This design comes from an exercise in tuning for small area, a short achievable clock period and few clock cycles on the open sky130 flow, not from production work. At most, simulation tests tie the RTL to the original design; equivalence was not proved. Some runs may be left out. An edit can pass the tests and still lose a function that they never use. The RTL of runs 2 and 4 was laid out without a check of its function. Power is estimated from default activity; no workload was simulated.

==> flow/design.v <==
module happy_face (
    input wire signed [31:0] s_x,
    input wire signed [31:0] s_y,
    input wire signed [31:0] height,
    input wire __clock,  
    input wire __reset,  
    input wire __start,  
    input wire __ready,  
    output reg __valid,  
    output reg __done,  
    output reg signed [31:0] __output_0,
    output reg signed [31:0] __output_1
);
    localparam _state0_assign0 = 0;
    localparam _state10_assign0 = 1;
    localparam _state11_while = 2;
    localparam _state11_while0_assign0 = 3;
    localparam _state11_while1 = 4;
    localparam _state11_while1_then1_assign0 = 5;
    localparam _state11_while2_assign0 = 6;
    localparam _state11_while3_assign0 = 7;
    localparam _state11_while4_assign0 = 8;
    localparam _state11_while5_assign0 = 9;
    localparam _state11_while6_assign0 = 10;
    localparam _state11_while7_assign0 = 11;
    localparam _state11_while8_assign0 = 12;
    localparam _state11_while9_assign0 = 13;
    localparam _state12_assign0 = 14;
    localparam _state13_assign0 = 15;
    localparam _state14_assign0 = 16;
    localparam _state15_assign0 = 17;
    localparam _state16_assign0 = 18;
    localparam _state17_while = 19;
    localparam _state17_while0_while = 20;
    localparam _state17_while0_while0_assign0 = 21;
    localparam _state17_while0_while1 = 22;
    localparam _state17_while1_assign0 = 23;
    localparam _state17_while2 = 24;
    localparam _state18_assign0 = 25;
    localparam _state19_assign0 = 26;
    localparam _state1_assign0 = 27;
    localparam _state20_assign0 = 28;
    localparam _state21_while = 29;
    localparam _state21_while0_while = 30;
    localparam _state21_while0_while0_assign0 = 31;
    localparam _state21_while0_while1 = 32;
    localparam _state21_while1_assign0 = 33;
    localparam _state21_while2 = 34;
    localparam _state2_assign0 = 35;
    localparam _state3_assign0 = 36;
    localparam _state4_assign0 = 37;
    localparam _state5_assign0 = 38;
    localparam _state6_assign0 = 39;
    localparam _state7_assign0 = 40;
    localparam _state8_assign0 = 41;
    localparam _state9_assign0 = 42;
    localparam _state_done = 43;
    localparam _state_done_assign0 = 44;
    localparam _state_idle = 45;
    reg [31:0] _state;
    reg signed [31:0] _x;
    reg signed [31:0] _y;
    reg signed [31:0] _d;
    reg signed [31:0] _rectangle_width;
    reg signed [31:0] _rectangle_height;
    reg signed [31:0] _i;
    reg signed [31:0] _j;
    reg signed [31:0] _s_x;
    reg signed [31:0] _s_y;
    reg signed [31:0] _height;
    always @(posedge __clock) begin
        if (__ready) begin
            __valid <= 0;
            __done <= 0;
        end
        if ((__reset || __start)) begin
            _state <= _state_idle;
            __done <= 0;
            __valid <= 0;
        end
        if (__start) begin
            _s_x <= s_x;
            _s_y <= s_y;
            _height <= height;
            _state <= _state0_assign0;
        end else begin
            if ((!__reset && (__ready || !(__valid)))) begin
                case (_state)
                    _state0_assign0: begin
                        _x <= $signed(0);
                        _state <= _state1_assign0;
                    end
                    _state1_assign0: begin
                        _y <= _height;
                        _state <= _state2_assign0;
                    end
                    _state2_assign0: begin
                        _d <= $signed($signed(3) - $signed($signed(2) * _height));
                        _state <= _state3_assign0;
                    end
                    _state3_assign0: begin
                        __output_0 <= $signed(_s_x + _x);
                        __output_1 <= $signed(_s_y + _y);
                        __valid <= 1;
                        _state <= _state4_assign0;
                    end
                    _state4_assign0: begin
                        __output_0 <= $signed(_s_x + _x);
                        __output_1 <= $signed(_s_y - _y);
                        __valid <= 1;
                        _state <= _state5_assign0;
                    end
                    _state5_assign0: begin
                        __output_0 <= $signed(_s_x - _x);
                        __output_1 <= $signed(_s_y + _y);
                        __valid <= 1;
                        _state <= _state6_assign0;
                    end
                    _state6_assign0: begin
                        __output_0 <= $signed(_s_x - _x);
                        __output_1 <= $signed(_s_y - _y);
                        __valid <= 1;
                        _state <= _state7_assign0;
                    end
                    _state7_assign0: begin
                        __output_0 <= $signed(_s_x + _y);
                        __output_1 <= $signed(_s_y + _x);
                        __valid <= 1;
                        _state <= _state8_assign0;
                    end
                    _state8_assign0: begin
                        __output_0 <= $signed(_s_x + _y);
                        __output_1 <= $signed(_s_y - _x);
                        __valid <= 1;
                        _state <= _state9_assign0;
                    end
                    _state9_assign0: begin
                        __output_0 <= $signed(_s_x - _y);
                        __output_1 <= $signed(_s_y + _x);
                        __valid <= 1;
                        _state <= _state10_assign0;
                    end
                    _state10_assign0: begin
                        __output_0 <= $signed(_s_x - _y);
                        __output_1 <= $signed(_s_y - _x);
                        __valid <= 1;
                        _state <= _state11_while;
                    end
                    _state11_while: begin
                        if ((_y >= _x)) begin
                            _state <= _state11_while0_assign0;
                        end else begin
                            _state <= _state12_assign0;
                        end
                    end
                    _state12_assign0: begin
                        _rectangle_width <= ($signed($signed(_height % $signed(3)) === $signed(0)) ? $signed(_height / $signed(3)) : $signed($signed(_height / $signed(3)) - $signed(($signed(_height < $signed(0)) ^ $signed($signed(3) < $signed(0))) & $signed(1))));
                        _state <= _state13_assign0;
                    end
                    _state13_assign0: begin
                        _rectangle_height <= ($signed($signed(_height % $signed(3)) === $signed(0)) ? $signed(_height / $signed(3)) : $signed($signed(_height / $signed(3)) - $signed(($signed(_height < $signed(0)) ^ $signed($signed(3) < $signed(0))) & $signed(1))));
                        _state <= _state14_assign0;
                    end
                    _state14_assign0: begin
                        _x <= $signed(_s_x + $signed(10));
                        _state <= _state15_assign0;
                    end
                    _state15_assign0: begin
                        _y <= $signed(_s_y + $signed(5));
                        _state <= _state16_assign0;
                    end
                    _state16_assign0: begin
                        _i <= $signed(0);
                        _j <= $signed(0);
                        _state <= _state17_while;
                    end
                    _state17_while: begin
                        if ((_i < _rectangle_width)) begin
                            _state <= _state17_while0_while;
                        end else begin
                            _state <= _state18_assign0;
                        end
                    end
                    _state18_assign0: begin
                        _x <= $signed(_s_x - $signed(10));
                        _state <= _state19_assign0;
                    end
                    _state19_assign0: begin
                        _y <= $signed(_s_y + $signed(5));
                        _state <= _state20_assign0;
                    end
                    _state20_assign0: begin
                        _i <= $signed(0);
                        _j <= $signed(0);
                        _state <= _state21_while;
                    end
                    _state21_while: begin
                        if ((_i < _rectangle_width)) begin
                            _state <= _state21_while0_while;
                        end else begin
                            _state <= _state_done_assign0;
                        end
                    end
                    _state_done_assign0: begin
                        __done <= 1;
                        __valid <= 1;
                        _state <= _state_idle;
                    end
                    _state21_while0_while: begin
                        if ((_j < _rectangle_height)) begin
                            _state <= _state21_while0_while0_assign0;
                        end else begin
                            _state <= _state21_while1_assign0;
                        end
                    end
                    _state21_while1_assign0: begin
                        _j <= $signed(0);
                        _state <= _state21_while2;
                    end
                    _state21_while2: begin
                        _i <= $signed(_i + $signed(1));
                        _state <= _state21_while;
                    end
                    _state21_while0_while0_assign0: begin
                        __output_0 <= $signed(_x + _i);
                        __output_1 <= $signed(_y + _j);
                        __valid <= 1;
                        _state <= _state21_while0_while1;
                    end
                    _state21_while0_while1: begin
                        _j <= $signed(_j + $signed(1));
                        _state <= _state21_while0_while;
                    end
                    _state17_while0_while: begin
                        if ((_j < _rectangle_height)) begin
                            _state <= _state17_while0_while0_assign0;
                        end else begin
                            _state <= _state17_while1_assign0;
                        end
                    end
                    _state17_while1_assign0: begin
                        _j <= $signed(0);
                        _state <= _state17_while2;
                    end
                    _state17_while2: begin
                        _i <= $signed(_i + $signed(1));
                        _state <= _state17_while;
                    end
                    _state17_while0_while0_assign0: begin
                        __output_0 <= $signed(_x + _i);
                        __output_1 <= $signed(_y + _j);
                        __valid <= 1;
                        _state <= _state17_while0_while1;
                    end
                    _state17_while0_while1: begin
                        _j <= $signed(_j + $signed(1));
                        _state <= _state17_while0_while;
                    end
                    _state11_while0_assign0: begin
                        _x <= $signed(_x + $signed(1));
                        _state <= _state11_while1;
                    end
                    _state11_while1: begin
                        if ((_d > $signed(0))) begin
                            _y <= $signed(_y - $signed(1));
                            _state <= _state11_while1_then1_assign0;
                        end else begin
                            _d <= $signed($signed(_d + $signed($signed(4) * _x)) + $signed(6));
                            _state <= _state11_while2_assign0;
                        end
                    end
                    _state11_while1_then1_assign0: begin
                        _d <= $signed($signed(_d + $signed($signed(4) * $signed(_x - _y))) + $signed(10));
                        _state <= _state11_while2_assign0;
                    end
                    _state11_while2_assign0: begin
                        __output_0 <= $signed(_s_x + _x);
                        __output_1 <= $signed(_s_y + _y);
                        __valid <= 1;
                        _state <= _state11_while3_assign0;
                    end
                    _state11_while3_assign0: begin
                        __output_0 <= $signed(_s_x + _x);
                        __output_1 <= $signed(_s_y - _y);
                        __valid <= 1;
                        _state <= _state11_while4_assign0;
                    end
                    _state11_while4_assign0: begin
                        __output_0 <= $signed(_s_x - _x);
                        __output_1 <= $signed(_s_y + _y);
                        __valid <= 1;
                        _state <= _state11_while5_assign0;
                    end
                    _state11_while5_assign0: begin
                        __output_0 <= $signed(_s_x - _x);
                        __output_1 <= $signed(_s_y - _y);
                        __valid <= 1;
                        _state <= _state11_while6_assign0;
                    end
                    _state11_while6_assign0: begin
                        __output_0 <= $signed(_s_x + _y);
                        __output_1 <= $signed(_s_y + _x);
                        __valid <= 1;
                        _state <= _state11_while7_assign0;
                    end
                    _state11_while7_assign0: begin
                        __output_0 <= $signed(_s_x + _y);
                        __output_1 <= $signed(_s_y - _x);
                        __valid <= 1;
                        _state <= _state11_while8_assign0;
                    end
                    _state11_while8_assign0: begin
                        __output_0 <= $signed(_s_x - _y);
                        __output_1 <= $signed(_s_y + _x);
                        __valid <= 1;
                        _state <= _state11_while9_assign0;
                    end
                    _state11_while9_assign0: begin
                        __output_0 <= $signed(_s_x - _y);
                        __output_1 <= $signed(_s_y - _x);
                        __valid <= 1;
                        _state <= _state11_while;
                    end
                endcase
            end
        end
    end
endmodule
==> flow/run.sh <==
#!/bin/bash
# synth_recipe.tcl (not shown) runs the flow's synth.tcl, then flattens the netlist and writes it again
# the make line also repeats each setting of config.mk as NAME=value (left out here)
make -C /OpenROAD-flow-scripts/flow DESIGN_CONFIG=/design/flow/config.mk WORK_HOME=/design/flow/orfs CLKGATE_MAP_FILE= SYNTH_SCRIPT=/design/flow/synth_recipe.tcl finish
==> flow/config.mk <==
export PLATFORM = sky130hd
export DESIGN_NAME = happy_face
export DESIGN_NICKNAME = happy_face
export VERILOG_FILES = /design/flow/design.v
export SDC_FILE = /design/flow/constraint.sdc
export NUM_CORES = 4
export LEC_CHECK = 0
export CAP_MARGIN = 20
export CORE_MARGIN = 2
export CORE_UTILIZATION = 40
export SLEW_MARGIN = 20
==> flow/constraint.sdc <==
create_clock -name core_clock -period 20.0 [get_ports {__clock}]
set_input_delay 4.0000 -clock core_clock [delete_from_list [all_inputs] [get_ports {__clock}]]
set_output_delay 4.0000 -clock core_clock [all_outputs]
set_load 0.01 [all_outputs]
**Run 1: zoomed window**

Window x 228 to 253, y 228 to 253 um. Cells in gray, sequential cells in the stronger gray; small squares are vias.
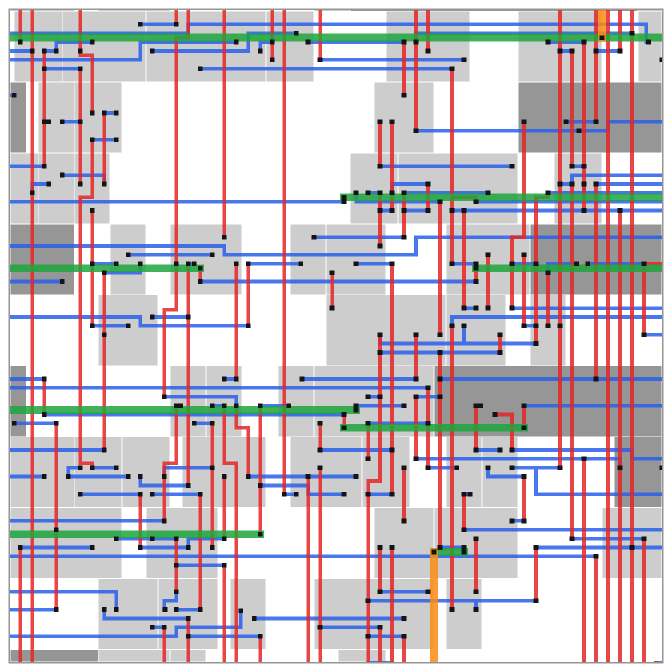
| color | layer |
|---|---|
| green | met3 |
| orange | met4 |
| blue | met1 |
| red | met2 |
netlist names of flops here include: `_i` (1)
cells with their middle in the window: 47
sequential cells in the window: 1
most frequent: inv_1 (8), ha_1 (7)

**Run 1: metal 2**

(2 px per um) Cells faint in the background.
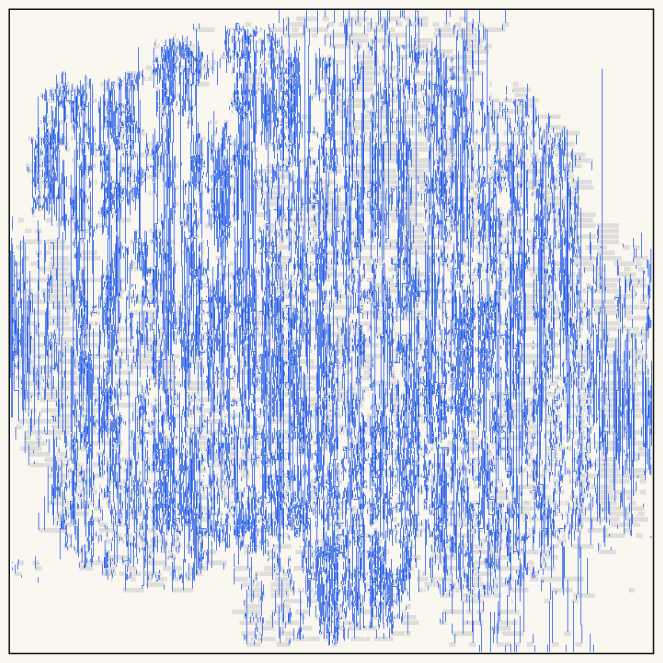
nets with wire on the layer: 4406
longest straight run: 156 um
main direction: vertical
wire length on this layer: 65.9 mm
share of all routed wire: 43%
final wirelength: 153000 um
GRT met2 Usage: 44.47%
via count: 37230

**Run 1: wiring heat map**

(1 px per um) 32 x 32 tiles, from black (low) to pale yellow (high), scaled to the fullest tile. Values are wire area over tile area, all layers added.
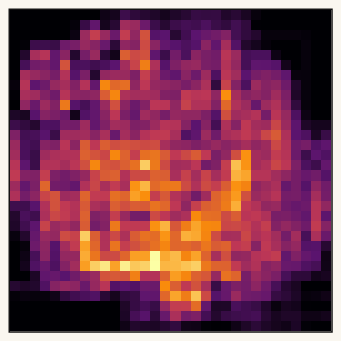
nearly empty tiles: 13%
mean over tiles: 0.25
emptiest ninth of the die: top right
fullest tile: 0.73
tiles over half the peak: 24%
drt wl/cell: 24.56 um
GRT Util Overall: 29.07%

[run 1: sequential cells by signal (all words and copies together), names as in the netlist]
name and count:
_state 32, _s_y 32, _d 32, __output_1 32, _height 32, _s_x 32, _x 32, _rectangle_height 32
__valid 1, _i 32, __output_0 32, __done 1, _rectangle_width 32, _j 32, _y 32
[run 1: cell families (layout without fill, tap and decap cells)]
group                    after synthesis  in the layout  synth area share [%]
XOR/XNOR                             481            481                 10.52
AND/OR/NAND/NOR                     1530           1530                 18.71
flip-flops                           418            418                 30.32
multiplexers                          18             18                0.4784
adder cells (fa/ha/maj)              414            414                 13.01
other                                  0              2                     0
AO/OA/AOI/OAI                       1341           1341                 21.36
buffers and inverters                578            728                 5.607
[run 1: layout make-up]
type	count	area (sq um)	share of cell area [%]
multi-input cells	3784	25950	57.36
flip-flops and latches	418	12210	26.99
repair buffers	247	2317	5.121
well taps	1298	1624	3.589
inverters	386	1449	3.202
clock buffers	57	1299	2.870
clock inverters	38	386.6	0.8545
diodes	2	5.005	0.01106
[run 1: routing by layer]
layer  track usage, %  wire length (um)  up-vias
met3            4.716             14040      247
met5                0                 0        -
li1                 -                 -    17570
met2            44.47             65950     1815
met1            40.87             66810    17600
met4            11.34              6222        0
[run 1: worst min-delay path by stage]
stage	startpoint	to
6_report	_state[31]$_SDFF_PP0_	_state[31]$_SDFF_PP0_
4_1_cts	_state[31]$_SDFF_PP0_	_state[31]$_SDFF_PP0_
3_5_place_dp	_state[31]$_SDFF_PP0_	_state[31]$_SDFF_PP0_
2_1_floorplan	_state[31]$_SDFF_PP0_	_state[31]$_SDFF_PP0_
5_1_grt	_state[31]$_SDFF_PP0_	_state[31]$_SDFF_PP0_
3_3_place_gp	_state[31]$_SDFF_PP0_	_state[31]$_SDFF_PP0_
[run 1: power breakdown]
group,internal (mW),switching (mW)
logic,1.40,2.51
registers,1.17,0.136
clock network,0.540,0.421
[run 1: per-stage QoR]
stage	setup WS (ps)	power, mW
after floorplan	7187	3.890
after global placement	4278	5.141
after CTS	4015	6.126
final	3794	6.183
after global routing	2432	6.588
after detailed placement	4038	5.144
[run 1: placed cells by master (no fill, tap or decap), drive strengths merged, types with 16 or more instances in the layout]
| cell type | n |
|---|---|
| a2111oi | 17 |
| a211oi | 20 |
| a21boi | 31 |
| a21o | 60 |
| a21oi | 365 |
| a221oi | 18 |
| a22oi | 63 |
| a31oi | 23 |
| and2 | 77 |
| and3 | 42 |
| buf | 83 |
| clkbuf | 57 |
| clkdlybuf4s50 | 164 |
| clkinv | 19 |
| dfxtp | 34 |
| edfxtp | 384 |
| ha | 406 |
| inv | 391 |
| nand2 | 353 |
| nand2b | 76 |
| nand3 | 213 |
| nand4 | 66 |
| nor2 | 410 |
| nor2b | 48 |
| nor3 | 110 |
| nor4 | 41 |
| o211ai | 18 |
| o21a | 17 |
| o21ai | 399 |
| o21bai | 73 |
| o221ai | 16 |
| o22ai | 68 |
| o311ai | 17 |
| o31ai | 41 |
| or3 | 41 |
| xnor2 | 318 |
| xor2 | 162 |
[run 1: critical path: cells and delay by family (launching register included)]
| kind | cells | cell delay, ps |
|---|---|---|
| AOI/OAI and AO/OA | 15 | 4620 |
| xor gates and xnor gates | 3 | 740 |
| adders and majority gates | 5 | 1460 |
| buffers and inverters | 7 | 1410 |
| DFF | 1 | 700 |
| muxes | 2 | 640 |
| and+or+nand+nor | 23 | 6310 |
==> results.toml, run 1 <==
[outcome]
status = "timing/DRC/antenna clean"

[timing]
worst_pin_slew_ps = 1196
max_freq_mhz = 61.71
tns_ps = 0
hold_violations = 0
fin_hold_ws_ps = 442.4
setup_violations = 0

[cells_and_area]
layoutNonFillerInstCount = 6230
nFillCells = 9760
nets = 5402
drive_gt1_share_pct = 5.497
area_delta_synth_final_pct = 12.34
post-route-util_pct = 45.25
final_design_area_no_fill_sq_mm = 0.04525

[clock_network]
clockBufferDepth = 3
clk_pin_slew_ps = 70
htreeDepth = 2
root_buffer = "clkbuf_16"
cts_tree = "built"
cts_buffers = 51
cts_sinks = 418
cts_resized = 0
postCtsSetupBuffers = 0
clkLatencyLatePin_ps = 660

[die]
ios = 166
die_y_um = 321.3
rows = 116
core_sq_mm = 0.1000
start_util_pct = 40.28
dieWidth_um = 321.3
die-area_sq_mm = 0.1032

[critical_path]
arrival_ps = 16590
crit_end = "_rectangle_height[28]$_DFFE_PP_"
critPathMaxFanout = 20
crit_required_ps = 20380
rrSetupSlack_ps = 3790
reg2reg_to = "_rectangle_height[28]$_DFFE_PP_"
cp_slowest_cell = "edfxtp_1"
crit_start = "_height[0]$_DFFE_PP_"
crit_path_start_kind = "register"
reg2reg_from = "_height[0]$_DFFE_PP_"
worstRegToRegCells = 55
worst_path_most_repeated_cell = "ha_1"
endpoint_kind = "register"

[route]
drc = 0
postRouteAntennaNets = 0
dr.pass1.iters = 8
initialDrtViolationCount = 4231
via_per_inst = 5.976

[synthesis]
yosysTopAreaCell = "edfxtp_1"
netlist_area_sq_mm = 0.04028
synth_top_cell_area_share_pct = 28.63
synth_edf_count = 384
async_flop_share_pct = 0
ys_seq_elements = 418
yosysSeqAreaShare_pct = 30.32
yosys_warnings = 1
synth_cells = 4780
synthFlopType = "edfxtp_1"
synth_most_common_cell = "nor2_1"
synth_area_per_cell_sq_um = 8.426
synth_cell_types = 118

[global_routing]
antenna_found_initial = 1
grt_max_degree = 130
grt_pass1_vias = 34680
grt_pass1_wl_um = 225600

[placed_design]
hpwl_um = 121900
dp.cells = 6131
dpl_cell_area_sq_mm = 0.04350
portBuffers = 165
place_congestion = 0.9827

[power_and_ir_drop]
ir_worst_vdd_v = 0.0001560
leakagePower_nw = 17.63
powerDensity_mw_per_mm2 = 136.7

[job]
drv_cap = 0
Testbench counts for the RTL of run 1, summed over its fixed seeds: cycles 82,970.
## Run 2: files that changed since run 1, shown whole
==> flow/design.v <==
module happy_face (
    input wire signed [31:0] s_x,
    input wire signed [31:0] s_y,
    input wire signed [31:0] height,
    input wire __clock,
    input wire __reset,
    input wire __start,
    input wire __ready,
    output reg __valid,
    output reg __done,
    output reg signed [31:0] __output_0,
    output reg signed [31:0] __output_1
);
    localparam [2:0] IDLE = 3'd0, INIT = 3'd1, CIRC = 3'd2, EPRE = 3'd3,
                     EYE = 3'd4, ESW = 3'd5, DONE = 3'd6, NEGM = 3'd7;
    reg [2:0] ph;
    reg [2:0] k;       
    reg eye;           
    reg neg;           
    reg decf;          
    reg [9:0] x;       
    reg [10:0] y;      
    reg [11:0] g;      
    reg [8:0] q;       
    wire adv = __ready | ~__valid;
    function automatic [12:0] add12(input [11:0] a, input [11:0] b, input ci);
        reg c;
        integer i;
        begin
            c = ci;
            for (i = 0; i < 12; i = i + 1) begin
                add12[i] = a[i] ^ b[i] ^ c;
                c = (a[i] & b[i]) | (c & (a[i] ^ b[i]));
            end
            add12[12] = c;
        end
    endfunction
    function automatic [31:0] add32(input [31:0] a, input [31:0] b, input ci);
        reg c;
        integer i;
        begin
            c = ci;
            for (i = 0; i < 32; i = i + 1) begin
                add32[i] = a[i] ^ b[i] ^ c;
                c = (a[i] & b[i]) | (c & (a[i] ^ b[i]));
            end
        end
    endfunction
    wire [31:0] hfull = {neg, q, x, ~g[11], y};
    reg [9:0] div3;
    reg [1:0] r3;
    reg [2:0] t3;
    integer b;
    always @* begin
        r3 = 2'd0;
        for (b = 9; b >= 0; b = b - 1) begin
            t3 = {r3, y[b]};
            div3[b] = (t3 >= 3'd3);
            r3 = div3[b] ? (t3 - 3'd3) : t3[1:0];
        end
    end
    wire [12:0] xinc_f = add12({2'b00, x}, 12'd0, 1'b1);
    wire [9:0] xinc = xinc_f[9:0];
    wire dec = ~g[11] & (|g[10:0]);
    wire signed [11:0] ys = {y[10], y};
    wire signed [11:0] xs = {2'b00, x};
    wire [12:0] cmp_f = add12(ys, ~xs, 1'b1);
    wire cont = ~cmp_f[11];
    wire [12:0] S_f = add12(xs, ys, 1'b0);
    wire [11:0] S = S_f[11:0];
    wire [12:0] Sd_f = add12(S, {12{dec}}, 1'b0);
    wire [11:0] Sd = Sd_f[11:0];
    wire lastrow = (xinc == {1'b0, q});
    wire lastcol = (y == 11'd1);
    wire qz = (q == 9'd0);
    wire [3:0] n = {eye, k};
    wire [11:0] gop = (k == 3'd0) ? {1'b0, xinc, 1'b1} : (k == 3'd1) ? 12'd4 : {~y, 1'b1};
    wire [12:0] gsum = add12(g, gop, k[2]);
    wire [12:0] ydec = add12({1'b0, y}, {12{dec | (ph == EYE)}}, 1'b0);
    wire [11:0] y2m = y[10] ? 12'd2 : {y, 1'b0};
    wire ysg = y[10];
    reg [11:0] p0, p1;
    reg hi0, hi1, inv0, inv1, c0, c1, en0, en1;
    always @* begin
        p0 = 12'd0; p1 = 12'd0;
        hi0 = 1'b0; hi1 = 1'b0;
        inv0 = 1'b0; inv1 = 1'b0;
        c0 = 1'b0; c1 = 1'b0;
        en0 = 1'b0; en1 = 1'b0;
        case (ph)
            INIT: begin
                p1 = hfull[11:0]; hi1 = 1'b1; en1 = 1'b1;
            end
            CIRC: begin
                en0 = 1'b1; en1 = 1'b1;
                case (k)
                    3'd0: begin p1 = y2m; inv1 = ~ysg; c1 = ~ysg; en0 = 1'b0; end
                    3'd1: begin p0 = {1'b0, x, 1'b0}; inv0 = 1'b1; c0 = 1'b1;
                                p1 = y2m; inv1 = ysg; c1 = ysg; end
                    3'd2: begin p1 = y2m; inv1 = ~ysg; c1 = ~ysg; en0 = 1'b0; end
                    3'd3: begin p0 = S; p1 = S; end
                    3'd4: begin p1 = {1'b0, x, 1'b0}; inv1 = 1'b1; c1 = 1'b1; en0 = 1'b0; end
                    3'd5: begin p0 = y2m; inv0 = ~ysg; c0 = ~ysg;
                                p1 = {1'b0, x, 1'b0}; end
                    3'd6: begin p1 = {1'b0, x, 1'b0}; inv1 = 1'b1; c1 = 1'b1; en0 = 1'b0; end
                    default: begin
                        if (cont) begin
                            p0 = S; c0 = 1'b1; p1 = Sd ^ {12{Sd[11]}}; inv1 = Sd[11];
                        end else begin
                            p0 = {1'b0, y}; p1 = {2'b00, x};
                            en0 = ~(neg | qz); en1 = ~(neg | qz);
                        end
                    end
                endcase
            end
            EPRE: begin
                p0 = 12'd10; p1 = 12'd5; en0 = 1'b1; en1 = 1'b1;
            end
            EYE: begin
                en0 = 1'b1; en1 = 1'b1;
                if (!lastrow) begin
                    c1 = 1'b1; en0 = 1'b0;
                end else if (!lastcol) begin
                    c0 = 1'b1; p1 = {2'b00, x}; inv1 = 1'b1; c1 = 1'b1;
                end else if (!eye) begin
                    p0 = {2'b00, x}; inv0 = 1'b1; c0 = 1'b1;
                    p1 = {2'b00, x}; inv1 = 1'b1; c1 = 1'b1;
                end else begin
                    en0 = 1'b0; en1 = 1'b0;
                end
            end
            ESW: begin
                p0 = 12'd20; inv0 = 1'b1; c0 = 1'b1; en0 = 1'b1;
            end
            NEGM: begin
                p0 = hfull[11:0]; p1 = hfull[11:0]; hi0 = 1'b1; hi1 = 1'b1;
                case (n)
                    4'd0, 4'd1, 4'd4, 4'd5: begin inv1 = 1'b1; c1 = 1'b1; en1 = 1'b1; end
                    4'd2, 4'd3: en1 = 1'b1;
                    4'd6: begin en0 = 1'b1; en1 = 1'b1; end
                    4'd8, 4'd9: begin inv0 = 1'b1; c0 = 1'b1; en0 = 1'b1; end
                    default: ;
                endcase
            end
            default: ;
        endcase
    end
    wire [19:0] hh = hfull[31:12] & {20{neg}};
    wire [31:0] d0 = {hi0 ? hh : 20'd0, p0} ^ {32{inv0}};
    wire [31:0] d1 = {hi1 ? hh : 20'd0, p1} ^ {32{inv1}};
    wire [31:0] sum0 = add32(__output_0, d0, c0);
    wire [31:0] sum1 = add32(__output_1, d1, c1);
    always @(posedge __clock) begin
        if (__start) begin
            __output_0 <= s_x;
            __output_1 <= s_y;
        end else if (!__reset && adv) begin
            if (en0) __output_0 <= sum0;
            if (en1) __output_1 <= sum1;
        end
    end
    always @(posedge __clock) begin
        if (__start) begin
            y <= height[10:0];
            g <= ~height[11:0];
            x <= height[21:12];
            q <= height[30:22];
            neg <= height[31];
            ph <= INIT;
            __valid <= 1'b0;
            __done <= 1'b0;
        end else if (__reset) begin
            ph <= IDLE;
            __valid <= 1'b0;
            __done <= 1'b0;
        end else if (adv) begin
            case (ph)
                INIT: begin
                    __valid <= 1'b1;
                    k <= 3'd0;
                    eye <= 1'b0;
                    decf <= 1'b0;
                    if (neg) begin
                        ph <= NEGM;
                    end else begin
                        ph <= CIRC;
                        q <= div3[8:0];
                    end
                end
                CIRC: begin
                    k <= k + 3'd1;
                    if (k == 3'd0 || (k == 3'd1 && decf)) g <= gsum[11:0];
                    if (k == 3'd7) begin
                        if (cont) begin
                            x <= xinc;
                            y <= ydec[10:0];
                            if (dec) g <= gsum[11:0];
                            decf <= dec;
                        end else if (neg | qz) begin
                            ph <= DONE;
                            __done <= 1'b1;
                        end else begin
                            ph <= EPRE;
                            __valid <= 1'b0;
                            x <= 10'd0;
                            y <= {2'b00, q};
                        end
                    end
                end
                EPRE: begin
                    ph <= EYE;
                    __valid <= 1'b1;
                end
                EYE: begin
                    if (!lastrow) begin
                        x <= xinc;
                    end else if (!lastcol) begin
                        x <= 10'd0;
                        y <= ydec[10:0];
                    end else if (!eye) begin
                        ph <= ESW;
                        __valid <= 1'b0;
                        x <= 10'd0;
                        y <= {2'b00, q};
                        eye <= 1'b1;
                    end else begin
                        ph <= DONE;
                        __done <= 1'b1;
                    end
                end
                ESW: begin
                    ph <= EYE;
                    __valid <= 1'b1;
                end
                NEGM: begin
                    {eye, k} <= n + 4'd1;
                    case (n)
                        4'd0, 4'd2, 4'd4, 4'd8: __valid <= 1'b0;
                        4'd11: begin __done <= 1'b1; ph <= DONE; end
                        default: __valid <= 1'b1;
                    endcase
                end
                DONE: begin
                    ph <= IDLE;
                    __valid <= 1'b0;
                    __done <= 1'b0;
                end
                default: __valid <= 1'b0;
            endcase
        end
    end
endmodule
==> run 2 against run 1 <==
Effect of this change:
- power down 79%
- clock skew is 12 ps lower
- register-to-register slack got worse by 3200 ps
- first-iteration DRC count shrank 78%
- setup slack worse by 3200 ps
- global-route usage decreased by 2.5 points
- via count is 74% lower
- die area shrank 71%
- clock power is 65% lower
- non-clock buffer count decreased by 40
- still clean on timing, DRC and antenna
- routed wire length down 74%
- sequential cell count down 301
- largest power group unchanged
==> results.toml, run 2 <==
[critical_path]
path_buf_inv = 5
cp_slowest_cell = "fa_1"
crit_required_ps = 20150
arrival_ps = 19520
critPathMaxFanout = 5
crit_start = "y[0]$_DFFE_PP_"
reg2reg_from = "y[0]$_DFFE_PP_"

[synthesis]
synth_edf_count = 112
synthFlopType = "edfxtp_1"
netlist_area_sq_mm = 0.01155
ys_seq_elements = 117
yosysTopAreaCell = "edfxtp_1"
synth_most_common_cell = "inv_1"
synth_cells = 1204
async_flop_share_pct = 0
yosys_warnings = 1
synth_cell_types = 73
synth_area_per_cell_sq_um = 9.591

[power_and_ir_drop]
p_int_mw = 0.8179
clkPwrFrac_pct = 25.5
swShare_pct = 38.06
ir_worst_vdd_v = 0.00004966
leakagePower_nw = 5.755
powerDensity_mw_per_mm2 = 91.86
seqPwrFrac_pct = 29.0
combPwrFrac_pct = 45.5

[route]
wl_per_cell_um = 22.76
wl_um = 39810
initialDrtViolationCount = 932
drc = 0
via_per_inst = 5.515
dr.pass1.iters = 6

[timing]
worst_pin_slew_ps = 924.4
setup_violations = 0
hold_violations = 0
max_freq_mhz = 51.62

[job]
drv_cap = 0

[cells_and_area]
area_delta_synth_final_pct = 24.49
nFillCells = 2679
multi_input_area_sq_mm = 0.007153
diodes = 0
final_cell_mix = "179 x inv_1, 164 x clkdlybuf4s50_1, 112 x edfxtp_1"
nets = 1588
drive_gt1_share_pct = 7.766
register_area_sq_mm = 0.003463

[clock_network]
cts_buffers = 17
clockBufferDepth = 2
root_buffer = "clkbuf_16"
cts_tree = "built"
cts_sinks = 117
clk_pin_slew_ps = 60

[global_routing]
antenna_found_initial = 0
grt_pass1_vias = 9893
grt_max_degree = 86
grt_usage_pct = 26.60
grt_pass1_wl_um = 60790

[placed_design]
hpwl_um = 29720
place_congestion = 1.001
portBuffers = 165
dp.cells = 1708

[die]
die_y_um = 173.9
dieWidth_um = 173.9
ios = 166
start_util_pct = 40.45

[outcome]
status = "timing/DRC/antenna clean"
==> run 2: cell types whose count changed after synthesis, moves of 257 or more <==
cell | before | now
ha_1 | 406 | 36
nand2_1 | 350 | 93
a21oi_1 | 363 | 58
edfxtp_1 | 384 | 112
nor2_1 | 407 | 82
o21ai_0 | 382 | 57
==> run 2: metal layers <==
layer | GRT usage, % | vias to the layer above | routed length (um)
li1 | - | 4409 | -
met2 | 42.43 | 451 | 18500
met5 | 0 | - | 0
met4 | 9.454 | 0 | 1189
met1 | 36.22 | 4717 | 17090
met3 | 5.184 | 68 | 3028
==> run 2: layout make-up <==
class | count | share of cell area, %
multi-input combinational | 828 | 49.76
sequential | 117 | 24.09
timing repair buffer | 207 | 13.81
inverter | 181 | 4.726
tap | 384 | 3.342
clock buffer | 19 | 3.012
clock inverter | 13 | 1.253
==> run 2: worst paths after layout <==
check	slack [ps]	end	depth (start not counted)
hold / removal	500	__valid$_SDFFE_PN0P_	2
hold reg to reg	500	__valid$_SDFFE_PN0P_	2
setup reg to reg	630	__output_1[31]$_DFFE_PP_	59
setup / recovery	630	__output_1[31]$_DFFE_PP_	59
==> run 2: power by group through the flow <==
stage,clock [mW],sequential [mW],combinational [mW]
finish,0.337,0.384,0.600
global route,0.349,0.388,0.668
CTS,0.341,0.383,0.594
detailed placement,0,0.387,0.591
global placement,0,0.387,0.582
floorplan,0,0.378,0.369
==> run 2: worst reg2reg max path, delay by kind of cell (launching register included) <==
kind	cells	cell delay [ps]
and+or+nand+nor	1	90
AOI/OAI and AO/OA	3	420
xor gates and xnor gates	7	1160
DFF	1	460
buffers and inverters	5	330
adders and majority gates	43	16650
==> run 2: cell families (layout without fill, tap and decap cells) <==
family	Yosys count	count (layout)	share of synthesized area (%)
AO/OA/AOI/OAI	248	248	15.20
AND/OR/NAND/NOR	266	266	10.33
flip-flops	117	117	29.99
XOR/XNOR	101	101	7.661
adder cells (fa/ha/maj)	137	137	21.32
buffers and inverters	259	420	8.787
multiplexers	76	76	6.707
==> run 2: repair_timing <==
item / CTS / global route
setup buffers: 0 / 9
setup endpoints to repair: 0 / 2
gates resized for setup: 0 / 10
==> run 2: through the flow <==
| stage | power [mW] | cell area [sq um] | utilization, % | hold slack, ps | worst slack, ps |
|---|---|---|---|---|---|
| after floorplan | 0.7473 | 11550 | - | 506.5 | 585.4 |
| after global placement | 0.9692 | 13620 | 47.69 | 491.9 | 591.0 |
| after CTS | 1.317 | 14260 | 49.94 | 511.4 | 268.8 |
| final | 1.321 | 14380 | 50.36 | 501.3 | 629.0 |
| after global routing | 1.406 | 14380 | 50.36 | 546.8 | -32.01 |
| after detailed placement | 0.9782 | 13640 | 47.79 | 498.3 | 240.7 |
**Run 2: zoomed window**

Window x 118 to 143, y 118 to 143 um. Cells in gray, sequential cells in the stronger gray; small squares are vias.
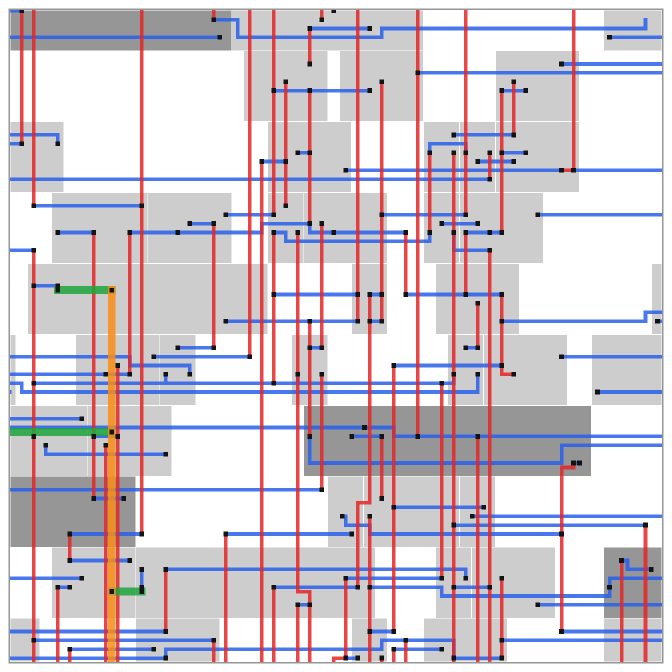
| color | layer |
|---|---|
| orange | met4 |
| green | met3 |
| blue | met1 |
| red | met2 |
netlist names of flops here include: `__output_0` (2)
sequential cells in the window: 2
most frequent: xnor2_1 (17), nand2_1 (10)
cells with their middle in the window: 37

**Run 2: cell outlines without signal wires**

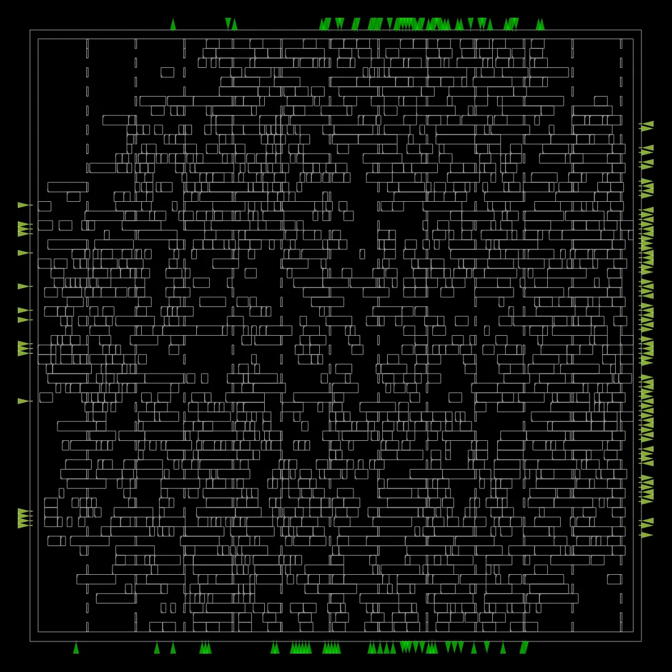
FF+latch count: 117
post-layout util: 50.36%
std cell rows: 62
Layout Cells excl Fill: 1749
Core Box Area: 0.02855 sq mm

--- run 3 (diff from run 2) ---
--- a/flow/design.v
+++ b/flow/design.v
@@ -24,27 +24,4 @@
     reg [8:0] q;       
     wire adv = __ready | ~__valid;
-    function automatic [12:0] add12(input [11:0] a, input [11:0] b, input ci);
-        reg c;
-        integer i;
-        begin
-            c = ci;
-            for (i = 0; i < 12; i = i + 1) begin
-                add12[i] = a[i] ^ b[i] ^ c;
-                c = (a[i] & b[i]) | (c & (a[i] ^ b[i]));
-            end
-            add12[12] = c;
-        end
-    endfunction
-    function automatic [31:0] add32(input [31:0] a, input [31:0] b, input ci);
-        reg c;
-        integer i;
-        begin
-            c = ci;
-            for (i = 0; i < 32; i = i + 1) begin
-                add32[i] = a[i] ^ b[i] ^ c;
-                c = (a[i] & b[i]) | (c & (a[i] ^ b[i]));
-            end
-        end
-    endfunction
     wire [31:0] hfull = {neg, q, x, ~g[11], y};
     reg [9:0] div3;
@@ -60,22 +37,15 @@
         end
     end
-    wire [12:0] xinc_f = add12({2'b00, x}, 12'd0, 1'b1);
-    wire [9:0] xinc = xinc_f[9:0];
+    wire [9:0] xinc = x + 10'd1;
     wire dec = ~g[11] & (|g[10:0]);
     wire signed [11:0] ys = {y[10], y};
     wire signed [11:0] xs = {2'b00, x};
-    wire [12:0] cmp_f = add12(ys, ~xs, 1'b1);
-    wire cont = ~cmp_f[11];
-    wire [12:0] S_f = add12(xs, ys, 1'b0);
-    wire [11:0] S = S_f[11:0];
-    wire [12:0] Sd_f = add12(S, {12{dec}}, 1'b0);
-    wire [11:0] Sd = Sd_f[11:0];
+    wire cont = ys >= xs;
+    wire [11:0] S = xs + ys;
+    wire [11:0] Sd = S - {11'd0, dec};
     wire lastrow = (xinc == {1'b0, q});
     wire lastcol = (y == 11'd1);
     wire qz = (q == 9'd0);
     wire [3:0] n = {eye, k};
-    wire [11:0] gop = (k == 3'd0) ? {1'b0, xinc, 1'b1} : (k == 3'd1) ? 12'd4 : {~y, 1'b1};
-    wire [12:0] gsum = add12(g, gop, k[2]);
-    wire [12:0] ydec = add12({1'b0, y}, {12{dec | (ph == EYE)}}, 1'b0);
     wire [11:0] y2m = y[10] ? 12'd2 : {y, 1'b0};
     wire ysg = y[10];
@@ -149,6 +119,6 @@
     wire [31:0] d0 = {hi0 ? hh : 20'd0, p0} ^ {32{inv0}};
     wire [31:0] d1 = {hi1 ? hh : 20'd0, p1} ^ {32{inv1}};
-    wire [31:0] sum0 = add32(__output_0, d0, c0);
-    wire [31:0] sum1 = add32(__output_1, d1, c1);
+    wire [31:0] sum0 = __output_0 + d0 + {31'd0, c0};
+    wire [31:0] sum1 = __output_1 + d1 + {31'd0, c1};
     always @(posedge __clock) begin
         if (__start) begin
@@ -190,10 +160,11 @@
                 CIRC: begin
                     k <= k + 3'd1;
-                    if (k == 3'd0 || (k == 3'd1 && decf)) g <= gsum[11:0];
+                    if (k == 3'd0) g <= g + {1'b0, xinc, 1'b1};
+                    if (k == 3'd1 && decf) g <= g + 12'd4;
                     if (k == 3'd7) begin
                         if (cont) begin
                             x <= xinc;
-                            y <= ydec[10:0];
-                            if (dec) g <= gsum[11:0];
+                            y <= y - {10'd0, dec};
+                            if (dec) g <= g + {~y, 1'b1} + 12'd1;
                             decf <= dec;
                         end else if (neg | qz) begin
@@ -217,5 +188,5 @@
                     end else if (!lastcol) begin
                         x <= 10'd0;
-                        y <= ydec[10:0];
+                        y <= y - 11'd1;
                     end else if (!eye) begin
                         ph <= ESW;
==> run 3 against run 2 <==
Effect of this change:
- die area grew 21%
- register-to-register slack gained 12000 ps
- core utilization shrank 2.1 points
- critical endpoint is now __output_1[28]$_DFFE_PP_
- fmax grew 150%
- setup slack gained 12000 ps
- cell area grew 16%
- cell count grew 34%
- first-iteration DRC count grew 39%
- still clean
- highest routed layer unchanged
==> results.toml, run 3 <==
[timing]
max-slew-margin-rel_pct = 33.86
setup_violations = 0
fin_hold_ws_ps = 557.3
rsz0062_at_grt = "no"
setup_ws_ps = 12190
slew_viol_final = 0
worst_pin_slew_ps = 988.4
hold_violations = 0
tns_ps = 0
fin_worst_skew_ps = 17.80
layout_min_cycle_time_ps = 7814
fin_crit_sh_pct = 39.07
max_freq_mhz = 128.0

[critical_path]
crit_path_start_kind = "register"
critPathMaxFanout = 13
crit_required_ps = 20180
critical_path.top_delay_family = "compound AO/OA/AOI/OAI gates"
crit_type = "register to register"
slowest_delay_ps = 830
endpoint_kind = "register"
cp_slowest_cell = "o31ai_2"
path_buf_inv = 1
arrival_ps = 7990

[worst_hold_path]
hold_class = "register to register"

[power_and_ir_drop]
ir_worst_vdd_v = 0.00006484
leakagePower_nw = 6.583
powerDensity_mw_per_mm2 = 79.47

[synthesis]
synth_edf_count = 112
ys_seq_elements = 117
syn-num-nets = 2001
synth_top_cell_area_share_pct = 23.92
synth_cell_types = 86
synthFlopType = "edfxtp_1"
synth_most_common_cell = "nand2_1"
async_flop_share_pct = 0
synth_cells = 1772
yosysSeqAreaShare_pct = 24.63
synth_area_per_cell_sq_um = 7.934
yosys_warnings = 1
yosysTopAreaCell = "edfxtp_1"
ys_top_cells_by_area = "edfxtp_1 24%, ha_1 11%, xnor2_1 7.4%, nand2_1 5.7%, o21ai_0 5.4%"
synthTopCellsByCount = "214 x nand2_1, 153 x o21ai_0, 146 x a21oi_1"
netlist_area_sq_mm = 0.01406

[route]
initialDrtViolationCount = 1295
postRouteAntennaNets = 0
wl_per_cell_um = 21.08
drc = 0
via_per_inst = 5.897
dr.pass1.iters = 9

[placed_design]
portBuffers = 165
hpwl_um = 37120
place_congestion = 1.005
dp_slack_ps = 12400

[global_routing]
grt_overflow_total = 0
grt_pass1_vias = 13380
grt_usage_pct = 27.25
grt_max_degree = 121
grt_pass1_wl_um = 76400
antenna_found_initial = 0

[clock_network]
root_buffer = "clkbuf_16"
htreeDepth = 4
cts_buffers = 17
cts_resized = 0
clockBufferDepth = 2
postCtsSetupBuffers = 0
clkLatencyLatePin_ps = 460
cts_sinks = 117
postCtsHoldBufs = 0
clk_pin_slew_ps = 60
cts_tree = "built"

[cells_and_area]
final_common_cell = "nand2_1"
drive_gt1_share_pct = 4.440
area_delta_synth_final_pct = 18.55
top_regs = "__output_0 (32), __output_1 (32), g (12)"
final_cell_mix = "214 x nand2_1, 164 x clkdlybuf4s50_1, 153 x o21ai_0"
nets = 2108
nFillCells = 3387
diodes = 0

[die]
die-area_sq_mm = 0.03666
rows = 68
start_util_pct = 40.70
die_y_um = 191.5
ios = 166
dieWidth_um = 191.5

[job]
drv_cap = 0

[outcome]
status = "timing/DRC/antenna clean"
Testbench counts for the RTL of run 3, summed over its fixed seeds: cycles 31,968.
[run 3: cell count changes after synthesis, moves of 35 or more]
cell     delta
nand2_1   +121
inv_1      -94
ha_1       +86
a21oi_1    +88
xnor2_1    +39
fa_1       -93
a21o_1     +35
o21ai_0    +96
nor2_1     +37
nand3_1    +35
mux2i_1    -64
[run 3: layer usage]
| layer | vias to the layer above | wire length (um) | GRT usage, % |
|---|---|---|---|
| met1 | 6469 | 22030 | 36.08 |
| li1 | 6698 | - | - |
| met2 | 578 | 22250 | 43.63 |
| met4 | 0 | 1715 | 11.01 |
| met5 | - | 0 | 0 |
| met3 | 96 | 3488 | 5.085 |
[run 3: power breakdown]
part           switching (mW)  internal [mW]
logic                   0.350          0.276
registers              0.0540          0.318
clock network           0.121          0.206
[run 3: cells by family after synthesis]
group | share of synthesized area [%]
compound gates | 27.20
xor+xnor | 11.36
fa+ha+maj | 11.85
buf+inv | 5.259
flops | 24.63
mux | 1.397
simple gates | 18.31
[run 3: metrics by stage]
| stage | power [mW] | utilization [%] | cell area [sq um] | instances |
|---|---|---|---|---|
| 6_report | 1.325 | 48.25 | 16670 | 2347 |
| 5_1_grt | 1.410 | 48.25 | 16670 | 2347 |
| 4_1_cts | 1.322 | 48.19 | 16650 | 2346 |
| 3_5_place_dp | 0.9897 | 46.46 | 16050 | 2314 |
| 3_3_place_gp | 0.9859 | 46.46 | 16050 | 2314 |
| 2_1_floorplan | 0.7898 | - | 14060 | 1772 |
[run 3: tightest hold or removal path, delay by kind of cell (launching register included)]
family	cells	cell delay (ps)
and+or+nand+nor	1	50
DFF	1	330
AOI/OAI and AO/OA	1	130
[run 3: layout make-up]
type | count | area (sq um) | area share [%]
clock inverter | 12 | 160.2 | 0.9609
sequential | 117 | 3463 | 20.78
multi-input combinational | 1468 | 9877 | 59.26
clock buffer | 20 | 436.7 | 2.620
tap | 455 | 569.3 | 3.416
inverter | 88 | 330.3 | 1.982
timing repair buffer | 187 | 1831 | 10.98
[run 3: path summary, 6_finish.rpt]
check	from	endpoint	slack, ps	depth (start not counted)
worst min-delay path	__done$_SDFFE_PN0P_	__done$_SDFFE_PN0P_	560	2
worst max register to register	x[2]$_DFFE_PP_	__output_1[28]$_DFFE_PP_	12190	25
worst min register to register	__done$_SDFFE_PN0P_	__done$_SDFFE_PN0P_	560	2
worst max-delay path	x[2]$_DFFE_PP_	__output_1[28]$_DFFE_PP_	12190	25
**Run 3: cell outlines without signal wires**

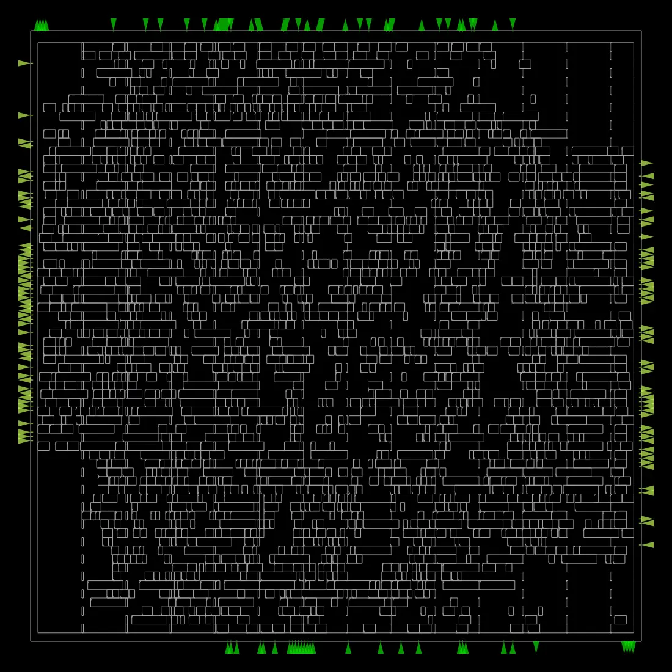
tapcell count: 455
post-layout util: 48.25%
Layout Cells excl Fill: 2347
Seq/total area: 20.78%
Core Box Area: 0.03454 sq mm

**Run 3: metal 2**

(3 px per um) Cells faint in the background.
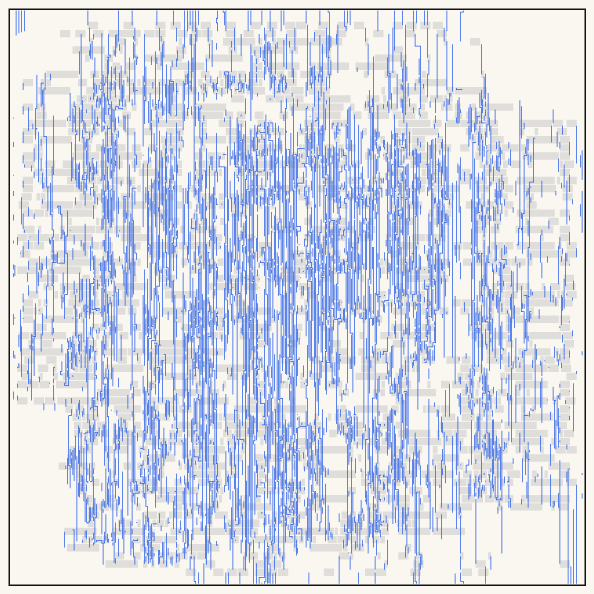
via count: 13840
final wirelength: 49480 um

--- run 4 (changed files replaced; the others as in run 3) ---
==> flow/design.v <==
module happy_face (
    input wire signed [31:0] s_x,
    input wire signed [31:0] s_y,
    input wire signed [31:0] height,
    input wire __clock,
    input wire __reset,
    input wire __start,
    input wire __ready,
    output reg __valid,
    output reg __done,
    output reg signed [31:0] __output_0,
    output reg signed [31:0] __output_1
);
    localparam [2:0] IDLE = 3'd0, INIT = 3'd1, CIRC = 3'd2, EPRE = 3'd3,
                     EYE = 3'd4, ESW = 3'd5, DONE = 3'd6, NEGM = 3'd7;
    reg [2:0] ph;
    reg [2:0] k;       
    reg eye;           
    reg neg;           
    reg decr;          
    reg contf;         
    reg lastcolf;      
    reg [9:0] x;       
    reg [10:0] y;      
    reg [11:0] s;      
    reg [11:0] g;      
    reg [9:0] q;       
    wire adv = __ready | ~__valid;
    wire go = ~__start & ~__reset & adv;
    wire iINIT = (ph == INIT);
    wire iCIRC = (ph == CIRC);
    wire iEPRE = (ph == EPRE);
    wire iEYE = (ph == EYE);
    wire iESW = (ph == ESW);
    wire iDONE = (ph == DONE);
    wire iNEGM = (ph == NEGM);
    wire k0 = (k == 3'd0), k1 = (k == 3'd1), k2 = (k == 3'd2), k3 = (k == 3'd3);
    wire k4 = (k == 3'd4), k5 = (k == 3'd5), k6 = (k == 3'd6), k7 = (k == 3'd7);
    wire [3:0] n = {eye, k};
    reg [9:0] div3;
    reg [1:0] r3;
    reg [2:0] t3;
    integer b;
    always @* begin
        r3 = 2'd0;
        for (b = 9; b >= 0; b = b - 1) begin
            t3 = {r3, y[b]};
            div3[b] = (t3 >= 3'd3);
            r3 = div3[b] ? (t3 - 3'd3) : t3[1:0];
        end
    end
    reg [9:0] xinc;
    reg [10:0] ydec;
    reg [11:0] sinc;
    reg [11:0] sd;
    reg [12:0] sz;     
    integer i;
    always @* begin
        for (i = 0; i < 10; i = i + 1) xinc[i] = x[i] ^ (&(x | ~((10'd1 << i) - 10'd1)));
        for (i = 0; i < 11; i = i + 1) ydec[i] = y[i] ^ (~|(y & ((11'd1 << i) - 11'd1)));
        for (i = 0; i < 12; i = i + 1) sinc[i] = s[i] ^ (&(s | ~((12'd1 << i) - 12'd1)));
        for (i = 0; i < 13; i = i + 1) sz[i] = ~|(s & ((13'd1 << i) - 13'd1));
        for (i = 0; i < 12; i = i + 1) sd[i] = s[i] ^ (decr & sz[i]);
    end
    wire bneg = decr & sz[12];
    wire dec_now = ~g[11] & (|g[10:0]);         
    wire [11:0] ycmp = {y[10], y} - {2'b00, x};
    wire cont_now = ~ycmp[11];                   
    wire qz = (q == 10'd0);
    wire [11:0] gop = k1 ? {~ydec, 1'b1} : {1'b0, xinc, 1'b1};
    wire [11:0] gsum;
    hf_add12 u_gadd (.a(g), .b(gop), .ci(k1), .s(gsum));
    wire [11:0] x2 = {1'b0, x, 1'b0};
    wire [11:0] y2 = y[10] ? 12'd2 : {y, 1'b0};    
    wire ysg = y[10];
    wire lastrow = (y == 11'd0);
    wire s0_x2 = iCIRC & k1;
    wire s0_s = (iCIRC & (k3 | (k7 & contf))) | iNEGM;
    wire s0_y2 = iCIRC & k5;
    wire s0_y = iCIRC & k7 & ~contf;
    wire s0_sd = iEYE & lastrow & lastcolf;
    wire [11:0] p0 = ({12{s0_x2}} & x2) | ({12{s0_s}} & s) | ({12{s0_y2}} & y2) |
                     ({12{s0_y}} & {1'b0, y}) | ({12{s0_sd}} & sd) |
                     (iEPRE ? 12'd10 : 12'd0) | (iESW ? 12'd20 : 12'd0);
    wire s1_y2 = iCIRC & (k0 | k1 | k2);
    wire s1_s = (iCIRC & k3) | iINIT | iNEGM;
    wire s1_x2 = iCIRC & (k4 | k5 | k6);
    wire s1_sd = (iCIRC & k7 & contf & ~bneg) | (iEYE & lastrow);
    wire s1_x = iCIRC & k7 & ~contf;
    wire [11:0] p1 = ({12{s1_y2}} & y2) | ({12{s1_s}} & s) | ({12{s1_x2}} & x2) |
                     ({12{s1_sd}} & sd) | ({12{s1_x}} & {2'b00, x}) |
                     (iEPRE ? 12'd5 : 12'd0);
    reg inv0, inv1, c0, c1, en0, en1;
    always @* begin
        inv0 = 1'b0; inv1 = 1'b0; c0 = 1'b0; c1 = 1'b0; en0 = 1'b0; en1 = 1'b0;
        case (ph)
            INIT: en1 = 1'b1;
            CIRC: begin
                case (k)
                    3'd0: begin en1 = 1'b1; inv1 = ~ysg; c1 = ~ysg; end
                    3'd1: begin en0 = 1'b1; inv0 = 1'b1; c0 = 1'b1;
                                en1 = 1'b1; inv1 = ysg; c1 = ysg; end
                    3'd2: begin en1 = 1'b1; inv1 = ~ysg; c1 = ~ysg; end
                    3'd3: begin en0 = 1'b1; en1 = 1'b1; end
                    3'd4: begin en1 = 1'b1; inv1 = 1'b1; c1 = 1'b1; end
                    3'd5: begin en0 = 1'b1; inv0 = ~ysg; c0 = ~ysg; en1 = 1'b1; end
                    3'd6: begin en1 = 1'b1; inv1 = 1'b1; c1 = 1'b1; end
                    default: begin
                        if (contf) begin
                            en0 = 1'b1; c0 = 1'b1; en1 = 1'b1; inv1 = bneg;
                        end else begin
                            en0 = ~qz; en1 = ~qz;
                        end
                    end
                endcase
            end
            EPRE: begin en0 = 1'b1; en1 = 1'b1; end
            EYE: begin
                if (!lastrow) begin
                    en1 = 1'b1; c1 = 1'b1;
                end else if (!lastcolf) begin
                    en0 = 1'b1; c0 = 1'b1; en1 = 1'b1; inv1 = 1'b1; c1 = 1'b1;
                end else if (!eye) begin
                    en0 = 1'b1; inv0 = 1'b1; c0 = 1'b1; en1 = 1'b1; inv1 = 1'b1; c1 = 1'b1;
                end
            end
            ESW: begin en0 = 1'b1; inv0 = 1'b1; c0 = 1'b1; end
            NEGM: begin
                case (n)
                    4'd0, 4'd1, 4'd4, 4'd5: begin en1 = 1'b1; inv1 = 1'b1; c1 = 1'b1; end
                    4'd2, 4'd3: en1 = 1'b1;
                    4'd6: begin en0 = 1'b1; en1 = 1'b1; end
                    4'd8, 4'd9: begin en0 = 1'b1; inv0 = 1'b1; c0 = 1'b1; end
                    default: ;
                endcase
            end
            default: ;
        endcase
    end
    wire [19:0] hh = {q, x} & {20{neg & (iINIT | iNEGM)}};
    wire [31:0] d0 = {hh, p0} ^ {32{inv0}};
    wire [31:0] d1 = {hh, p1} ^ {32{inv1}};
    wire [31:0] sum0, sum1;
    hf_add32 u_add0 (.a(__output_0), .b(d0), .ci(c0), .s(sum0));
    hf_add32 u_add1 (.a(__output_1), .b(d1), .ci(c1), .s(sum1));
    always @(posedge __clock) begin
        if (__start) begin
            __output_0 <= s_x;
            __output_1 <= s_y;
        end else if (go) begin
            if (en0) __output_0 <= sum0;
            if (en1) __output_1 <= sum1;
        end
    end
    wire exit_eye = iCIRC & k7 & ~contf & ~qz;
    wire col_next = iEYE & lastrow & ~lastcolf;
    wire eye_switch = iEYE & lastrow & lastcolf & ~eye;
    wire x_inc = (iCIRC & k7 & contf) | col_next;
    wire x_clr = exit_eye | eye_switch;
    wire [9:0] x_next = x_inc ? xinc : (x_clr ? 10'd0 : x);
    always @(posedge __clock) begin
        if (__start) begin
            x <= height[21:12];
            y <= height[10:0];
            s <= height[11:0];
            g <= ~height[11:0];
            q <= height[31:22];
            neg <= height[31];
        end else if (go) begin
            if (x_inc | x_clr) x <= x_next;
            if ((iCIRC & k7 & contf & decr) | (iEYE & ~lastrow)) y <= ydec;
            if (iEPRE | col_next | eye_switch) y <= sd[10:0];
            if (iCIRC & k7 & contf & ~decr) s <= sinc;
            if (exit_eye) s <= {2'b00, q};
            if ((iCIRC & k0) | (iCIRC & k1 & decr)) g <= gsum;
            if (iINIT & ~neg) q <= div3;
            if (iEPRE | iEYE) lastcolf <= (x_next == sd[9:0]);
        end
    end
    always @(posedge __clock) begin
        if (__start) begin
            ph <= INIT;
            __valid <= 1'b0;
            __done <= 1'b0;
        end else if (__reset) begin
            ph <= IDLE;
            __valid <= 1'b0;
            __done <= 1'b0;
        end else if (adv) begin
            case (ph)
                INIT: begin
                    __valid <= 1'b1;
                    k <= 3'd0;
                    eye <= 1'b0;
                    decr <= 1'b0;
                    ph <= neg ? NEGM : CIRC;
                end
                CIRC: begin
                    k <= k + 3'd1;
                    if (k2) begin
                        decr <= dec_now;
                        contf <= cont_now;
                    end
                    if (k7 & ~contf) begin
                        if (qz) begin
                            ph <= DONE;
                            __done <= 1'b1;
                        end else begin
                            ph <= EPRE;
                            __valid <= 1'b0;
                            decr <= 1'b1;
                        end
                    end
                end
                EPRE: begin
                    ph <= EYE;
                    __valid <= 1'b1;
                end
                EYE: begin
                    if (lastrow & lastcolf) begin
                        if (!eye) begin
                            ph <= ESW;
                            __valid <= 1'b0;
                            eye <= 1'b1;
                        end else begin
                            ph <= DONE;
                            __done <= 1'b1;
                        end
                    end
                end
                ESW: begin
                    ph <= EYE;
                    __valid <= 1'b1;
                end
                NEGM: begin
                    {eye, k} <= n + 4'd1;
                    case (n)
                        4'd0, 4'd2, 4'd4, 4'd8: __valid <= 1'b0;
                        4'd11: begin __done <= 1'b1; ph <= DONE; end
                        default: __valid <= 1'b1;
                    endcase
                end
                DONE: begin
                    ph <= IDLE;
                    __valid <= 1'b0;
                    __done <= 1'b0;
                end
                default: __valid <= 1'b0;
            endcase
        end
    end
endmodule
module hf_add32 (
    input wire [31:0] a,
    input wire [31:0] b,
    input wire ci,
    output wire [31:0] s
);
    wire [31:0] p = a ^ b;
    wire [31:0] g = a & b;
    wire gc0 = g[0] | (p[0] & ci);
    wire G1 = g[1] | (p[1] & gc0);
    wire G2 = g[3] | (p[3] & g[2]);
    wire P2 = p[3] & p[2];
    wire G3 = g[5] | (p[5] & g[4]);
    wire P3 = p[5] & p[4];
    wire G4 = g[7] | (p[7] & g[6]);
    wire P4 = p[7] & p[6];
    wire G5 = g[9] | (p[9] & g[8]);
    wire P5 = p[9] & p[8];
    wire G6 = g[11] | (p[11] & g[10]);
    wire P6 = p[11] & p[10];
    wire G7 = g[13] | (p[13] & g[12]);
    wire P7 = p[13] & p[12];
    wire G8 = g[15] | (p[15] & g[14]);
    wire P8 = p[15] & p[14];
    wire G9 = g[17] | (p[17] & g[16]);
    wire P9 = p[17] & p[16];
    wire G10 = g[19] | (p[19] & g[18]);
    wire P10 = p[19] & p[18];
    wire G11 = g[21] | (p[21] & g[20]);
    wire P11 = p[21] & p[20];
    wire G12 = g[23] | (p[23] & g[22]);
    wire P12 = p[23] & p[22];
    wire G13 = g[25] | (p[25] & g[24]);
    wire P13 = p[25] & p[24];
    wire G14 = g[27] | (p[27] & g[26]);
    wire P14 = p[27] & p[26];
    wire G15 = g[29] | (p[29] & g[28]);
    wire P15 = p[29] & p[28];
    wire G16 = g[31] | (p[31] & g[30]);
    wire P16 = p[31] & p[30];
    wire G17 = G2 | (P2 & G1);
    wire G18 = G4 | (P4 & G3);
    wire P18 = P4 & P3;
    wire G19 = G6 | (P6 & G5);
    wire P19 = P6 & P5;
    wire G20 = G8 | (P8 & G7);
    wire P20 = P8 & P7;
    wire G21 = G10 | (P10 & G9);
    wire P21 = P10 & P9;
    wire G22 = G12 | (P12 & G11);
    wire P22 = P12 & P11;
    wire G23 = G14 | (P14 & G13);
    wire P23 = P14 & P13;
    wire G24 = G16 | (P16 & G15);
    wire P24 = P16 & P15;
    wire G25 = G18 | (P18 & G17);
    wire G26 = G20 | (P20 & G19);
    wire P26 = P20 & P19;
    wire G27 = G22 | (P22 & G21);
    wire P27 = P22 & P21;
    wire G28 = G24 | (P24 & G23);
    wire P28 = P24 & P23;
    wire G29 = G26 | (P26 & G25);
    wire G30 = G28 | (P28 & G27);
    wire P30 = P28 & P27;
    wire G31 = G30 | (P30 & G29);
    wire G32 = G27 | (P27 & G29);
    wire G33 = G19 | (P19 & G25);
    wire G34 = G21 | (P21 & G29);
    wire G35 = G23 | (P23 & G32);
    wire G36 = G3 | (P3 & G17);
    wire G37 = G5 | (P5 & G25);
    wire G38 = G7 | (P7 & G33);
    wire G39 = G9 | (P9 & G29);
    wire G40 = G11 | (P11 & G34);
    wire G41 = G13 | (P13 & G32);
    wire G42 = G15 | (P15 & G35);
    wire G43 = g[2] | (p[2] & G1);
    wire G44 = g[4] | (p[4] & G17);
    wire G45 = g[6] | (p[6] & G36);
    wire G46 = g[8] | (p[8] & G25);
    wire G47 = g[10] | (p[10] & G37);
    wire G48 = g[12] | (p[12] & G33);
    wire G49 = g[14] | (p[14] & G38);
    wire G50 = g[16] | (p[16] & G29);
    wire G51 = g[18] | (p[18] & G39);
    wire G52 = g[20] | (p[20] & G34);
    wire G53 = g[22] | (p[22] & G40);
    wire G54 = g[24] | (p[24] & G32);
    wire G55 = g[26] | (p[26] & G41);
    wire G56 = g[28] | (p[28] & G35);
    wire G57 = g[30] | (p[30] & G42);
    assign s[0] = p[0] ^ ci;
    assign s[1] = p[1] ^ gc0;
    assign s[2] = p[2] ^ G1;
    assign s[3] = p[3] ^ G43;
    assign s[4] = p[4] ^ G17;
    assign s[5] = p[5] ^ G44;
    assign s[6] = p[6] ^ G36;
    assign s[7] = p[7] ^ G45;
    assign s[8] = p[8] ^ G25;
    assign s[9] = p[9] ^ G46;
    assign s[10] = p[10] ^ G37;
    assign s[11] = p[11] ^ G47;
    assign s[12] = p[12] ^ G33;
    assign s[13] = p[13] ^ G48;
    assign s[14] = p[14] ^ G38;
    assign s[15] = p[15] ^ G49;
    assign s[16] = p[16] ^ G29;
    assign s[17] = p[17] ^ G50;
    assign s[18] = p[18] ^ G39;
    assign s[19] = p[19] ^ G51;
    assign s[20] = p[20] ^ G34;
    assign s[21] = p[21] ^ G52;
    assign s[22] = p[22] ^ G40;
    assign s[23] = p[23] ^ G53;
    assign s[24] = p[24] ^ G32;
    assign s[25] = p[25] ^ G54;
    assign s[26] = p[26] ^ G41;
    assign s[27] = p[27] ^ G55;
    assign s[28] = p[28] ^ G35;
    assign s[29] = p[29] ^ G56;
    assign s[30] = p[30] ^ G42;
    assign s[31] = p[31] ^ G57;
endmodule
module hf_add12 (
    input wire [11:0] a,
    input wire [11:0] b,
    input wire ci,
    output wire [11:0] s
);
    wire [11:0] p = a ^ b;
    wire [11:0] g = a & b;
    wire gc0 = g[0] | (p[0] & ci);
    wire G1 = g[1] | (p[1] & gc0);
    wire G2 = g[3] | (p[3] & g[2]);
    wire P2 = p[3] & p[2];
    wire G3 = g[5] | (p[5] & g[4]);
    wire P3 = p[5] & p[4];
    wire G4 = g[7] | (p[7] & g[6]);
    wire P4 = p[7] & p[6];
    wire G5 = g[9] | (p[9] & g[8]);
    wire P5 = p[9] & p[8];
    wire G6 = g[11] | (p[11] & g[10]);
    wire P6 = p[11] & p[10];
    wire G7 = G2 | (P2 & G1);
    wire G8 = G4 | (P4 & G3);
    wire P8 = P4 & P3;
    wire G9 = G6 | (P6 & G5);
    wire P9 = P6 & P5;
    wire G10 = G8 | (P8 & G7);
    wire G11 = G9 | (P9 & G10);
    wire G12 = G3 | (P3 & G7);
    wire G13 = G5 | (P5 & G10);
    wire G14 = g[2] | (p[2] & G1);
    wire G15 = g[4] | (p[4] & G7);
    wire G16 = g[6] | (p[6] & G12);
    wire G17 = g[8] | (p[8] & G10);
    wire G18 = g[10] | (p[10] & G13);
    assign s[0] = p[0] ^ ci;
    assign s[1] = p[1] ^ gc0;
    assign s[2] = p[2] ^ G1;
    assign s[3] = p[3] ^ G14;
    assign s[4] = p[4] ^ G7;
    assign s[5] = p[5] ^ G15;
    assign s[6] = p[6] ^ G12;
    assign s[7] = p[7] ^ G16;
    assign s[8] = p[8] ^ G10;
    assign s[9] = p[9] ^ G17;
    assign s[10] = p[10] ^ G13;
    assign s[11] = p[11] ^ G18;
endmodule
==> run 4 against run 3 <==
Effect of this change:
- core utilization increased by 0.95 points
- critical path type unchanged
- still clean
- critical path depth increased by 4
- clock skew decreased by 2.3 ps
- first-iteration DRC count decreased by 7.7%
- sequential cell count increased by 15
- hold slack got worse by 40 ps
- die area decreased by 12%
- sequential share of layout area increased by 5.3 points
==> results.toml, run 4 <==
[outcome]
status = "timing/DRC/antenna clean"

[cells_and_area]
nFillCells = 2936
final_cell_mix = "176 x nand2_1, 164 x clkdlybuf4s50_1, 149 x o21ai_0"
post-route-util_pct = 49.20
drive_gt1_share_pct = 6.420
final_common_cell = "nand2_1"
area_delta_synth_final_pct = 21.62
nets = 1741
diodes = 0
top_regs = "__output_0 (32), __output_1 (32)"

[synthesis]
ys_top_cells_by_area = "edfxtp_1 31%, ha_1 10%, fa_1 6.5%, o21ai_0 6.2%, xnor2_1 5.4%"
synth_cells = 1366
yosys.area_share.adder_pct = 16.93
yosysTopAreaCell = "edfxtp_1"
ys_seq_elements = 132
synth_edf_count = 127
synthTopCellsByCount = "176 x nand2_1, 152 x o21ai_0, 127 x edfxtp_1"
synth_cell_types = 83
async_flop_share_pct = 0
synthFlopType = "edfxtp_1"
synth_top_cell_area_share_pct = 30.90
synth_most_common_cell = "nand2_1"
synth.area.mux_share_pct = 2.585
synth_compound_area_share_pct = 19.24
yosys.area_share.simple_pct = 13.61
synth_area_per_cell_sq_um = 9.036
syn-num-nets = 1609
synth-xor-area-share_pct = 10.01
yosys_warnings = 1
synth_top_family_by_area = "compound AO/OA/AOI/OAI gates"
netlist_area_sq_mm = 0.01234

[global_routing]
grt-busiest-layer = "met2"
antenna_found_initial = 0
use_met2_pct = 37.99
met3_usage_pct = 4.011
grt_max_degree = 98
met1_usage_pct = 31.89
grt_pass1_wl_um = 58840
grt_overflow_total = 0

[clock_network]
postCtsSetupBuffers = 0
clkLatencyLatePin_ps = 430
cts_tree = "built"
clockBufferDepth = 2
cts_resized = 0
htreeDepth = 4
postCtsHoldBufs = 0
cts_buffers = 17
clk_pin_slew_ps = 60
root_buffer = "clkbuf_16"
cts_sinks = 132

[critical_path]
critPathMaxFanout = 32
endpoint_kind = "register"
arrival_ps = 7860
crit_type = "register to register"
cp_slowest_cell = "edfxtp_1"
slowest_delay_ps = 540
crit_required_ps = 20140
crit_path_start_kind = "register"

[timing]
setup_ws_ps = 12290
tns_ps = 0
fin_hold_ws_ps = 517.3
setup_violations = 0
slew_viol_final = 0
hold_violations = 0
rsz0062_at_grt = "no"
fin_crit_sh_pct = 38.57
max-slew-margin-rel_pct = 20.58
max_freq_mhz = 129.6
layout_min_cycle_time_ps = 7713

[route]
drc = 0
postRouteAntennaNets = 0
via_per_inst = 5.560
dr.pass1.iters = 10
initialDrtViolationCount = 1195

[placed_design]
hpwl_um = 29790
dp_slack_ps = 12320
place_congestion = 0.9638
portBuffers = 165

[power_and_ir_drop]
leakagePower_nw = 6.164
total_power_mw = 1.185
ir_worst_vdd_v = 0.00005179

[worst_hold_path]
hold_class = "register to register"

[die]
die_y_um = 179.7
dieWidth_um = 179.7
die-area_sq_mm = 0.03228
ios = 166
rows = 64
start_util_pct = 40.46
core_sq_mm = 0.03051

[job]
drv_cap = 0
-- run 4: cell types whose count changed in the layout (fill, tap and decap cells not counted), moves of 16 or more --
cell	previous run	this run
a21oi_1	146	60
xnor2_1	119	76
nor2_1	118	77
nand2_1	214	176
nand3_1	53	15
inv_1	85	119
fa_1	7	40
nor3_1	39	18
a211oi_1	23	4
ha_1	122	103
nor2b_1	28	9
xor2_1	46	65
a31oi_1	24	7
o21bai_1	22	6
-- run 4: worst max-delay path: cells and delay by family (launching register included) --
family	cells	cell delay (ps)
and+or+nand+nor	7	2100
DFF	1	540
buffers and inverters	3	630
adders and majority gates	4	1160
AOI/OAI and AO/OA	11	2280
xor gates and xnor gates	4	710
-- run 4: per-stage QoR --
stage / instance area [sq um] / std cells
2_1_floorplan: 12340 / 1366
6_report: 15010 / 1907
5_1_grt: 15010 / 1907
3_5_place_dp: 14380 / 1874
3_3_place_gp: 14380 / 1874
4_1_cts: 14980 / 1906
-- run 4: logic make-up after synthesis --
| logic type | after synthesis |
|---|---|
| AO/OA/AOI/OAI | 372 |
| AND/OR/NAND/NOR | 363 |
| buffers and inverters | 186 |
| adder cells (fa/ha/maj) | 143 |
| XOR/XNOR | 141 |
| flip-flops | 132 |
| multiplexers | 29 |
-- run 4: final cells by class --
cell class / instances / area, sq um / share of cell area (%)
clock buffer: 18 / 429.2 / 2.859
multi-input combinational: 1048 / 7771 / 51.77
clock inverter: 14 / 177.7 / 1.184
timing repair buffer: 179 / 1774 / 11.82
sequential: 132 / 3914 / 26.07
tap: 396 / 495.5 / 3.301
inverter: 120 / 450.4 / 3.000
-- run 4: layer usage --
layer,part of all wire (%),vias up
li1,-,5099
met1,45,5063
met2,46,391
met3,6.1,49
met4,2.1,0
met5,0,-
-- run 4: final timing paths --
kind	cells past startpoint	startpoint	slack, ps	to
setup / recovery	29	y[1]$_DFFE_PP_	12290	__output_0[31]$_DFFE_PP_
hold / removal	2	__done$_SDFFE_PP0P_	520	__done$_SDFFE_PP0P_
setup reg to reg	29	y[1]$_DFFE_PP_	12290	__output_0[31]$_DFFE_PP_
hold reg to reg	2	__done$_SDFFE_PP0P_	520	__done$_SDFFE_PP0P_
-- run 4: power breakdown --
group          internal [mW]  leakage (nW)  total (mW)  switching (mW)
Sequential             0.358          1.30       0.407          0.0494
Combinational          0.207          4.58       0.439           0.232
Clock                  0.198         0.284       0.339           0.140
Total                  0.763          6.16        1.18           0.422
**Run 4: zoomed window**

Window x 122 to 147, y 122 to 147 um. Cells in gray, sequential cells in the stronger gray; small squares are vias.
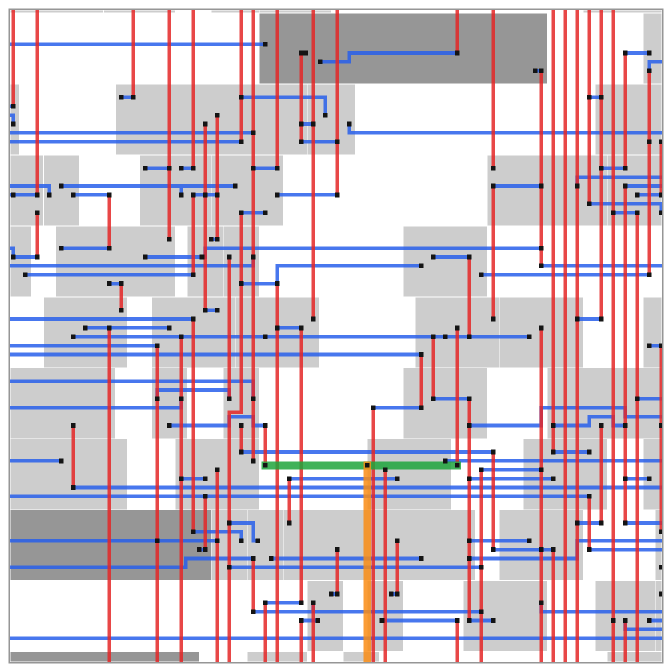
| color | layer |
|---|---|
| blue | met1 |
| red | met2 |
| orange | met4 |
| green | met3 |
cells with their middle in the window: 34
netlist names of flops here include: `__output_1` (2)
sequential cells in the window: 2
most frequent: xnor2_1 (10), nand2_1 (5)

**Run 4: routed metal, one color a layer**

(3 px per um) Two of the layers only.
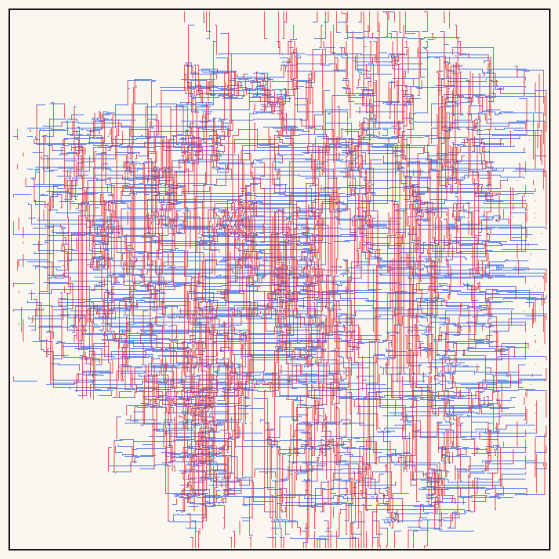
| color | layer | wire length |
|---|---|---|
| red | met2 | 17700 um |
| blue | met1 | 17400 um |
drt wl/cell: 20.02 um
GRT Util Overall: 23.25%
final wirelength: 38170 um
via count: 10600

--- run 5 (diff from run 4) ---
--- a/flow/design.v
+++ b/flow/design.v
@@ -26,4 +26,8 @@
     reg [11:0] g;      
     reg [9:0] q;       
+    reg [1:0] r3;      
+    reg lastrowf;      
+    reg bnegf;         
+    reg qzf;           
     wire adv = __ready | ~__valid;
     wire go = ~__start & ~__reset & adv;
@@ -38,16 +42,4 @@
     wire k4 = (k == 3'd4), k5 = (k == 3'd5), k6 = (k == 3'd6), k7 = (k == 3'd7);
     wire [3:0] n = {eye, k};
-    reg [9:0] div3;
-    reg [1:0] r3;
-    reg [2:0] t3;
-    integer b;
-    always @* begin
-        r3 = 2'd0;
-        for (b = 9; b >= 0; b = b - 1) begin
-            t3 = {r3, y[b]};
-            div3[b] = (t3 >= 3'd3);
-            r3 = div3[b] ? (t3 - 3'd3) : t3[1:0];
-        end
-    end
     reg [9:0] xinc;
     reg [10:0] ydec;
@@ -63,9 +55,28 @@
         for (i = 0; i < 12; i = i + 1) sd[i] = s[i] ^ (decr & sz[i]);
     end
-    wire bneg = decr & sz[12];
+    wire bneg = bnegf;
     wire dec_now = ~g[11] & (|g[10:0]);         
     wire [11:0] ycmp = {y[10], y} - {2'b00, x};
     wire cont_now = ~ycmp[11];                   
-    wire qz = (q == 10'd0);
+    wire qz = qzf;
+    wire [3:0] dv = {r3, q[9:8]};
+    reg [1:0] qd, rn;
+    always @* begin
+        case (dv)
+            4'd0: begin qd = 2'd0; rn = 2'd0; end
+            4'd1: begin qd = 2'd0; rn = 2'd1; end
+            4'd2: begin qd = 2'd0; rn = 2'd2; end
+            4'd3: begin qd = 2'd1; rn = 2'd0; end
+            4'd4: begin qd = 2'd1; rn = 2'd1; end
+            4'd5: begin qd = 2'd1; rn = 2'd2; end
+            4'd6: begin qd = 2'd2; rn = 2'd0; end
+            4'd7: begin qd = 2'd2; rn = 2'd1; end
+            4'd8: begin qd = 2'd2; rn = 2'd2; end
+            4'd9: begin qd = 2'd3; rn = 2'd0; end
+            4'd10: begin qd = 2'd3; rn = 2'd1; end
+            default: begin qd = 2'd3; rn = 2'd2; end
+        endcase
+    end
+    wire divstep = iCIRC & (x == 10'd0) & (k0 | k1 | k2 | k3 | k4);
     wire [11:0] gop = k1 ? {~ydec, 1'b1} : {1'b0, xinc, 1'b1};
     wire [11:0] gsum;
@@ -74,5 +85,5 @@
     wire [11:0] y2 = y[10] ? 12'd2 : {y, 1'b0};    
     wire ysg = y[10];
-    wire lastrow = (y == 11'd0);
+    wire lastrow = lastrowf;
     wire s0_x2 = iCIRC & k1;
     wire s0_s = (iCIRC & (k3 | (k7 & contf))) | iNEGM;
@@ -159,4 +170,7 @@
     wire x_clr = exit_eye | eye_switch;
     wire [9:0] x_next = x_inc ? xinc : (x_clr ? 10'd0 : x);
+    wire y_dn = (iCIRC & k7 & contf & decr) | (iEYE & ~lastrow);
+    wire y_ld = iEPRE | col_next | eye_switch;
+    wire [10:0] y_next = y_ld ? sd[10:0] : (y_dn ? ydec : y);
     always @(posedge __clock) begin
         if (__start) begin
@@ -169,10 +183,19 @@
         end else if (go) begin
             if (x_inc | x_clr) x <= x_next;
-            if ((iCIRC & k7 & contf & decr) | (iEYE & ~lastrow)) y <= ydec;
-            if (iEPRE | col_next | eye_switch) y <= sd[10:0];
+            if (y_dn | y_ld) y <= y_next;
             if (iCIRC & k7 & contf & ~decr) s <= sinc;
             if (exit_eye) s <= {2'b00, q};
             if ((iCIRC & k0) | (iCIRC & k1 & decr)) g <= gsum;
-            if (iINIT & ~neg) q <= div3;
+            if (iINIT & ~neg) begin
+                q <= y[9:0];
+                r3 <= 2'd0;
+            end
+            if (divstep) begin
+                q <= {q[7:0], qd};
+                r3 <= rn;
+            end
+            if (iCIRC & k5) qzf <= (q == 10'd0);
+            if (iCIRC & k2) bnegf <= dec_now & sz[12];
+            if (iEPRE | iEYE) lastrowf <= (y_next == 11'd0);
             if (iEPRE | iEYE) lastcolf <= (x_next == sd[9:0]);
         end
==> run 5 against run 4 <==
Effect of this change:
- critical path depth down 6
- setup slack improved by 1300 ps
- synthesized cell count grew 4.2%
- global-route usage rose by 1.8 points
- non-clock buffer count fell by 1
- cell count increased by 2.7%
- power up 3.6%
==> results.toml, run 5 <==
[critical_path]
crit_type = "register to register"
critPathMaxFanout = 19
crit_chain = "inv_1, ha_1, nand2_1, nor2_1, a222oi_1, nand2_1, a21oi_1, xnor2_1, ha_1, o21ai_0, a21oi_1, o21ai_0, a21oi_1, a21oi_1, o21ai_0, a211oi_1, nor2_1, o41ai_1, fa_1, xnor2_1, xnor2_1, xnor2_1, o21ai_0"
cp_slowest_cell = "nor2_1"
crit_path_start_kind = "register"
crit_required_ps = 20160
arrival_ps = 6540
slowest_delay_ps = 690
endpoint_kind = "register"

[cells_and_area]
nets = 1785
multi_input_area_sq_mm = 0.007974
final_common_cell = "nand2_1"
top_regs = "__output_0 (32), __output_1 (32)"
layoutNonFillerInstCount = 1958
final_design_area_no_fill_sq_mm = 0.01529
register_area_sq_mm = 0.004064
drive_gt1_share_pct = 5.848
area_delta_synth_final_pct = 20.37
diodes = 0
final_cell_mix = "182 x nand2_1, 164 x clkdlybuf4s50_1, 150 x o21ai_0"

[timing]
layout_min_cycle_time_ps = 6379
setup_violations = 0
fin_worst_skew_ps = 15.24
worst_pin_slew_ps = 1051
rsz0062_at_grt = "no"
tns_ps = 0
max_freq_mhz = 156.8
hold_violations = 0
slew_viol_final = 0
max-slew-margin-rel_pct = 29.64
fin_crit_sh_pct = 31.89
fin_hold_ws_ps = 521.5

[synthesis]
synth_top_cell_area_share_pct = 31.20
async_flop_share_pct = 0
synthFlopType = "edfxtp_1"
synthTopCellsByCount = "182 x nand2_1, 152 x o21ai_0, 132 x edfxtp_1"
ys_top_cells_by_area = "edfxtp_1 31%, ha_1 10%, fa_1 6.3%, o21ai_0 6.0%, nand2_1 5.4%"
synth_most_common_cell = "nand2_1"
synth_cells = 1423
syn-num-nets = 1665
ys_seq_elements = 137
synth_cell_types = 81
synth_area_per_cell_sq_um = 8.928
synth_edf_count = 132
yosysTopAreaCell = "edfxtp_1"
yosys_warnings = 1
yosysSeqAreaShare_pct = 31.99
netlist_area_sq_mm = 0.01270

[placed_design]
portBuffers = 165
dp.cells = 1926
dpl_cell_area_sq_mm = 0.01469
hpwl_um = 32090
place_congestion = 0.9383

[route]
dr.pass1.iters = 5
wl_per_cell_um = 21.10
top_layer = "met4"
route.vias.total = 11070
initialDrtViolationCount = 1015
drc = 0
wl_um = 41320
via_per_inst = 5.654
drt-met1-wl_um = 17800
wl_met3_um = 2745
postRouteAntennaNets = 0
wl_met2_um = 19350

[clock_network]
postCtsSetupBuffers = 0
cts_tree = "built"
cts_sinks = 137
htreeDepth = 4
root_buffer = "clkbuf_16"
clk_pin_slew_ps = 60
clkLatencyLatePin_ps = 440
postCtsHoldBufs = 0
cts_buffers = 17
clockBufferDepth = 2
cts_resized = 0

[job]
drv_cap = 0

[die]
core_sq_mm = 0.03139
start_util_pct = 40.47
ios = 166
die-area_sq_mm = 0.03320
die_y_um = 182.2
dieWidth_um = 182.2

[outcome]
status = "timing/DRC/antenna clean"

[power_and_ir_drop]
powerDensity_mw_per_mm2 = 80.26
seqPwrFrac_pct = 35.2
p_int_mw = 0.7874
p_sw_mw = 0.4399
ir_worst_vdd_v = 0.00005071
combPwrFrac_pct = 37.5
leakagePower_nw = 5.998
clkPwrFrac_pct = 27.3
swShare_pct = 35.84

[global_routing]
antenna_found_initial = 0
grt_overflow_total = 0
grt_max_degree = 99
grt_pass1_wl_um = 63290
grt_usage_pct = 25.01
grt_pass1_vias = 10960

[worst_hold_path]
hold_class = "register to register"
Testbench counts for the RTL of run 5, summed over its fixed seeds: cycles 31,968.
-- run 5: cell count changes after synthesis, moves of 12 or more --
cell,before,now
inv_1,119,104
a21oi_1,60,90
nor2_1,77,93
a222oi_1,14,2
a21o_1,27,15
-- run 5: power by group through the flow --
| stage | clock [mW] | sequential (mW) | combinational (mW) |
|---|---|---|---|
| floorplan | 0 | 0.418 | 0.295 |
| global placement | 0 | 0.437 | 0.451 |
| detailed placement | 0 | 0.437 | 0.459 |
| CTS | 0.338 | 0.431 | 0.462 |
| global route | 0.347 | 0.437 | 0.518 |
| finish | 0.335 | 0.432 | 0.461 |
-- run 5: metal layers --
layer | track usage (%) | vias up
met5 | 0 | -
met4 | 9.903 | 0
met3 | 4.171 | 84
met2 | 41.71 | 469
met1 | 32.46 | 5257
li1 | - | 5260
-- run 5: logic make-up after synthesis --
group / after synthesis / share of synthesized area (%)
muxes: 35 / 2.925
and+or+nand+nor: 398 / 14.57
adders and majority gates: 142 / 16.35
DFF: 137 / 31.99
AOI/OAI and AO/OA: 386 / 18.70
xor gates and xnor gates: 142 / 9.789
buffers and inverters: 183 / 5.682
-- run 5: worst paths after layout --
kind | startpoint | end | slack [ps] | cells past startpoint
setup / recovery | k[1]$_DFFE_PP_ | __output_0[31]$_DFFE_PP_ | 13620 | 23
hold / removal | __done$_SDFFE_PP0P_ | __done$_SDFFE_PP0P_ | 520 | 2
setup reg to reg | k[1]$_DFFE_PP_ | __output_0[31]$_DFFE_PP_ | 13620 | 23
hold reg to reg | __done$_SDFFE_PP0P_ | __done$_SDFFE_PP0P_ | 520 | 2
-- run 5: layout make-up --
type | count | area share, %
tap | 402 | 3.289
timing repair buffer | 178 | 11.45
multi-input combinational | 1103 | 52.14
clock inverter | 15 | 1.162
sequential | 137 | 26.57
inverter | 106 | 2.602
clock buffer | 17 | 2.782
-- run 5: worst max-delay path, delay by kind of cell (launching register included) --
family	cells	cell delay (ps)
AO/OA/AOI/OAI	11	2320
AND/OR/NAND/NOR	4	1450
adder cells (fa/ha/maj)	3	1030
XOR/XNOR	4	580
flip-flops	1	480
buffers and inverters	1	240
-- run 5: stage by stage --
stage          power (mW)  utilization, %  worst slack, ps
2_1_floorplan      0.7131               -            12480
3_3_place_gp       0.8882           46.79            13640
3_5_place_dp       0.8960           46.79            13620
4_1_cts             1.231           48.71            13720
5_1_grt             1.303           48.71            12990
6_report            1.227           48.71            13620
**Run 5: zoomed window**

Window x 124 to 149, y 124 to 149 um. Cells in gray, sequential cells in the stronger gray; small squares are vias.
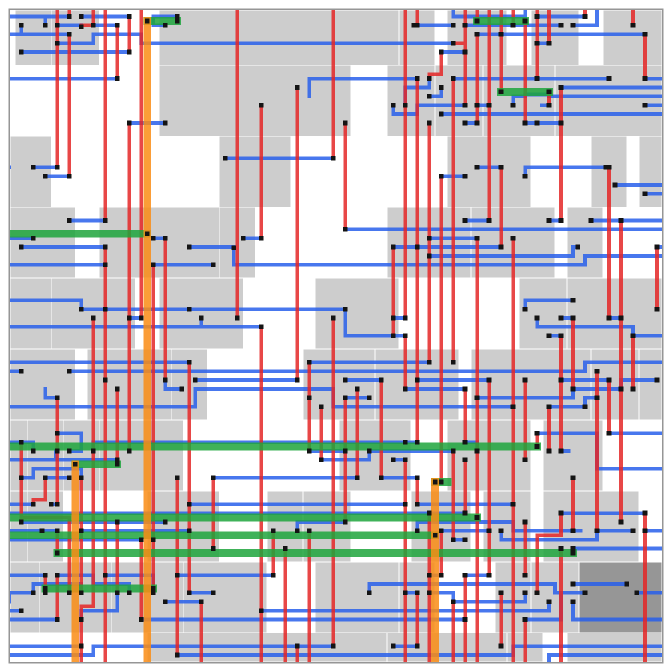

**Run 5: cell outlines without signal wires**

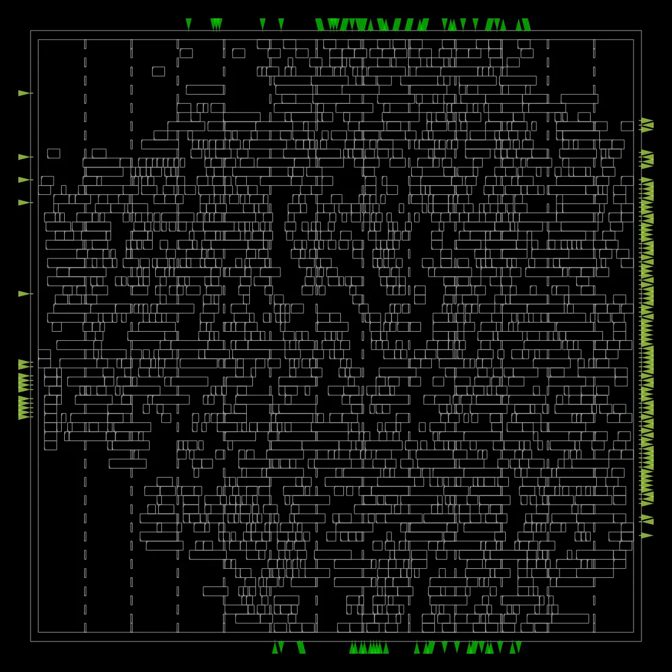
fillers: 2980
tapcell count: 402
FF+latch count: 137
std cell rows: 65
Seq/total area: 26.57%

--- run 6 (diff from run 5) ---
==> flow/flow/run.sh (new file) <==
#!/bin/bash
# Standard layout, with plain buffers on the ports instead of delay buffers and no dummy
# loads in the clock tree.
set -euo pipefail
export BUFFER_PORTS_ARGS="-buffer_cell sky130_fd_sc_hd__buf_1"
export CTS_ARGS="-sink_clustering_enable -repair_clock_nets -dont_use_dummy_load"
bash standard.sh > standard.log 2>&1
==> flow/standard.sh (new file) <==
#!/bin/bash
# synth_recipe.tcl (not shown) runs the flow's synth.tcl, then flattens the netlist and writes it again
# the make line also repeats each setting of config.mk as NAME=value (left out here)
make -C /OpenROAD-flow-scripts/flow DESIGN_CONFIG=/design/flow/config.mk WORK_HOME=/design/flow/orfs CLKGATE_MAP_FILE= SYNTH_SCRIPT=/design/flow/synth_recipe.tcl "${@:-finish}"
removed: flow/run.sh
==> run 6 against run 5 <==
Effect of this change:
- die area unchanged
- hold slack got worse by 0.73 ps
- clock power decreased by 21%
- register-to-register slack improved by 110 ps
- combinational power decreased by 8.7%
- critical path depth decreased by 1
- largest power group is now registers
- non-clock buffer count increased by 2
- global-route usage decreased by 0.45 points
- sequential cell count unchanged
- power decreased by 9.1%
==> results.toml, run 6 <==
[route]
wl_met3_um = 2900
via_per_inst = 5.703
top_layer = "met4"
wl_um = 40580
dr.pass1.iters = 8
initialDrtViolationCount = 984

[power_and_ir_drop]
combPwrFrac_pct = 37.7
p_int_mw = 0.6960
powerDensity_mw_per_mm2 = 78.93
seqPwrFrac_pct = 38.7
total_power_mw = 1.115
clkPwrFrac_pct = 23.5
ir_worst_vdd_v = 0.00005368
p_sw_mw = 0.4190
swShare_pct = 37.58

[global_routing]
grt_pass1_vias = 11070
grt_usage_pct = 24.56
antenna_found_initial = 0
grt_overflow_total = 0
grt_max_degree = 86
grt_pass1_wl_um = 62350

[cells_and_area]
nets = 1787
final_common_cell = "nand2_1"
post-route-util_pct = 45.00
final_cell_mix = "182 x nand2_1, 164 x buf_1, 150 x o21ai_0"
area_delta_synth_final_pct = 11.20
diodes = 0
drive_gt1_share_pct = 5.120

[critical_path]
endpoint_kind = "register"
slowest_delay_ps = 820
crit_chain = "nand4bb_1, inv_1, nand2_1, nor2_1, a221oi_1, xor2_1, fa_1, fa_1, nand2b_1, a21oi_1, o21ai_0, a21oi_1, a21oi_1, o21ai_0, a211oi_1, nor2_1, o41ai_1, fa_1, xnor2_1, xnor2_1, xnor2_1, o21ai_0"
crit_type = "register to register"
critPathMaxFanout = 23
cp_slowest_cell = "dfxtp_1"
arrival_ps = 6430
crit_required_ps = 20150

[worst_hold_path]
hold_class = "register to register"

[timing]
max-slew-margin-rel_pct = 27.35
setup_violations = 0
worst_pin_slew_ps = 1078
slew_viol_final = 0
layout_min_cycle_time_ps = 6272
hold_violations = 0
fin_crit_sh_pct = 31.36
fin_worst_skew_ps = 26.66
fin_hold_ws_ps = 520.8
max_freq_mhz = 159.4

[die]
die-area_sq_mm = 0.03320
start_util_pct = 40.47
die_y_um = 182.2
rows = 65
core_sq_mm = 0.03139
ios = 166

[clock_network]
htreeDepth = 4
root_buffer = "clkbuf_16"
cts_buffers = 17
clockBufferDepth = 2
cts_tree = "built"
clkLatencyLatePin_ps = 450
clk_pin_slew_ps = 50
postCtsSetupBuffers = 0
postCtsHoldBufs = 0

[synthesis]
synth_top_cell_area_share_pct = 31.20
syn-num-nets = 1665
synth_most_common_cell = "nand2_1"
ys_top_cells_by_area = "edfxtp_1 31%, ha_1 10%, fa_1 6.3%, o21ai_0 6.0%, nand2_1 5.4%"
synth_cells = 1423
netlist_area_sq_mm = 0.01270
yosysSeqAreaShare_pct = 31.99
synth_edf_count = 132
ys_seq_elements = 137
async_flop_share_pct = 0
yosys_warnings = 1
yosysTopAreaCell = "edfxtp_1"
synth_area_per_cell_sq_um = 8.928
synthFlopType = "edfxtp_1"

[placed_design]
place_congestion = 0.9841
portBuffers = 165
hpwl_um = 31620

[job]
drv_cap = 0

[outcome]
status = "timing/DRC/antenna clean"
run 6: cell counts after synthesis:
No cell type changed its count.
run 6: kinds of logic after synthesis:
family / after synthesis / share of synthesized area (%)
adder cells (fa/ha/maj): 142 / 16.35
flip-flops: 137 / 31.99
multiplexers: 35 / 2.925
XOR/XNOR: 142 / 9.789
AO/OA/AOI/OAI: 386 / 18.70
AND/OR/NAND/NOR: 398 / 14.57
buffers and inverters: 183 / 5.682
run 6: through the flow:
step	instance area [sq um]	instances	worst slack [ps]
4_1_cts	14100	1944	13720
3_3_place_gp	13670	1927	13510
6_report	14130	1945	13730
5_1_grt	14130	1945	13130
2_1_floorplan	12700	1423	12480
3_5_place_dp	13670	1927	13460
run 6: final timing paths:
| path | start | to | slack (ps) | depth (start not counted) |
|---|---|---|---|---|
| hold / removal | __done$_SDFFE_PP0P_ | __done$_SDFFE_PP0P_ | 520 | 2 |
| setup / recovery | ph[0]$_SDFFE_PP1P_ | __output_0[31]$_DFFE_PP_ | 13730 | 22 |
| hold reg to reg | __done$_SDFFE_PP0P_ | __done$_SDFFE_PP0P_ | 520 | 2 |
| setup reg to reg | ph[0]$_SDFFE_PP1P_ | __output_0[31]$_DFFE_PP_ | 13730 | 22 |
run 6: power by group through the flow:
stage	sequential, mW	clock, mW	combinational (mW)
after floorplan	0.418	0	0.295
after global placement	0.435	0	0.408
after detailed placement	0.436	0	0.419
after CTS	0.430	0.268	0.422
after global routing	0.436	0.276	0.478
final	0.432	0.263	0.421
run 6: routing by layer:
layer / vias up / GRT usage [%]
met3: 100 / 3.852
met1: 5259 / 32.19
met4: 0 / 9.903
met5: - / 0
li1: 5257 / -
met2: 477 / 40.67
run 6: cell type report:
| cell class | count | area, sq um | area share (%) |
|---|---|---|---|
| clock buffer | 17 | 425.4 | 3.011 |
| inverter | 106 | 397.9 | 2.816 |
| multi-input combinational | 1103 | 7981 | 56.50 |
| sequential | 137 | 4064 | 28.77 |
| tap | 402 | 503.0 | 3.560 |
| timing repair buffer | 180 | 755.7 | 5.349 |
run 6: critical path: cells and delay by family, from the launching register on:
kind,cells,cell delay (ps)
buf+inv,1,120
simple gates,5,1280
xor+xnor,4,660
fa+ha+maj,3,1260
compound gates,9,1860
flops,1,820
**Run 6: zoomed window**

Window x 124 to 149, y 124 to 149 um. Cells in gray, sequential cells in the stronger gray; small squares are vias.
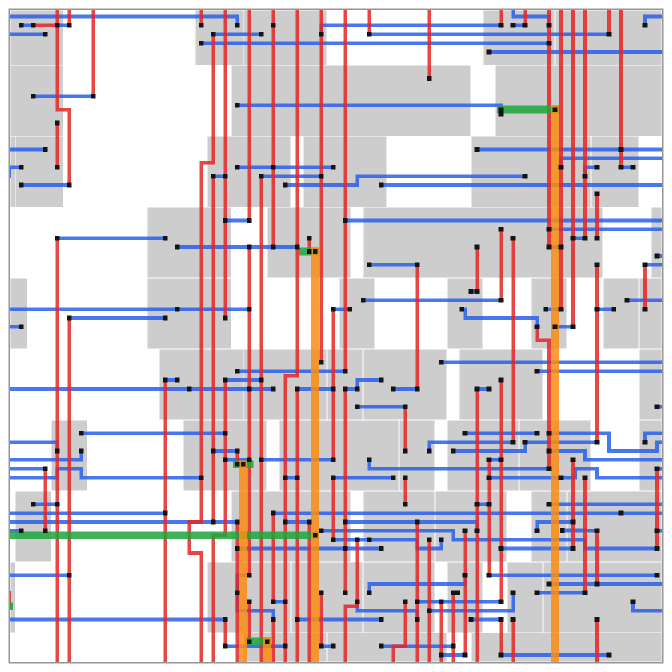

**Run 6: routed metal, one color a layer**

(2 px per um) Two of the layers only.
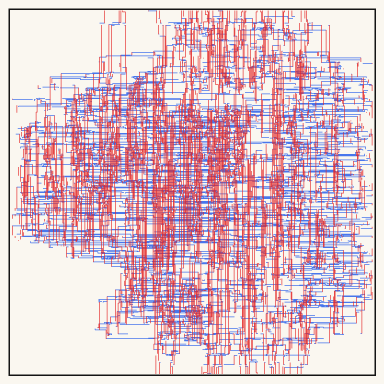
| color | layer | wire length |
|---|---|---|
| blue | met1 | 17300 um |
| red | met2 | 18900 um |
drt wl/cell: 20.86 um
via count: 11090

--- run 7 (diff from run 6) ---
==> flow/flow/run.sh (replaced) <==
#!/bin/bash
# Standard layout, with plain buffers on the ports instead of delay buffers, no dummy loads in
# the clock tree, and timing repair that aims well below the clock period.
set -euo pipefail
export BUFFER_PORTS_ARGS="-buffer_cell sky130_fd_sc_hd__buf_1"
export CTS_ARGS="-sink_clustering_enable -repair_clock_nets -dont_use_dummy_load"
export SETUP_SLACK_MARGIN=14.5
export TNS_END_PERCENT=0
bash standard.sh > standard.log 2>&1
==> run 7 against run 6 <==
Effect of this change:
- critical path type is now primary input to register
- still clean on timing, DRC and antenna
- largest cell class unchanged
- highest routed layer unchanged
- sequential share of layout area shrank 0.79 points
- critical endpoint is now __output_1[11]$_DFFE_PP_
- synthesized cell count unchanged
- sequential power hardly changed
==> results.toml, run 7 <==
[die]
dieWidth_um = 182.2
ios = 166
rows = 65
die_y_um = 182.2
die-area_sq_mm = 0.03320
start_util_pct = 40.47

[power_and_ir_drop]
total_power_mw = 1.121
p_int_mw = 0.7006
p_sw_mw = 0.4203
seqPwrFrac_pct = 38.8
powerDensity_mw_per_mm2 = 77.03
ir_worst_vdd_v = 0.00005688
swShare_pct = 37.50
clkPwrFrac_pct = 23.2
leakagePower_nw = 5.694
combPwrFrac_pct = 38.0

[route]
via_per_inst = 5.722
dr.pass1.iters = 7
postRouteAntennaNets = 0
initialDrtViolationCount = 1032
wl_per_cell_um = 21.53
drc = 0

[synthesis]
synth_cell_types = 81
synth_cells = 1423
synthFlopType = "edfxtp_1"
synth_most_common_cell = "nand2_1"
synth_area_per_cell_sq_um = 8.928
yosysSeqAreaShare_pct = 31.99
ys_top_cells_by_area = "edfxtp_1 31%, ha_1 10%, fa_1 6.3%, o21ai_0 6.0%, nand2_1 5.4%"
synth_top_cell_area_share_pct = 31.20
async_flop_share_pct = 0
synth_edf_count = 132
yosys_warnings = 1
synthTopCellsByCount = "182 x nand2_1, 152 x o21ai_0, 132 x edfxtp_1"
yosysTopAreaCell = "edfxtp_1"
netlist_area_sq_mm = 0.01270
ys_seq_elements = 137
syn-num-nets = 1665

[cells_and_area]
final_cell_mix = "178 x nand2_1, 164 x buf_1, 145 x o21ai_0"
top_regs = "__output_0 (32), __output_1 (32)"
drive_gt1_share_pct = 8.824
final_common_cell = "nand2_1"
nets = 1808
area_delta_synth_final_pct = 14.53
diodes = 0

[outcome]
status = "timing/DRC/antenna clean"

[timing]
tns_ps = 0
fin_crit_sh_pct = 28.61
slew_viol_final = 0
fin_worst_skew_ps = 20.54
layout_min_cycle_time_ps = 5722
hold_violations = 0
worst_pin_slew_ps = 1039
setup_violations = 0
fin_hold_ws_ps = 526.3
rsz0062_at_grt = "yes"
max-slew-margin-rel_pct = 30.76
max_freq_mhz = 174.8

[placed_design]
portBuffers = 165
place_congestion = 0.9500
hpwl_um = 31830

[global_routing]
grt_max_degree = 83
antenna_found_initial = 0
grt_usage_pct = 25.33
grt_overflow_total = 0
grt_pass1_wl_um = 63530
grt_pass1_vias = 10710

[clock_network]
clk_pin_slew_ps = 60
cts_sinks = 137
clockBufferDepth = 2
postCtsHoldBufs = 0
cts_buffers = 17
htreeDepth = 4
cts_tree = "built"
root_buffer = "clkbuf_16"
clkLatencyLatePin_ps = 450

[critical_path]
crit_path_start_kind = "primary input"
crit_type = "primary input to register"
crit_required_ps = 20060
critPathMaxFanout = 42
endpoint_kind = "register"
arrival_ps = 5780

[worst_hold_path]
hold_class = "register to register"

[job]
drv_cap = 0
[run 7: path summary, 6_finish.rpt]
kind | start | endpoint | slack (ps) | depth (start not counted)
max reg2reg | s[0]$_DFFE_PP_ | __output_0[31]$_DFFE_PP_ | 14480 | 25
min | __done$_SDFFE_PP0P_ | __done$_SDFFE_PP0P_ | 530 | 2
min reg2reg | __done$_SDFFE_PP0P_ | __done$_SDFFE_PP0P_ | 530 | 2
max | __start | __output_1[11]$_DFFE_PP_ | 14280 | 3
[run 7: through the flow]
step	setup WS (ps)	utilization, %	cells	area [sq um]
final	14280	46.35	1966	14550
after global routing	14160	46.35	1966	14550
after CTS	14170	45.40	1948	14250
after global placement	13610	43.52	1923	13660
after floorplan	14310	-	1423	12780
after detailed placement	13560	43.52	1923	13660
[run 7: repair_timing]
item | 4_1_cts | 5_1_grt
buffers inserted | 5 | 17
endpoints found under the hold margin | 0 | 0
gates cloned | 3 | 0
endpoints found under the setup margin | 128 | 151
gates resized for setup | 25 | 35
pin swaps | 4 | 11
[run 7: critical path, stage by stage]
cell and delay (ps):
clkbuf_4 310, or3_4 630, o21ai_2 810
[run 7: routing by layer]
layer,track usage (%),part of all wire (%)
met4,9.323,3.0
met1,34.97,44
met5,0,0
met3,4.191,7.3
met2,40.06,45
[run 7: kinds of logic (layout without fill, tap and decap cells)]
group                    after synthesis  count (layout)  share of synthesized area (%)
buffers and inverters                183             322                          5.682
AND/OR/NAND/NOR                      398             398                          14.57
XOR/XNOR                             142             142                          9.789
flip-flops                           137             137                          31.99
AO/OA/AOI/OAI                        386             388                          18.70
multiplexers                          35              35                          2.925
adder cells (fa/ha/maj)              142             142                          16.35
[run 7: layout make-up]
type / instances / area (sq um) / area share, %
clock buffers: 17 / 425.4 / 2.924
repair buffers: 199 / 949.7 / 6.527
well taps: 402 / 503.0 / 3.457
multi-input cells: 1105 / 8204 / 56.38
inverters: 106 / 397.9 / 2.735
flip-flops and latches: 137 / 4070 / 27.97
[run 7: power by group through the flow]
stage / combinational [mW] / clock [mW] / sequential [mW]
global placement: 0.401 / 0 / 0.438
global route: 0.481 / 0.275 / 0.439
detailed placement: 0.410 / 0 / 0.438
floorplan: 0.297 / 0 / 0.417
finish: 0.426 / 0.260 / 0.434
CTS: 0.419 / 0.266 / 0.433
**Run 7: cell outlines without signal wires**

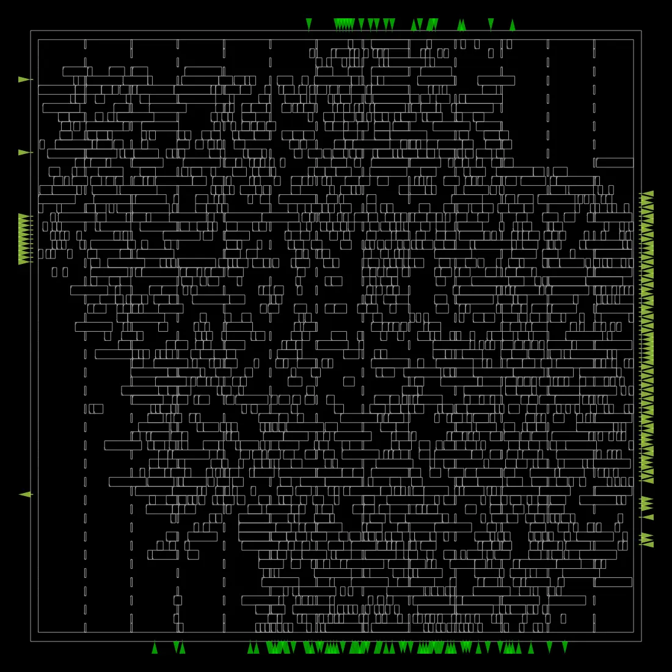
Core Box Area: 0.03139 sq mm
post-layout util: 46.35%
Layout Cells excl Fill: 1966
fillers: 3130
Seq/total area: 27.97%

**Run 7: metal 2**

(3 px per um) Cells faint in the background.
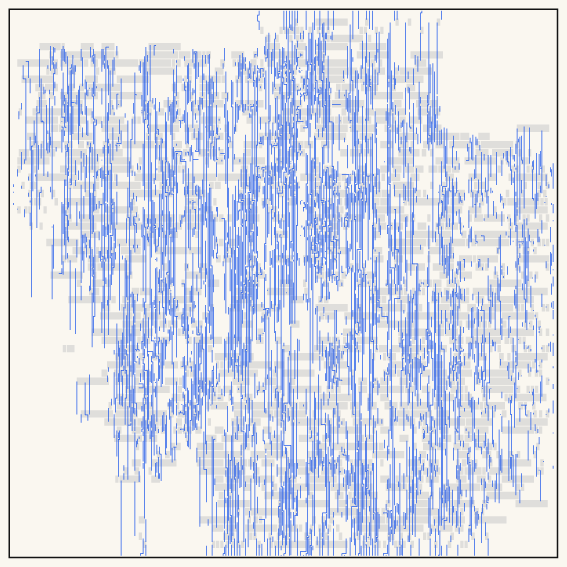
final wirelength: 42330 um
via count: 11250

--- run 8 (diff from run 7) ---
--- a/flow/flow/run.sh
+++ b/flow/flow/run.sh
@@ -6,4 +6,3 @@
 export CTS_ARGS="-sink_clustering_enable -repair_clock_nets -dont_use_dummy_load"
 export SETUP_SLACK_MARGIN=14.5
-export TNS_END_PERCENT=0
 bash standard.sh > standard.log 2>&1
==> run 8 against run 7 <==
Effect of this change:
- core utilization increased by 1.7 points
- sequential share of layout area fell by 0.99 points
- global-route usage down 0.26 points
- setup slack improved by 320 ps
- hold slack improved by 63 ps
- synthesized area did not move
- sequential cell count did not move
- cell area rose by 3.7%
- register-to-register slack gained 200 ps
- die area stayed put
- clock skew decreased by 4.3 ps
- largest power group is now combinational cells
==> results.toml, run 8 <==
[cells_and_area]
area_delta_synth_final_pct = 18.79
top_regs = "__output_0 (32), __output_1 (32)"
multi_input_area_sq_mm = 0.008441
post-route-util_pct = 48.07
register_area_sq_mm = 0.004073
nets = 1840
diodes = 0

[die]
ios = 166
dieWidth_um = 182.2
core_sq_mm = 0.03139
rows = 65
die_y_um = 182.2

[timing]
rsz0062_at_grt = "yes"
tns_ps = 0
worst_pin_slew_ps = 921.0

[route]
drc = 0
via_per_inst = 5.780
initialDrtViolationCount = 1145
wl_um = 42120
postRouteAntennaNets = 0
dr.pass1.iters = 5

[clock_network]
htreeDepth = 4
cts_sinks = 137
root_buffer = "clkbuf_16"
cts_buffers = 17
clockBufferDepth = 2

[critical_path]
crit_required_ps = 20190
rrSetupSlack_ps = 14680
crit_path_start_kind = "primary input"
crit_end = "__output_0[6]$_DFFE_PP_"

[synthesis]
synth_edf_count = 132
synth_top_family_by_area = "compound AO/OA/AOI/OAI gates"
synthFlopType = "edfxtp_1"
ys_seq_elements = 137
synth_cell_types = 81
yosys.area_share.simple_pct = 14.57
synth_top_cell_area_share_pct = 31.20
synth_cells = 1423
yosysTopAreaCell = "edfxtp_1"
syn-num-nets = 1665
async_flop_share_pct = 0
synth_compound_area_share_pct = 18.70
netlist_area_sq_mm = 0.01270

[global_routing]
grt_pass1_vias = 10980
antenna_found_initial = 0

[placed_design]
place_congestion = 0.9598
portBuffers = 165

[outcome]
status = "timing/DRC/antenna clean"

[power_and_ir_drop]
powerDensity_mw_per_mm2 = 76.01
[run 8: layout make-up]
class | instances | area share, %
multi-input cells | 1105 | 55.93
repair buffers | 231 | 8.299
clock buffers | 17 | 2.819
inverters | 106 | 2.636
flip-flops and latches | 137 | 26.99
well taps | 402 | 3.333
[run 8: worst min path at each step]
stage / from / end / slack [ps] / depth (start not counted)
floorplan: __done$_SDFFE_PP0P_ / __done$_SDFFE_PP0P_ / 530 / 2
global placement: __done$_SDFFE_PP0P_ / __done$_SDFFE_PP0P_ / 540 / 2
detailed placement: __done$_SDFFE_PP0P_ / __done$_SDFFE_PP0P_ / 570 / 2
CTS: __done$_SDFFE_PP0P_ / __done$_SDFFE_PP0P_ / 590 / 2
global route: __done$_SDFFE_PP0P_ / __done$_SDFFE_PP0P_ / 600 / 2
finish: __done$_SDFFE_PP0P_ / __done$_SDFFE_PP0P_ / 590 / 2
[run 8: kinds of logic (layout without fill, tap and decap cells)]
family	after synthesis	in the layout
and+or+nand+nor	398	398
AOI/OAI and AO/OA	386	388
buffers and inverters	183	354
adders and majority gates	142	142
xor gates and xnor gates	142	142
DFF	137	137
muxes	35	35
[run 8: stage by stage]
stage	instances	setup WS, ps	hold WS, ps	total power [mW]	instance area, sq um
floorplan	1423	14310	532.3	0.7146	12780
global placement	1923	13560	536.5	0.8368	13660
detailed placement	1923	13530	573.2	0.8465	13660
CTS	1966	14250	586.9	1.125	14470
global route	1998	14420	603.0	1.222	15090
finish	1998	14600	589.2	1.147	15090
[run 8: layer usage]
metal / global-route usage, % / routed length [um] / vias to the layer above / part of all wire, %
met2: 39.74 / 19160 / 490 / 45
met1: 34.00 / 18500 / 5585 / 44
met5: 0 / 0 / - / 0
met4: 10.42 / 1639 / 0 / 3.9
li1: - / - / 5373 / -
met3: 4.271 / 2811 / 101 / 6.7
[run 8: timing repair]
item,CTS,global route
buffers inserted,23,30
hold buffers,0,0
cloned,3,1
endpoints found under the setup margin,137,68
resized for setup,36,74
pin swaps,10,27
[run 8: worst max-delay path, stage by stage]
cell    delay [ps]
buf_4          390
buf_8          380
buf_12         320
mux2_2         370
[run 8: power by group]
| part | internal, mW | total (mW) | switching (mW) |
|---|---|---|---|
| Sequential | 0.374 | 0.432 | 0.0587 |
| Combinational | 0.195 | 0.452 | 0.257 |
| Clock | 0.147 | 0.263 | 0.116 |
**Run 8: routed metal, one color a layer**

(2 px per um) Two of the layers only.
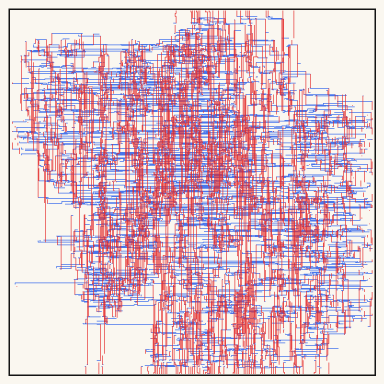
via count: 11550
drt wl/cell: 21.08 um
GRT Util Overall: 25.07%

**Run 8: zoomed window**

Window x 124 to 149, y 124 to 149 um. Cells in gray, sequential cells in the stronger gray; small squares are vias.
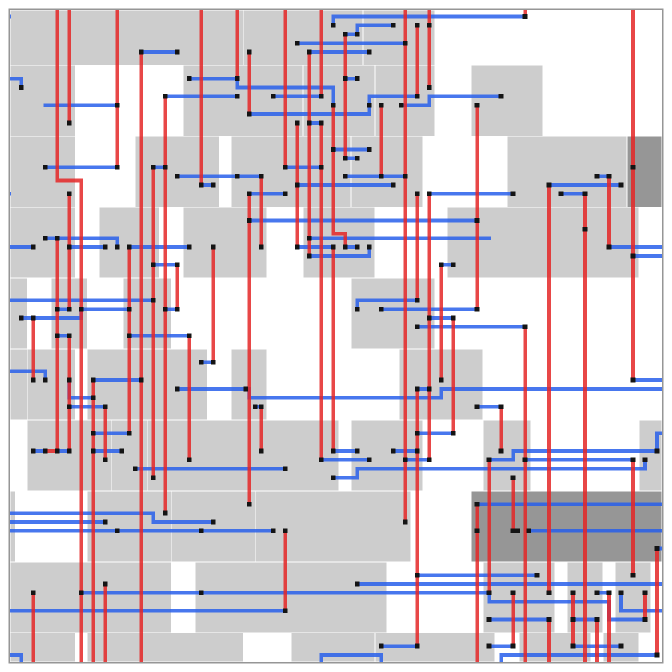

--- run 9 (diff from run 8) ---
--- a/flow/design.v
+++ b/flow/design.v
@@ -15,5 +15,5 @@
                      EYE = 3'd4, ESW = 3'd5, DONE = 3'd6, NEGM = 3'd7;
     reg [2:0] ph;
-    reg [2:0] k;       
+    reg [7:0] k;       
     reg eye;           
     reg neg;           
@@ -39,7 +39,6 @@
     wire iDONE = (ph == DONE);
     wire iNEGM = (ph == NEGM);
-    wire k0 = (k == 3'd0), k1 = (k == 3'd1), k2 = (k == 3'd2), k3 = (k == 3'd3);
-    wire k4 = (k == 3'd4), k5 = (k == 3'd5), k6 = (k == 3'd6), k7 = (k == 3'd7);
-    wire [3:0] n = {eye, k};
+    wire k0 = k[0], k1 = k[1], k2 = k[2], k3 = k[3];
+    wire k4 = k[4], k5 = k[5], k6 = k[6], k7 = k[7];
     reg [9:0] xinc;
     reg [10:0] ydec;
@@ -108,21 +107,19 @@
             INIT: en1 = 1'b1;
             CIRC: begin
-                case (k)
-                    3'd0: begin en1 = 1'b1; inv1 = ~ysg; c1 = ~ysg; end
-                    3'd1: begin en0 = 1'b1; inv0 = 1'b1; c0 = 1'b1;
-                                en1 = 1'b1; inv1 = ysg; c1 = ysg; end
-                    3'd2: begin en1 = 1'b1; inv1 = ~ysg; c1 = ~ysg; end
-                    3'd3: begin en0 = 1'b1; en1 = 1'b1; end
-                    3'd4: begin en1 = 1'b1; inv1 = 1'b1; c1 = 1'b1; end
-                    3'd5: begin en0 = 1'b1; inv0 = ~ysg; c0 = ~ysg; en1 = 1'b1; end
-                    3'd6: begin en1 = 1'b1; inv1 = 1'b1; c1 = 1'b1; end
-                    default: begin
-                        if (contf) begin
-                            en0 = 1'b1; c0 = 1'b1; en1 = 1'b1; inv1 = bneg;
-                        end else begin
-                            en0 = ~qz; en1 = ~qz;
-                        end
+                if (k0) begin en1 = 1'b1; inv1 = ~ysg; c1 = ~ysg; end
+                if (k1) begin en0 = 1'b1; inv0 = 1'b1; c0 = 1'b1;
+                              en1 = 1'b1; inv1 = ysg; c1 = ysg; end
+                if (k2) begin en1 = 1'b1; inv1 = ~ysg; c1 = ~ysg; end
+                if (k3) begin en0 = 1'b1; en1 = 1'b1; end
+                if (k4) begin en1 = 1'b1; inv1 = 1'b1; c1 = 1'b1; end
+                if (k5) begin en0 = 1'b1; inv0 = ~ysg; c0 = ~ysg; en1 = 1'b1; end
+                if (k6) begin en1 = 1'b1; inv1 = 1'b1; c1 = 1'b1; end
+                if (k7) begin
+                    if (contf) begin
+                        en0 = 1'b1; c0 = 1'b1; en1 = 1'b1; inv1 = bneg;
+                    end else begin
+                        en0 = ~qz; en1 = ~qz;
                     end
-                endcase
+                end
             end
             EPRE: begin en0 = 1'b1; en1 = 1'b1; end
@@ -138,11 +135,8 @@
             ESW: begin en0 = 1'b1; inv0 = 1'b1; c0 = 1'b1; end
             NEGM: begin
-                case (n)
-                    4'd0, 4'd1, 4'd4, 4'd5: begin en1 = 1'b1; inv1 = 1'b1; c1 = 1'b1; end
-                    4'd2, 4'd3: en1 = 1'b1;
-                    4'd6: begin en0 = 1'b1; en1 = 1'b1; end
-                    4'd8, 4'd9: begin en0 = 1'b1; inv0 = 1'b1; c0 = 1'b1; end
-                    default: ;
-                endcase
+                if (~eye & (k0 | k1 | k4 | k5)) begin en1 = 1'b1; inv1 = 1'b1; c1 = 1'b1; end
+                if (~eye & (k2 | k3)) en1 = 1'b1;
+                if (~eye & k6) begin en0 = 1'b1; en1 = 1'b1; end
+                if (eye & (k0 | k1)) begin en0 = 1'b1; inv0 = 1'b1; c0 = 1'b1; end
             end
             default: ;
@@ -171,10 +165,9 @@
     wire [9:0] x_next = x_inc ? xinc : (x_clr ? 10'd0 : x);
     wire y_dn = (iCIRC & k7 & contf & decr) | (iEYE & ~lastrow);
-    wire y_ld = iEPRE | col_next | eye_switch;
+    wire y_ld = iINIT | iEPRE | col_next | eye_switch;
     wire [10:0] y_next = y_ld ? sd[10:0] : (y_dn ? ydec : y);
     always @(posedge __clock) begin
         if (__start) begin
             x <= height[21:12];
-            y <= height[10:0];
             s <= height[11:0];
             g <= ~height[11:0];
@@ -188,5 +181,5 @@
             if ((iCIRC & k0) | (iCIRC & k1 & decr)) g <= gsum;
             if (iINIT & ~neg) begin
-                q <= y[9:0];
+                q <= s[9:0];
                 r3 <= 2'd0;
             end
@@ -206,4 +199,5 @@
             __valid <= 1'b0;
             __done <= 1'b0;
+            decr <= 1'b0;
         end else if (__reset) begin
             ph <= IDLE;
@@ -214,5 +208,5 @@
                 INIT: begin
                     __valid <= 1'b1;
-                    k <= 3'd0;
+                    k <= 8'd1;
                     eye <= 1'b0;
                     decr <= 1'b0;
@@ -220,5 +214,5 @@
                 end
                 CIRC: begin
-                    k <= k + 3'd1;
+                    k <= {k[6:0], k[7]};
                     if (k2) begin
                         decr <= dec_now;
@@ -257,10 +251,12 @@
                 end
                 NEGM: begin
-                    {eye, k} <= n + 4'd1;
-                    case (n)
-                        4'd0, 4'd2, 4'd4, 4'd8: __valid <= 1'b0;
-                        4'd11: begin __done <= 1'b1; ph <= DONE; end
-                        default: __valid <= 1'b1;
-                    endcase
+                    k <= {k[6:0], k[7]};
+                    if (k7) eye <= 1'b1;
+                    if (eye & k3) begin
+                        __done <= 1'b1;
+                        ph <= DONE;
+                    end else begin
+                        __valid <= ~((~eye & (k0 | k2 | k4)) | (eye & k0));
+                    end
                 end
                 DONE: begin
==> run 9 against run 8 <==
Effect of this change:
- via count is 2.4% lower
- power is 0.41% lower
- synthesized cell count is 3.2% lower
- non-clock buffer count stayed put
- fmax is 1.3% lower
- clock power hardly changed
- synthesized area is 1.6% lower
- highest routed layer unchanged
==> results.toml, run 9 <==
[outcome]
status = "timing/DRC/antenna clean"

[die]
die-area_sq_mm = 0.03268
dieWidth_um = 180.8
rows = 64
start_util_pct = 40.76
core_sq_mm = 0.03067
die_y_um = 180.8
ios = 166

[route]
postRouteAntennaNets = 0
drt-met1-wl_um = 17880
wl_um = 41770
wl_met2_um = 18690
initialDrtViolationCount = 1132
top_layer = "met4"
drc = 0
wl_met3_um = 3423
dr.pass1.iters = 9
via_per_inst = 5.783

[synthesis]
synthFlopType = "edfxtp_1"
ys_top_cells_by_area = "edfxtp_1 33%, ha_1 9.4%, fa_1 6.4%, xor2_1 6.0%, nand2_1 5.3%"
synthTopCellsByCount = "175 x nand2_1, 136 x edfxtp_1, 131 x o21ai_0"
synth_most_common_cell = "nand2_1"
yosysTopAreaCell = "edfxtp_1"
async_flop_share_pct = 0
yosysSeqAreaShare_pct = 33.63
synth_cell_types = 73
syn-num-nets = 1611
synth_top_cell_area_share_pct = 32.67
ys_seq_elements = 142
netlist_area_sq_mm = 0.01250
yosys_warnings = 1
synth_cells = 1377
synth_area_per_cell_sq_um = 9.077
synth_edf_count = 136

[cells_and_area]
nFillCells = 2965
area_delta_synth_final_pct = 19.10
drive_gt1_share_pct = 12.03
layoutNonFillerInstCount = 1950
diodes = 0
top_regs = "__output_0 (32), __output_1 (32)"
final_common_cell = "nand2_1"
register_area_sq_mm = 0.004213
final_cell_mix = "171 x nand2_1, 164 x buf_1, 136 x edfxtp_1"
multi_input_area_sq_mm = 0.008074
nets = 1790

[global_routing]
antenna_found_initial = 0
grt_overflow_total = 0
grt_pass1_vias = 10780
grt_max_degree = 66
grt_pass1_wl_um = 63760

[timing]
hold_violations = 0
fin_worst_skew_ps = 28.32
rsz0062_at_grt = "yes"
setup_violations = 0
max_freq_mhz = 182.8
worst_pin_slew_ps = 1038
slew_viol_final = 0
tns_ps = 0
fin_crit_sh_pct = 27.35
max-slew-margin-rel_pct = 30.40
layout_min_cycle_time_ps = 5470

[critical_path]
crit_required_ps = 20110
arrival_ps = 5580
reg2reg_from = "s[1]$_DFFE_PP_"
critPathMaxFanout = 51
reg2reg_to = "__output_0[31]$_DFFE_PP_"
crit_start = "__start"
endpoint_kind = "register"
crit_end = "s[5]$_DFFE_PP_"
rrSetupSlack_ps = 14540
crit_type = "primary input to register"
crit_path_start_kind = "primary input"
worstRegToRegCells = 24

[power_and_ir_drop]
ir_worst_vdd_v = 0.00004642
powerDensity_mw_per_mm2 = 76.75
leakagePower_nw = 5.744

[clock_network]
clockBufferDepth = 2
root_buffer = "clkbuf_16"
cts_sinks = 142
cts_buffers = 17
postCtsHoldBufs = 0
cts_tree = "built"
clk_pin_slew_ps = 60
htreeDepth = 4
clkLatencyLatePin_ps = 450

[worst_hold_path]
hold_class = "register to register"

[placed_design]
hpwl_um = 30970
dp.cells = 1878
portBuffers = 165
place_congestion = 0.9714

[job]
drv_cap = 0
Testbench counts for the RTL of run 9, summed over its fixed seeds: cycles 31,968.
[run 9: worst min path at each step]
stage                              from                   to  slack (ps)  cells past startpoint
global placement    __done$_SDFFE_PP0P_  __done$_SDFFE_PP0P_         490                      2
detailed placement  __done$_SDFFE_PP0P_  __done$_SDFFE_PP0P_         500                      2
floorplan           __done$_SDFFE_PP0P_  __done$_SDFFE_PP0P_         520                      2
CTS                 __done$_SDFFE_PP0P_  __done$_SDFFE_PP0P_         510                      2
finish              __done$_SDFFE_PP0P_  __done$_SDFFE_PP0P_         510                      2
global route        __done$_SDFFE_PP0P_  __done$_SDFFE_PP0P_         540                      2
[run 9: where the power goes]
| group | internal, mW | total (mW) | switching, mW |
|---|---|---|---|
| logic | 0.188 | 0.442 | 0.254 |
| registers | 0.383 | 0.434 | 0.0506 |
| clock network | 0.147 | 0.266 | 0.119 |
[run 9: metrics by stage]
stage | power, mW | utilization [%] | setup WS, ps | hold slack, ps | area, sq um
5_1_grt | 1.221 | 48.54 | 14400 | 538.0 | 14890
6_report | 1.143 | 48.54 | 14530 | 506.5 | 14890
2_1_floorplan | 0.7115 | - | 14380 | 518.5 | 12560
4_1_cts | 1.125 | 46.94 | 14330 | 509.9 | 14400
3_5_place_dp | 0.8419 | 44.04 | 13490 | 503.6 | 13510
3_3_place_gp | 0.8328 | 43.94 | 13380 | 495.0 | 13480
[run 9: cell type report]
cell class,count,share of cell area [%]
inverter,95,2.446
clock buffer,17,2.858
sequential,142,28.30
tap,396,3.328
timing repair buffer,231,8.833
multi-input combinational,1069,54.24
[run 9: repair_timing]
| item | 4_1_cts | 5_1_grt |
|---|---|---|
| resized for setup | 50 | 63 |
| cloned | 4 | 1 |
| pin swaps | 9 | 36 |
| setup buffers | 18 | 32 |
| endpoints found under the setup margin | 149 | 15 |
[run 9: kinds of logic after synthesis]
logic type                 count (synthesis)  synth area share, %
muxes                                     31                2.643
xor gates and xnor gates                 138                9.670
buffers and inverters                    167                5.135
DFF                                      142                33.63
and+or+nand+nor                          406                15.24
adders and majority gates                134                15.82
AOI/OAI and AO/OA                        359                17.87
[run 9: critical path, cell delays in order]
cell and delay (ps):
clkbuf_4 370, nor3_2 540, o21ai_0 320, nand2_2 330
[run 9: routing by layer]
metal | global-route usage, % | up-vias
li1 | - | 5280
met1 | 35.09 | 5373
met2 | 39.30 | 529
met3 | 4.616 | 94
met4 | 10.97 | 0
met5 | 0 | -
**Run 9: zoomed window**

Window x 123 to 148, y 123 to 148 um. Cells in gray, sequential cells in the stronger gray; small squares are vias.
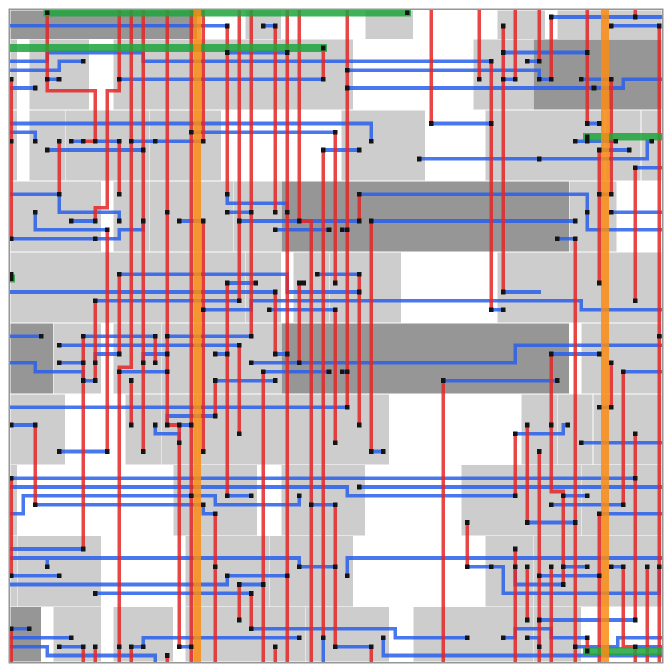

**Run 9: routed metal, one color a layer**

(2 px per um) Two of the layers only.
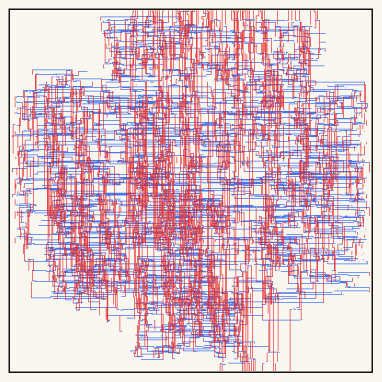
| color | layer | wire length |
|---|---|---|
| red | met2 | 18700 um |
| blue | met1 | 17900 um |
via count: 11280
drt wl/cell: 21.42 um
GRT Util Overall: 25.48%


## Gallery

Wiring heat map.
Plate I
(2 px per um) 36 x 36 tiles, from black (low) to pale yellow (high), scaled to the fullest tile. Values are wire area over tile area, all layers added.
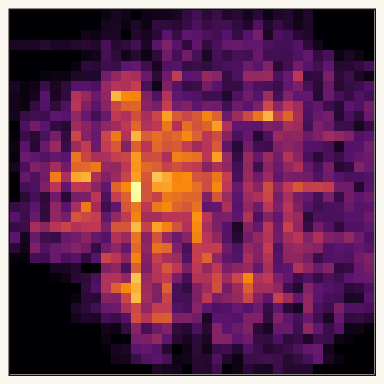
Plate II
(2 px per um) 38 x 38 tiles, from black (low) to pale yellow (high), scaled to the fullest tile. Values are wire area over tile area, all layers added.
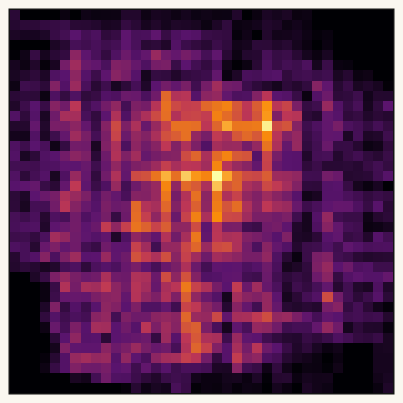
Plate III
(2 px per um) 36 x 36 tiles, from black (low) to pale yellow (high), scaled to the fullest tile. Values are wire area over tile area, all layers added.
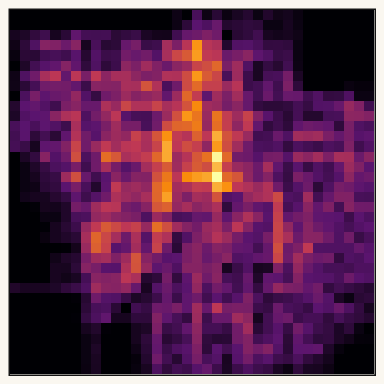
Plate IV
(2 px per um) 35 x 35 tiles, from black (low) to pale yellow (high), scaled to the fullest tile. Values are wire area over tile area, all layers added.
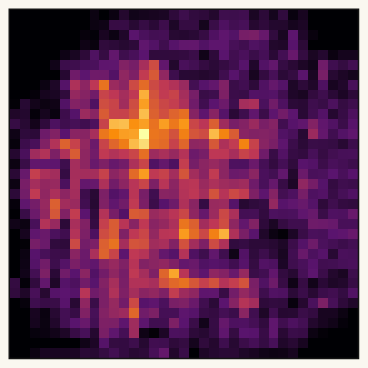
Plate V
(2 px per um) 36 x 36 tiles, from black (low) to pale yellow (high), scaled to the fullest tile. Values are wire area over tile area, all layers added.
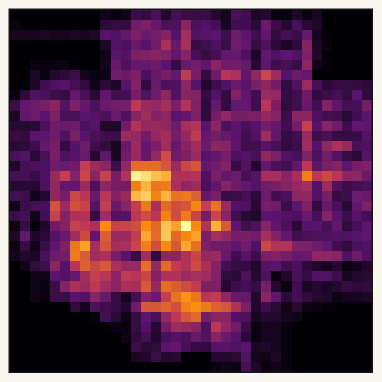
Plate VI
(2 px per um) 36 x 36 tiles, from black (low) to pale yellow (high), scaled to the fullest tile. Values are wire area over tile area, all layers added.
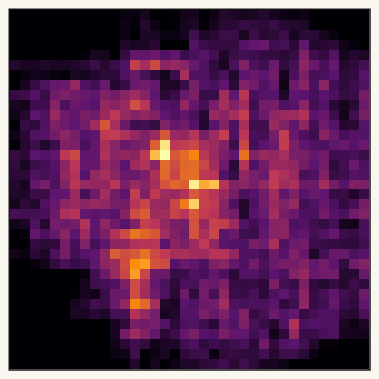
- Plate II = run 3
- Plate VI = run 4
- Plate I = run 5
- Plate IV = run 2
- Plate III = run 7
- Plate V = run 9

Key to Plate I:
densest ninth of the die: middle
emptiest ninth of the die: bottom left
nearly empty tiles: 14%
mean over tiles: 0.20


==> gallery <==
Cell outlines without signal wires.
panel A
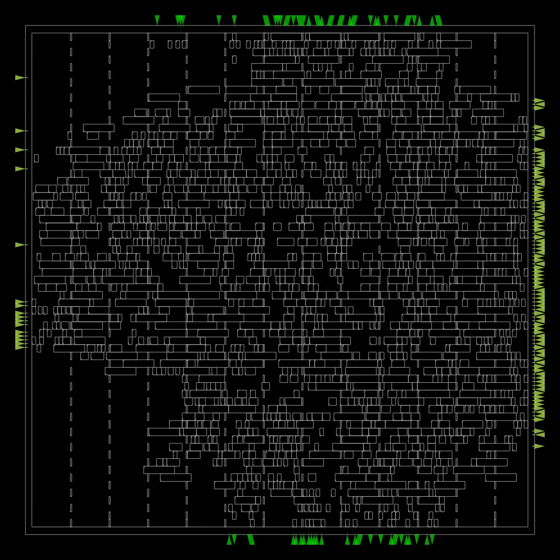
panel B
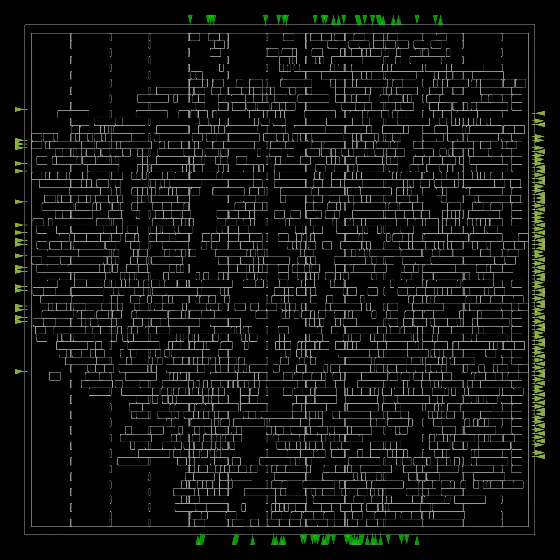
panel C
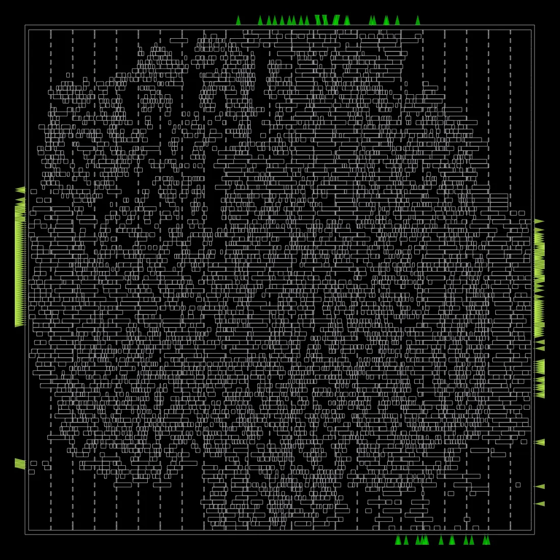
panel D
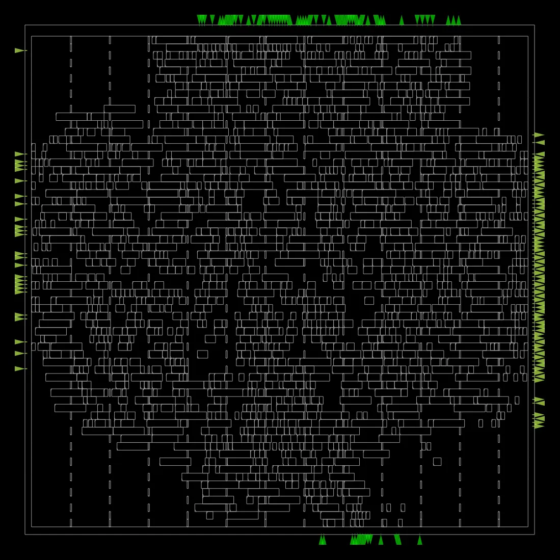
panel C: run 1
panel D: run 9
panel B: run 4
panel A: run 6
- most sequential cells: panel C
- most cells: panel C

==> static timing again, ports no longer ideal <==
The flow's constraints put no driver on any port. The routed layouts listed below were extracted and timed again, unchanged, in two steps.
Step 1 (the two cells are an assumption about what drives the block):
set clk [get_ports {__clock}]
set_driving_cell -lib_cell sky130_fd_sc_hd__clkbuf_16 $clk
set_driving_cell -lib_cell sky130_fd_sc_hd__buf_2 [delete_from_list [all_inputs] $clk]
Step 2 adds t to the input delays and takes it off the output delays; t is the mean of the earliest and latest rising clock arrival at the registers after step 1. Input paths then give back, and output paths get back, about the clock's delay inside the block.
Three values: no drivers, after step 1, after step 2; two values: the first two.
| run | shift t [ns] | slack for setup (ns) | slew at the worst register clock pin (ns) | worst data-port slew with drivers (ns) |
|---|---|---|---|---|
| run 1 | 0.724 | 3.794 / 3.794 / 3.794 | 0.07 / 0.07 | 0.08 |
| run 2 | 0.470 | 0.629 / 0.629 / 0.629 | 0.07 / 0.07 | 0.04 |
| run 3 | 0.499 | 12.186 / 12.186 / 12.186 | 0.06 / 0.06 | 0.07 |
| run 4 | 0.474 | 12.287 / 12.287 / 12.287 | 0.07 / 0.07 | 0.07 |
| run 5 | 0.485 | 13.621 / 13.621 / 13.621 | 0.07 / 0.07 | 0.05 |
| run 6 | 0.483 | 13.728 / 13.728 / 13.512 | 0.08 / 0.08 | 0.04 |
| run 7 | 0.492 | 14.278 / 14.310 / 13.818 | 0.07 / 0.07 | 0.06 |
| run 8 | 0.491 | 14.599 / 14.628 / 14.136 | 0.06 / 0.06 | 0.07 |
| run 9 | 0.485 | 14.530 / 14.541 / 14.075 | 0.08 / 0.08 | 0.05 |
After both steps setup and hold are still met in every run listed. The setup slack of run 8, which loses most, moves by +0.029 ns with the drivers and by -0.463 ns with both steps.
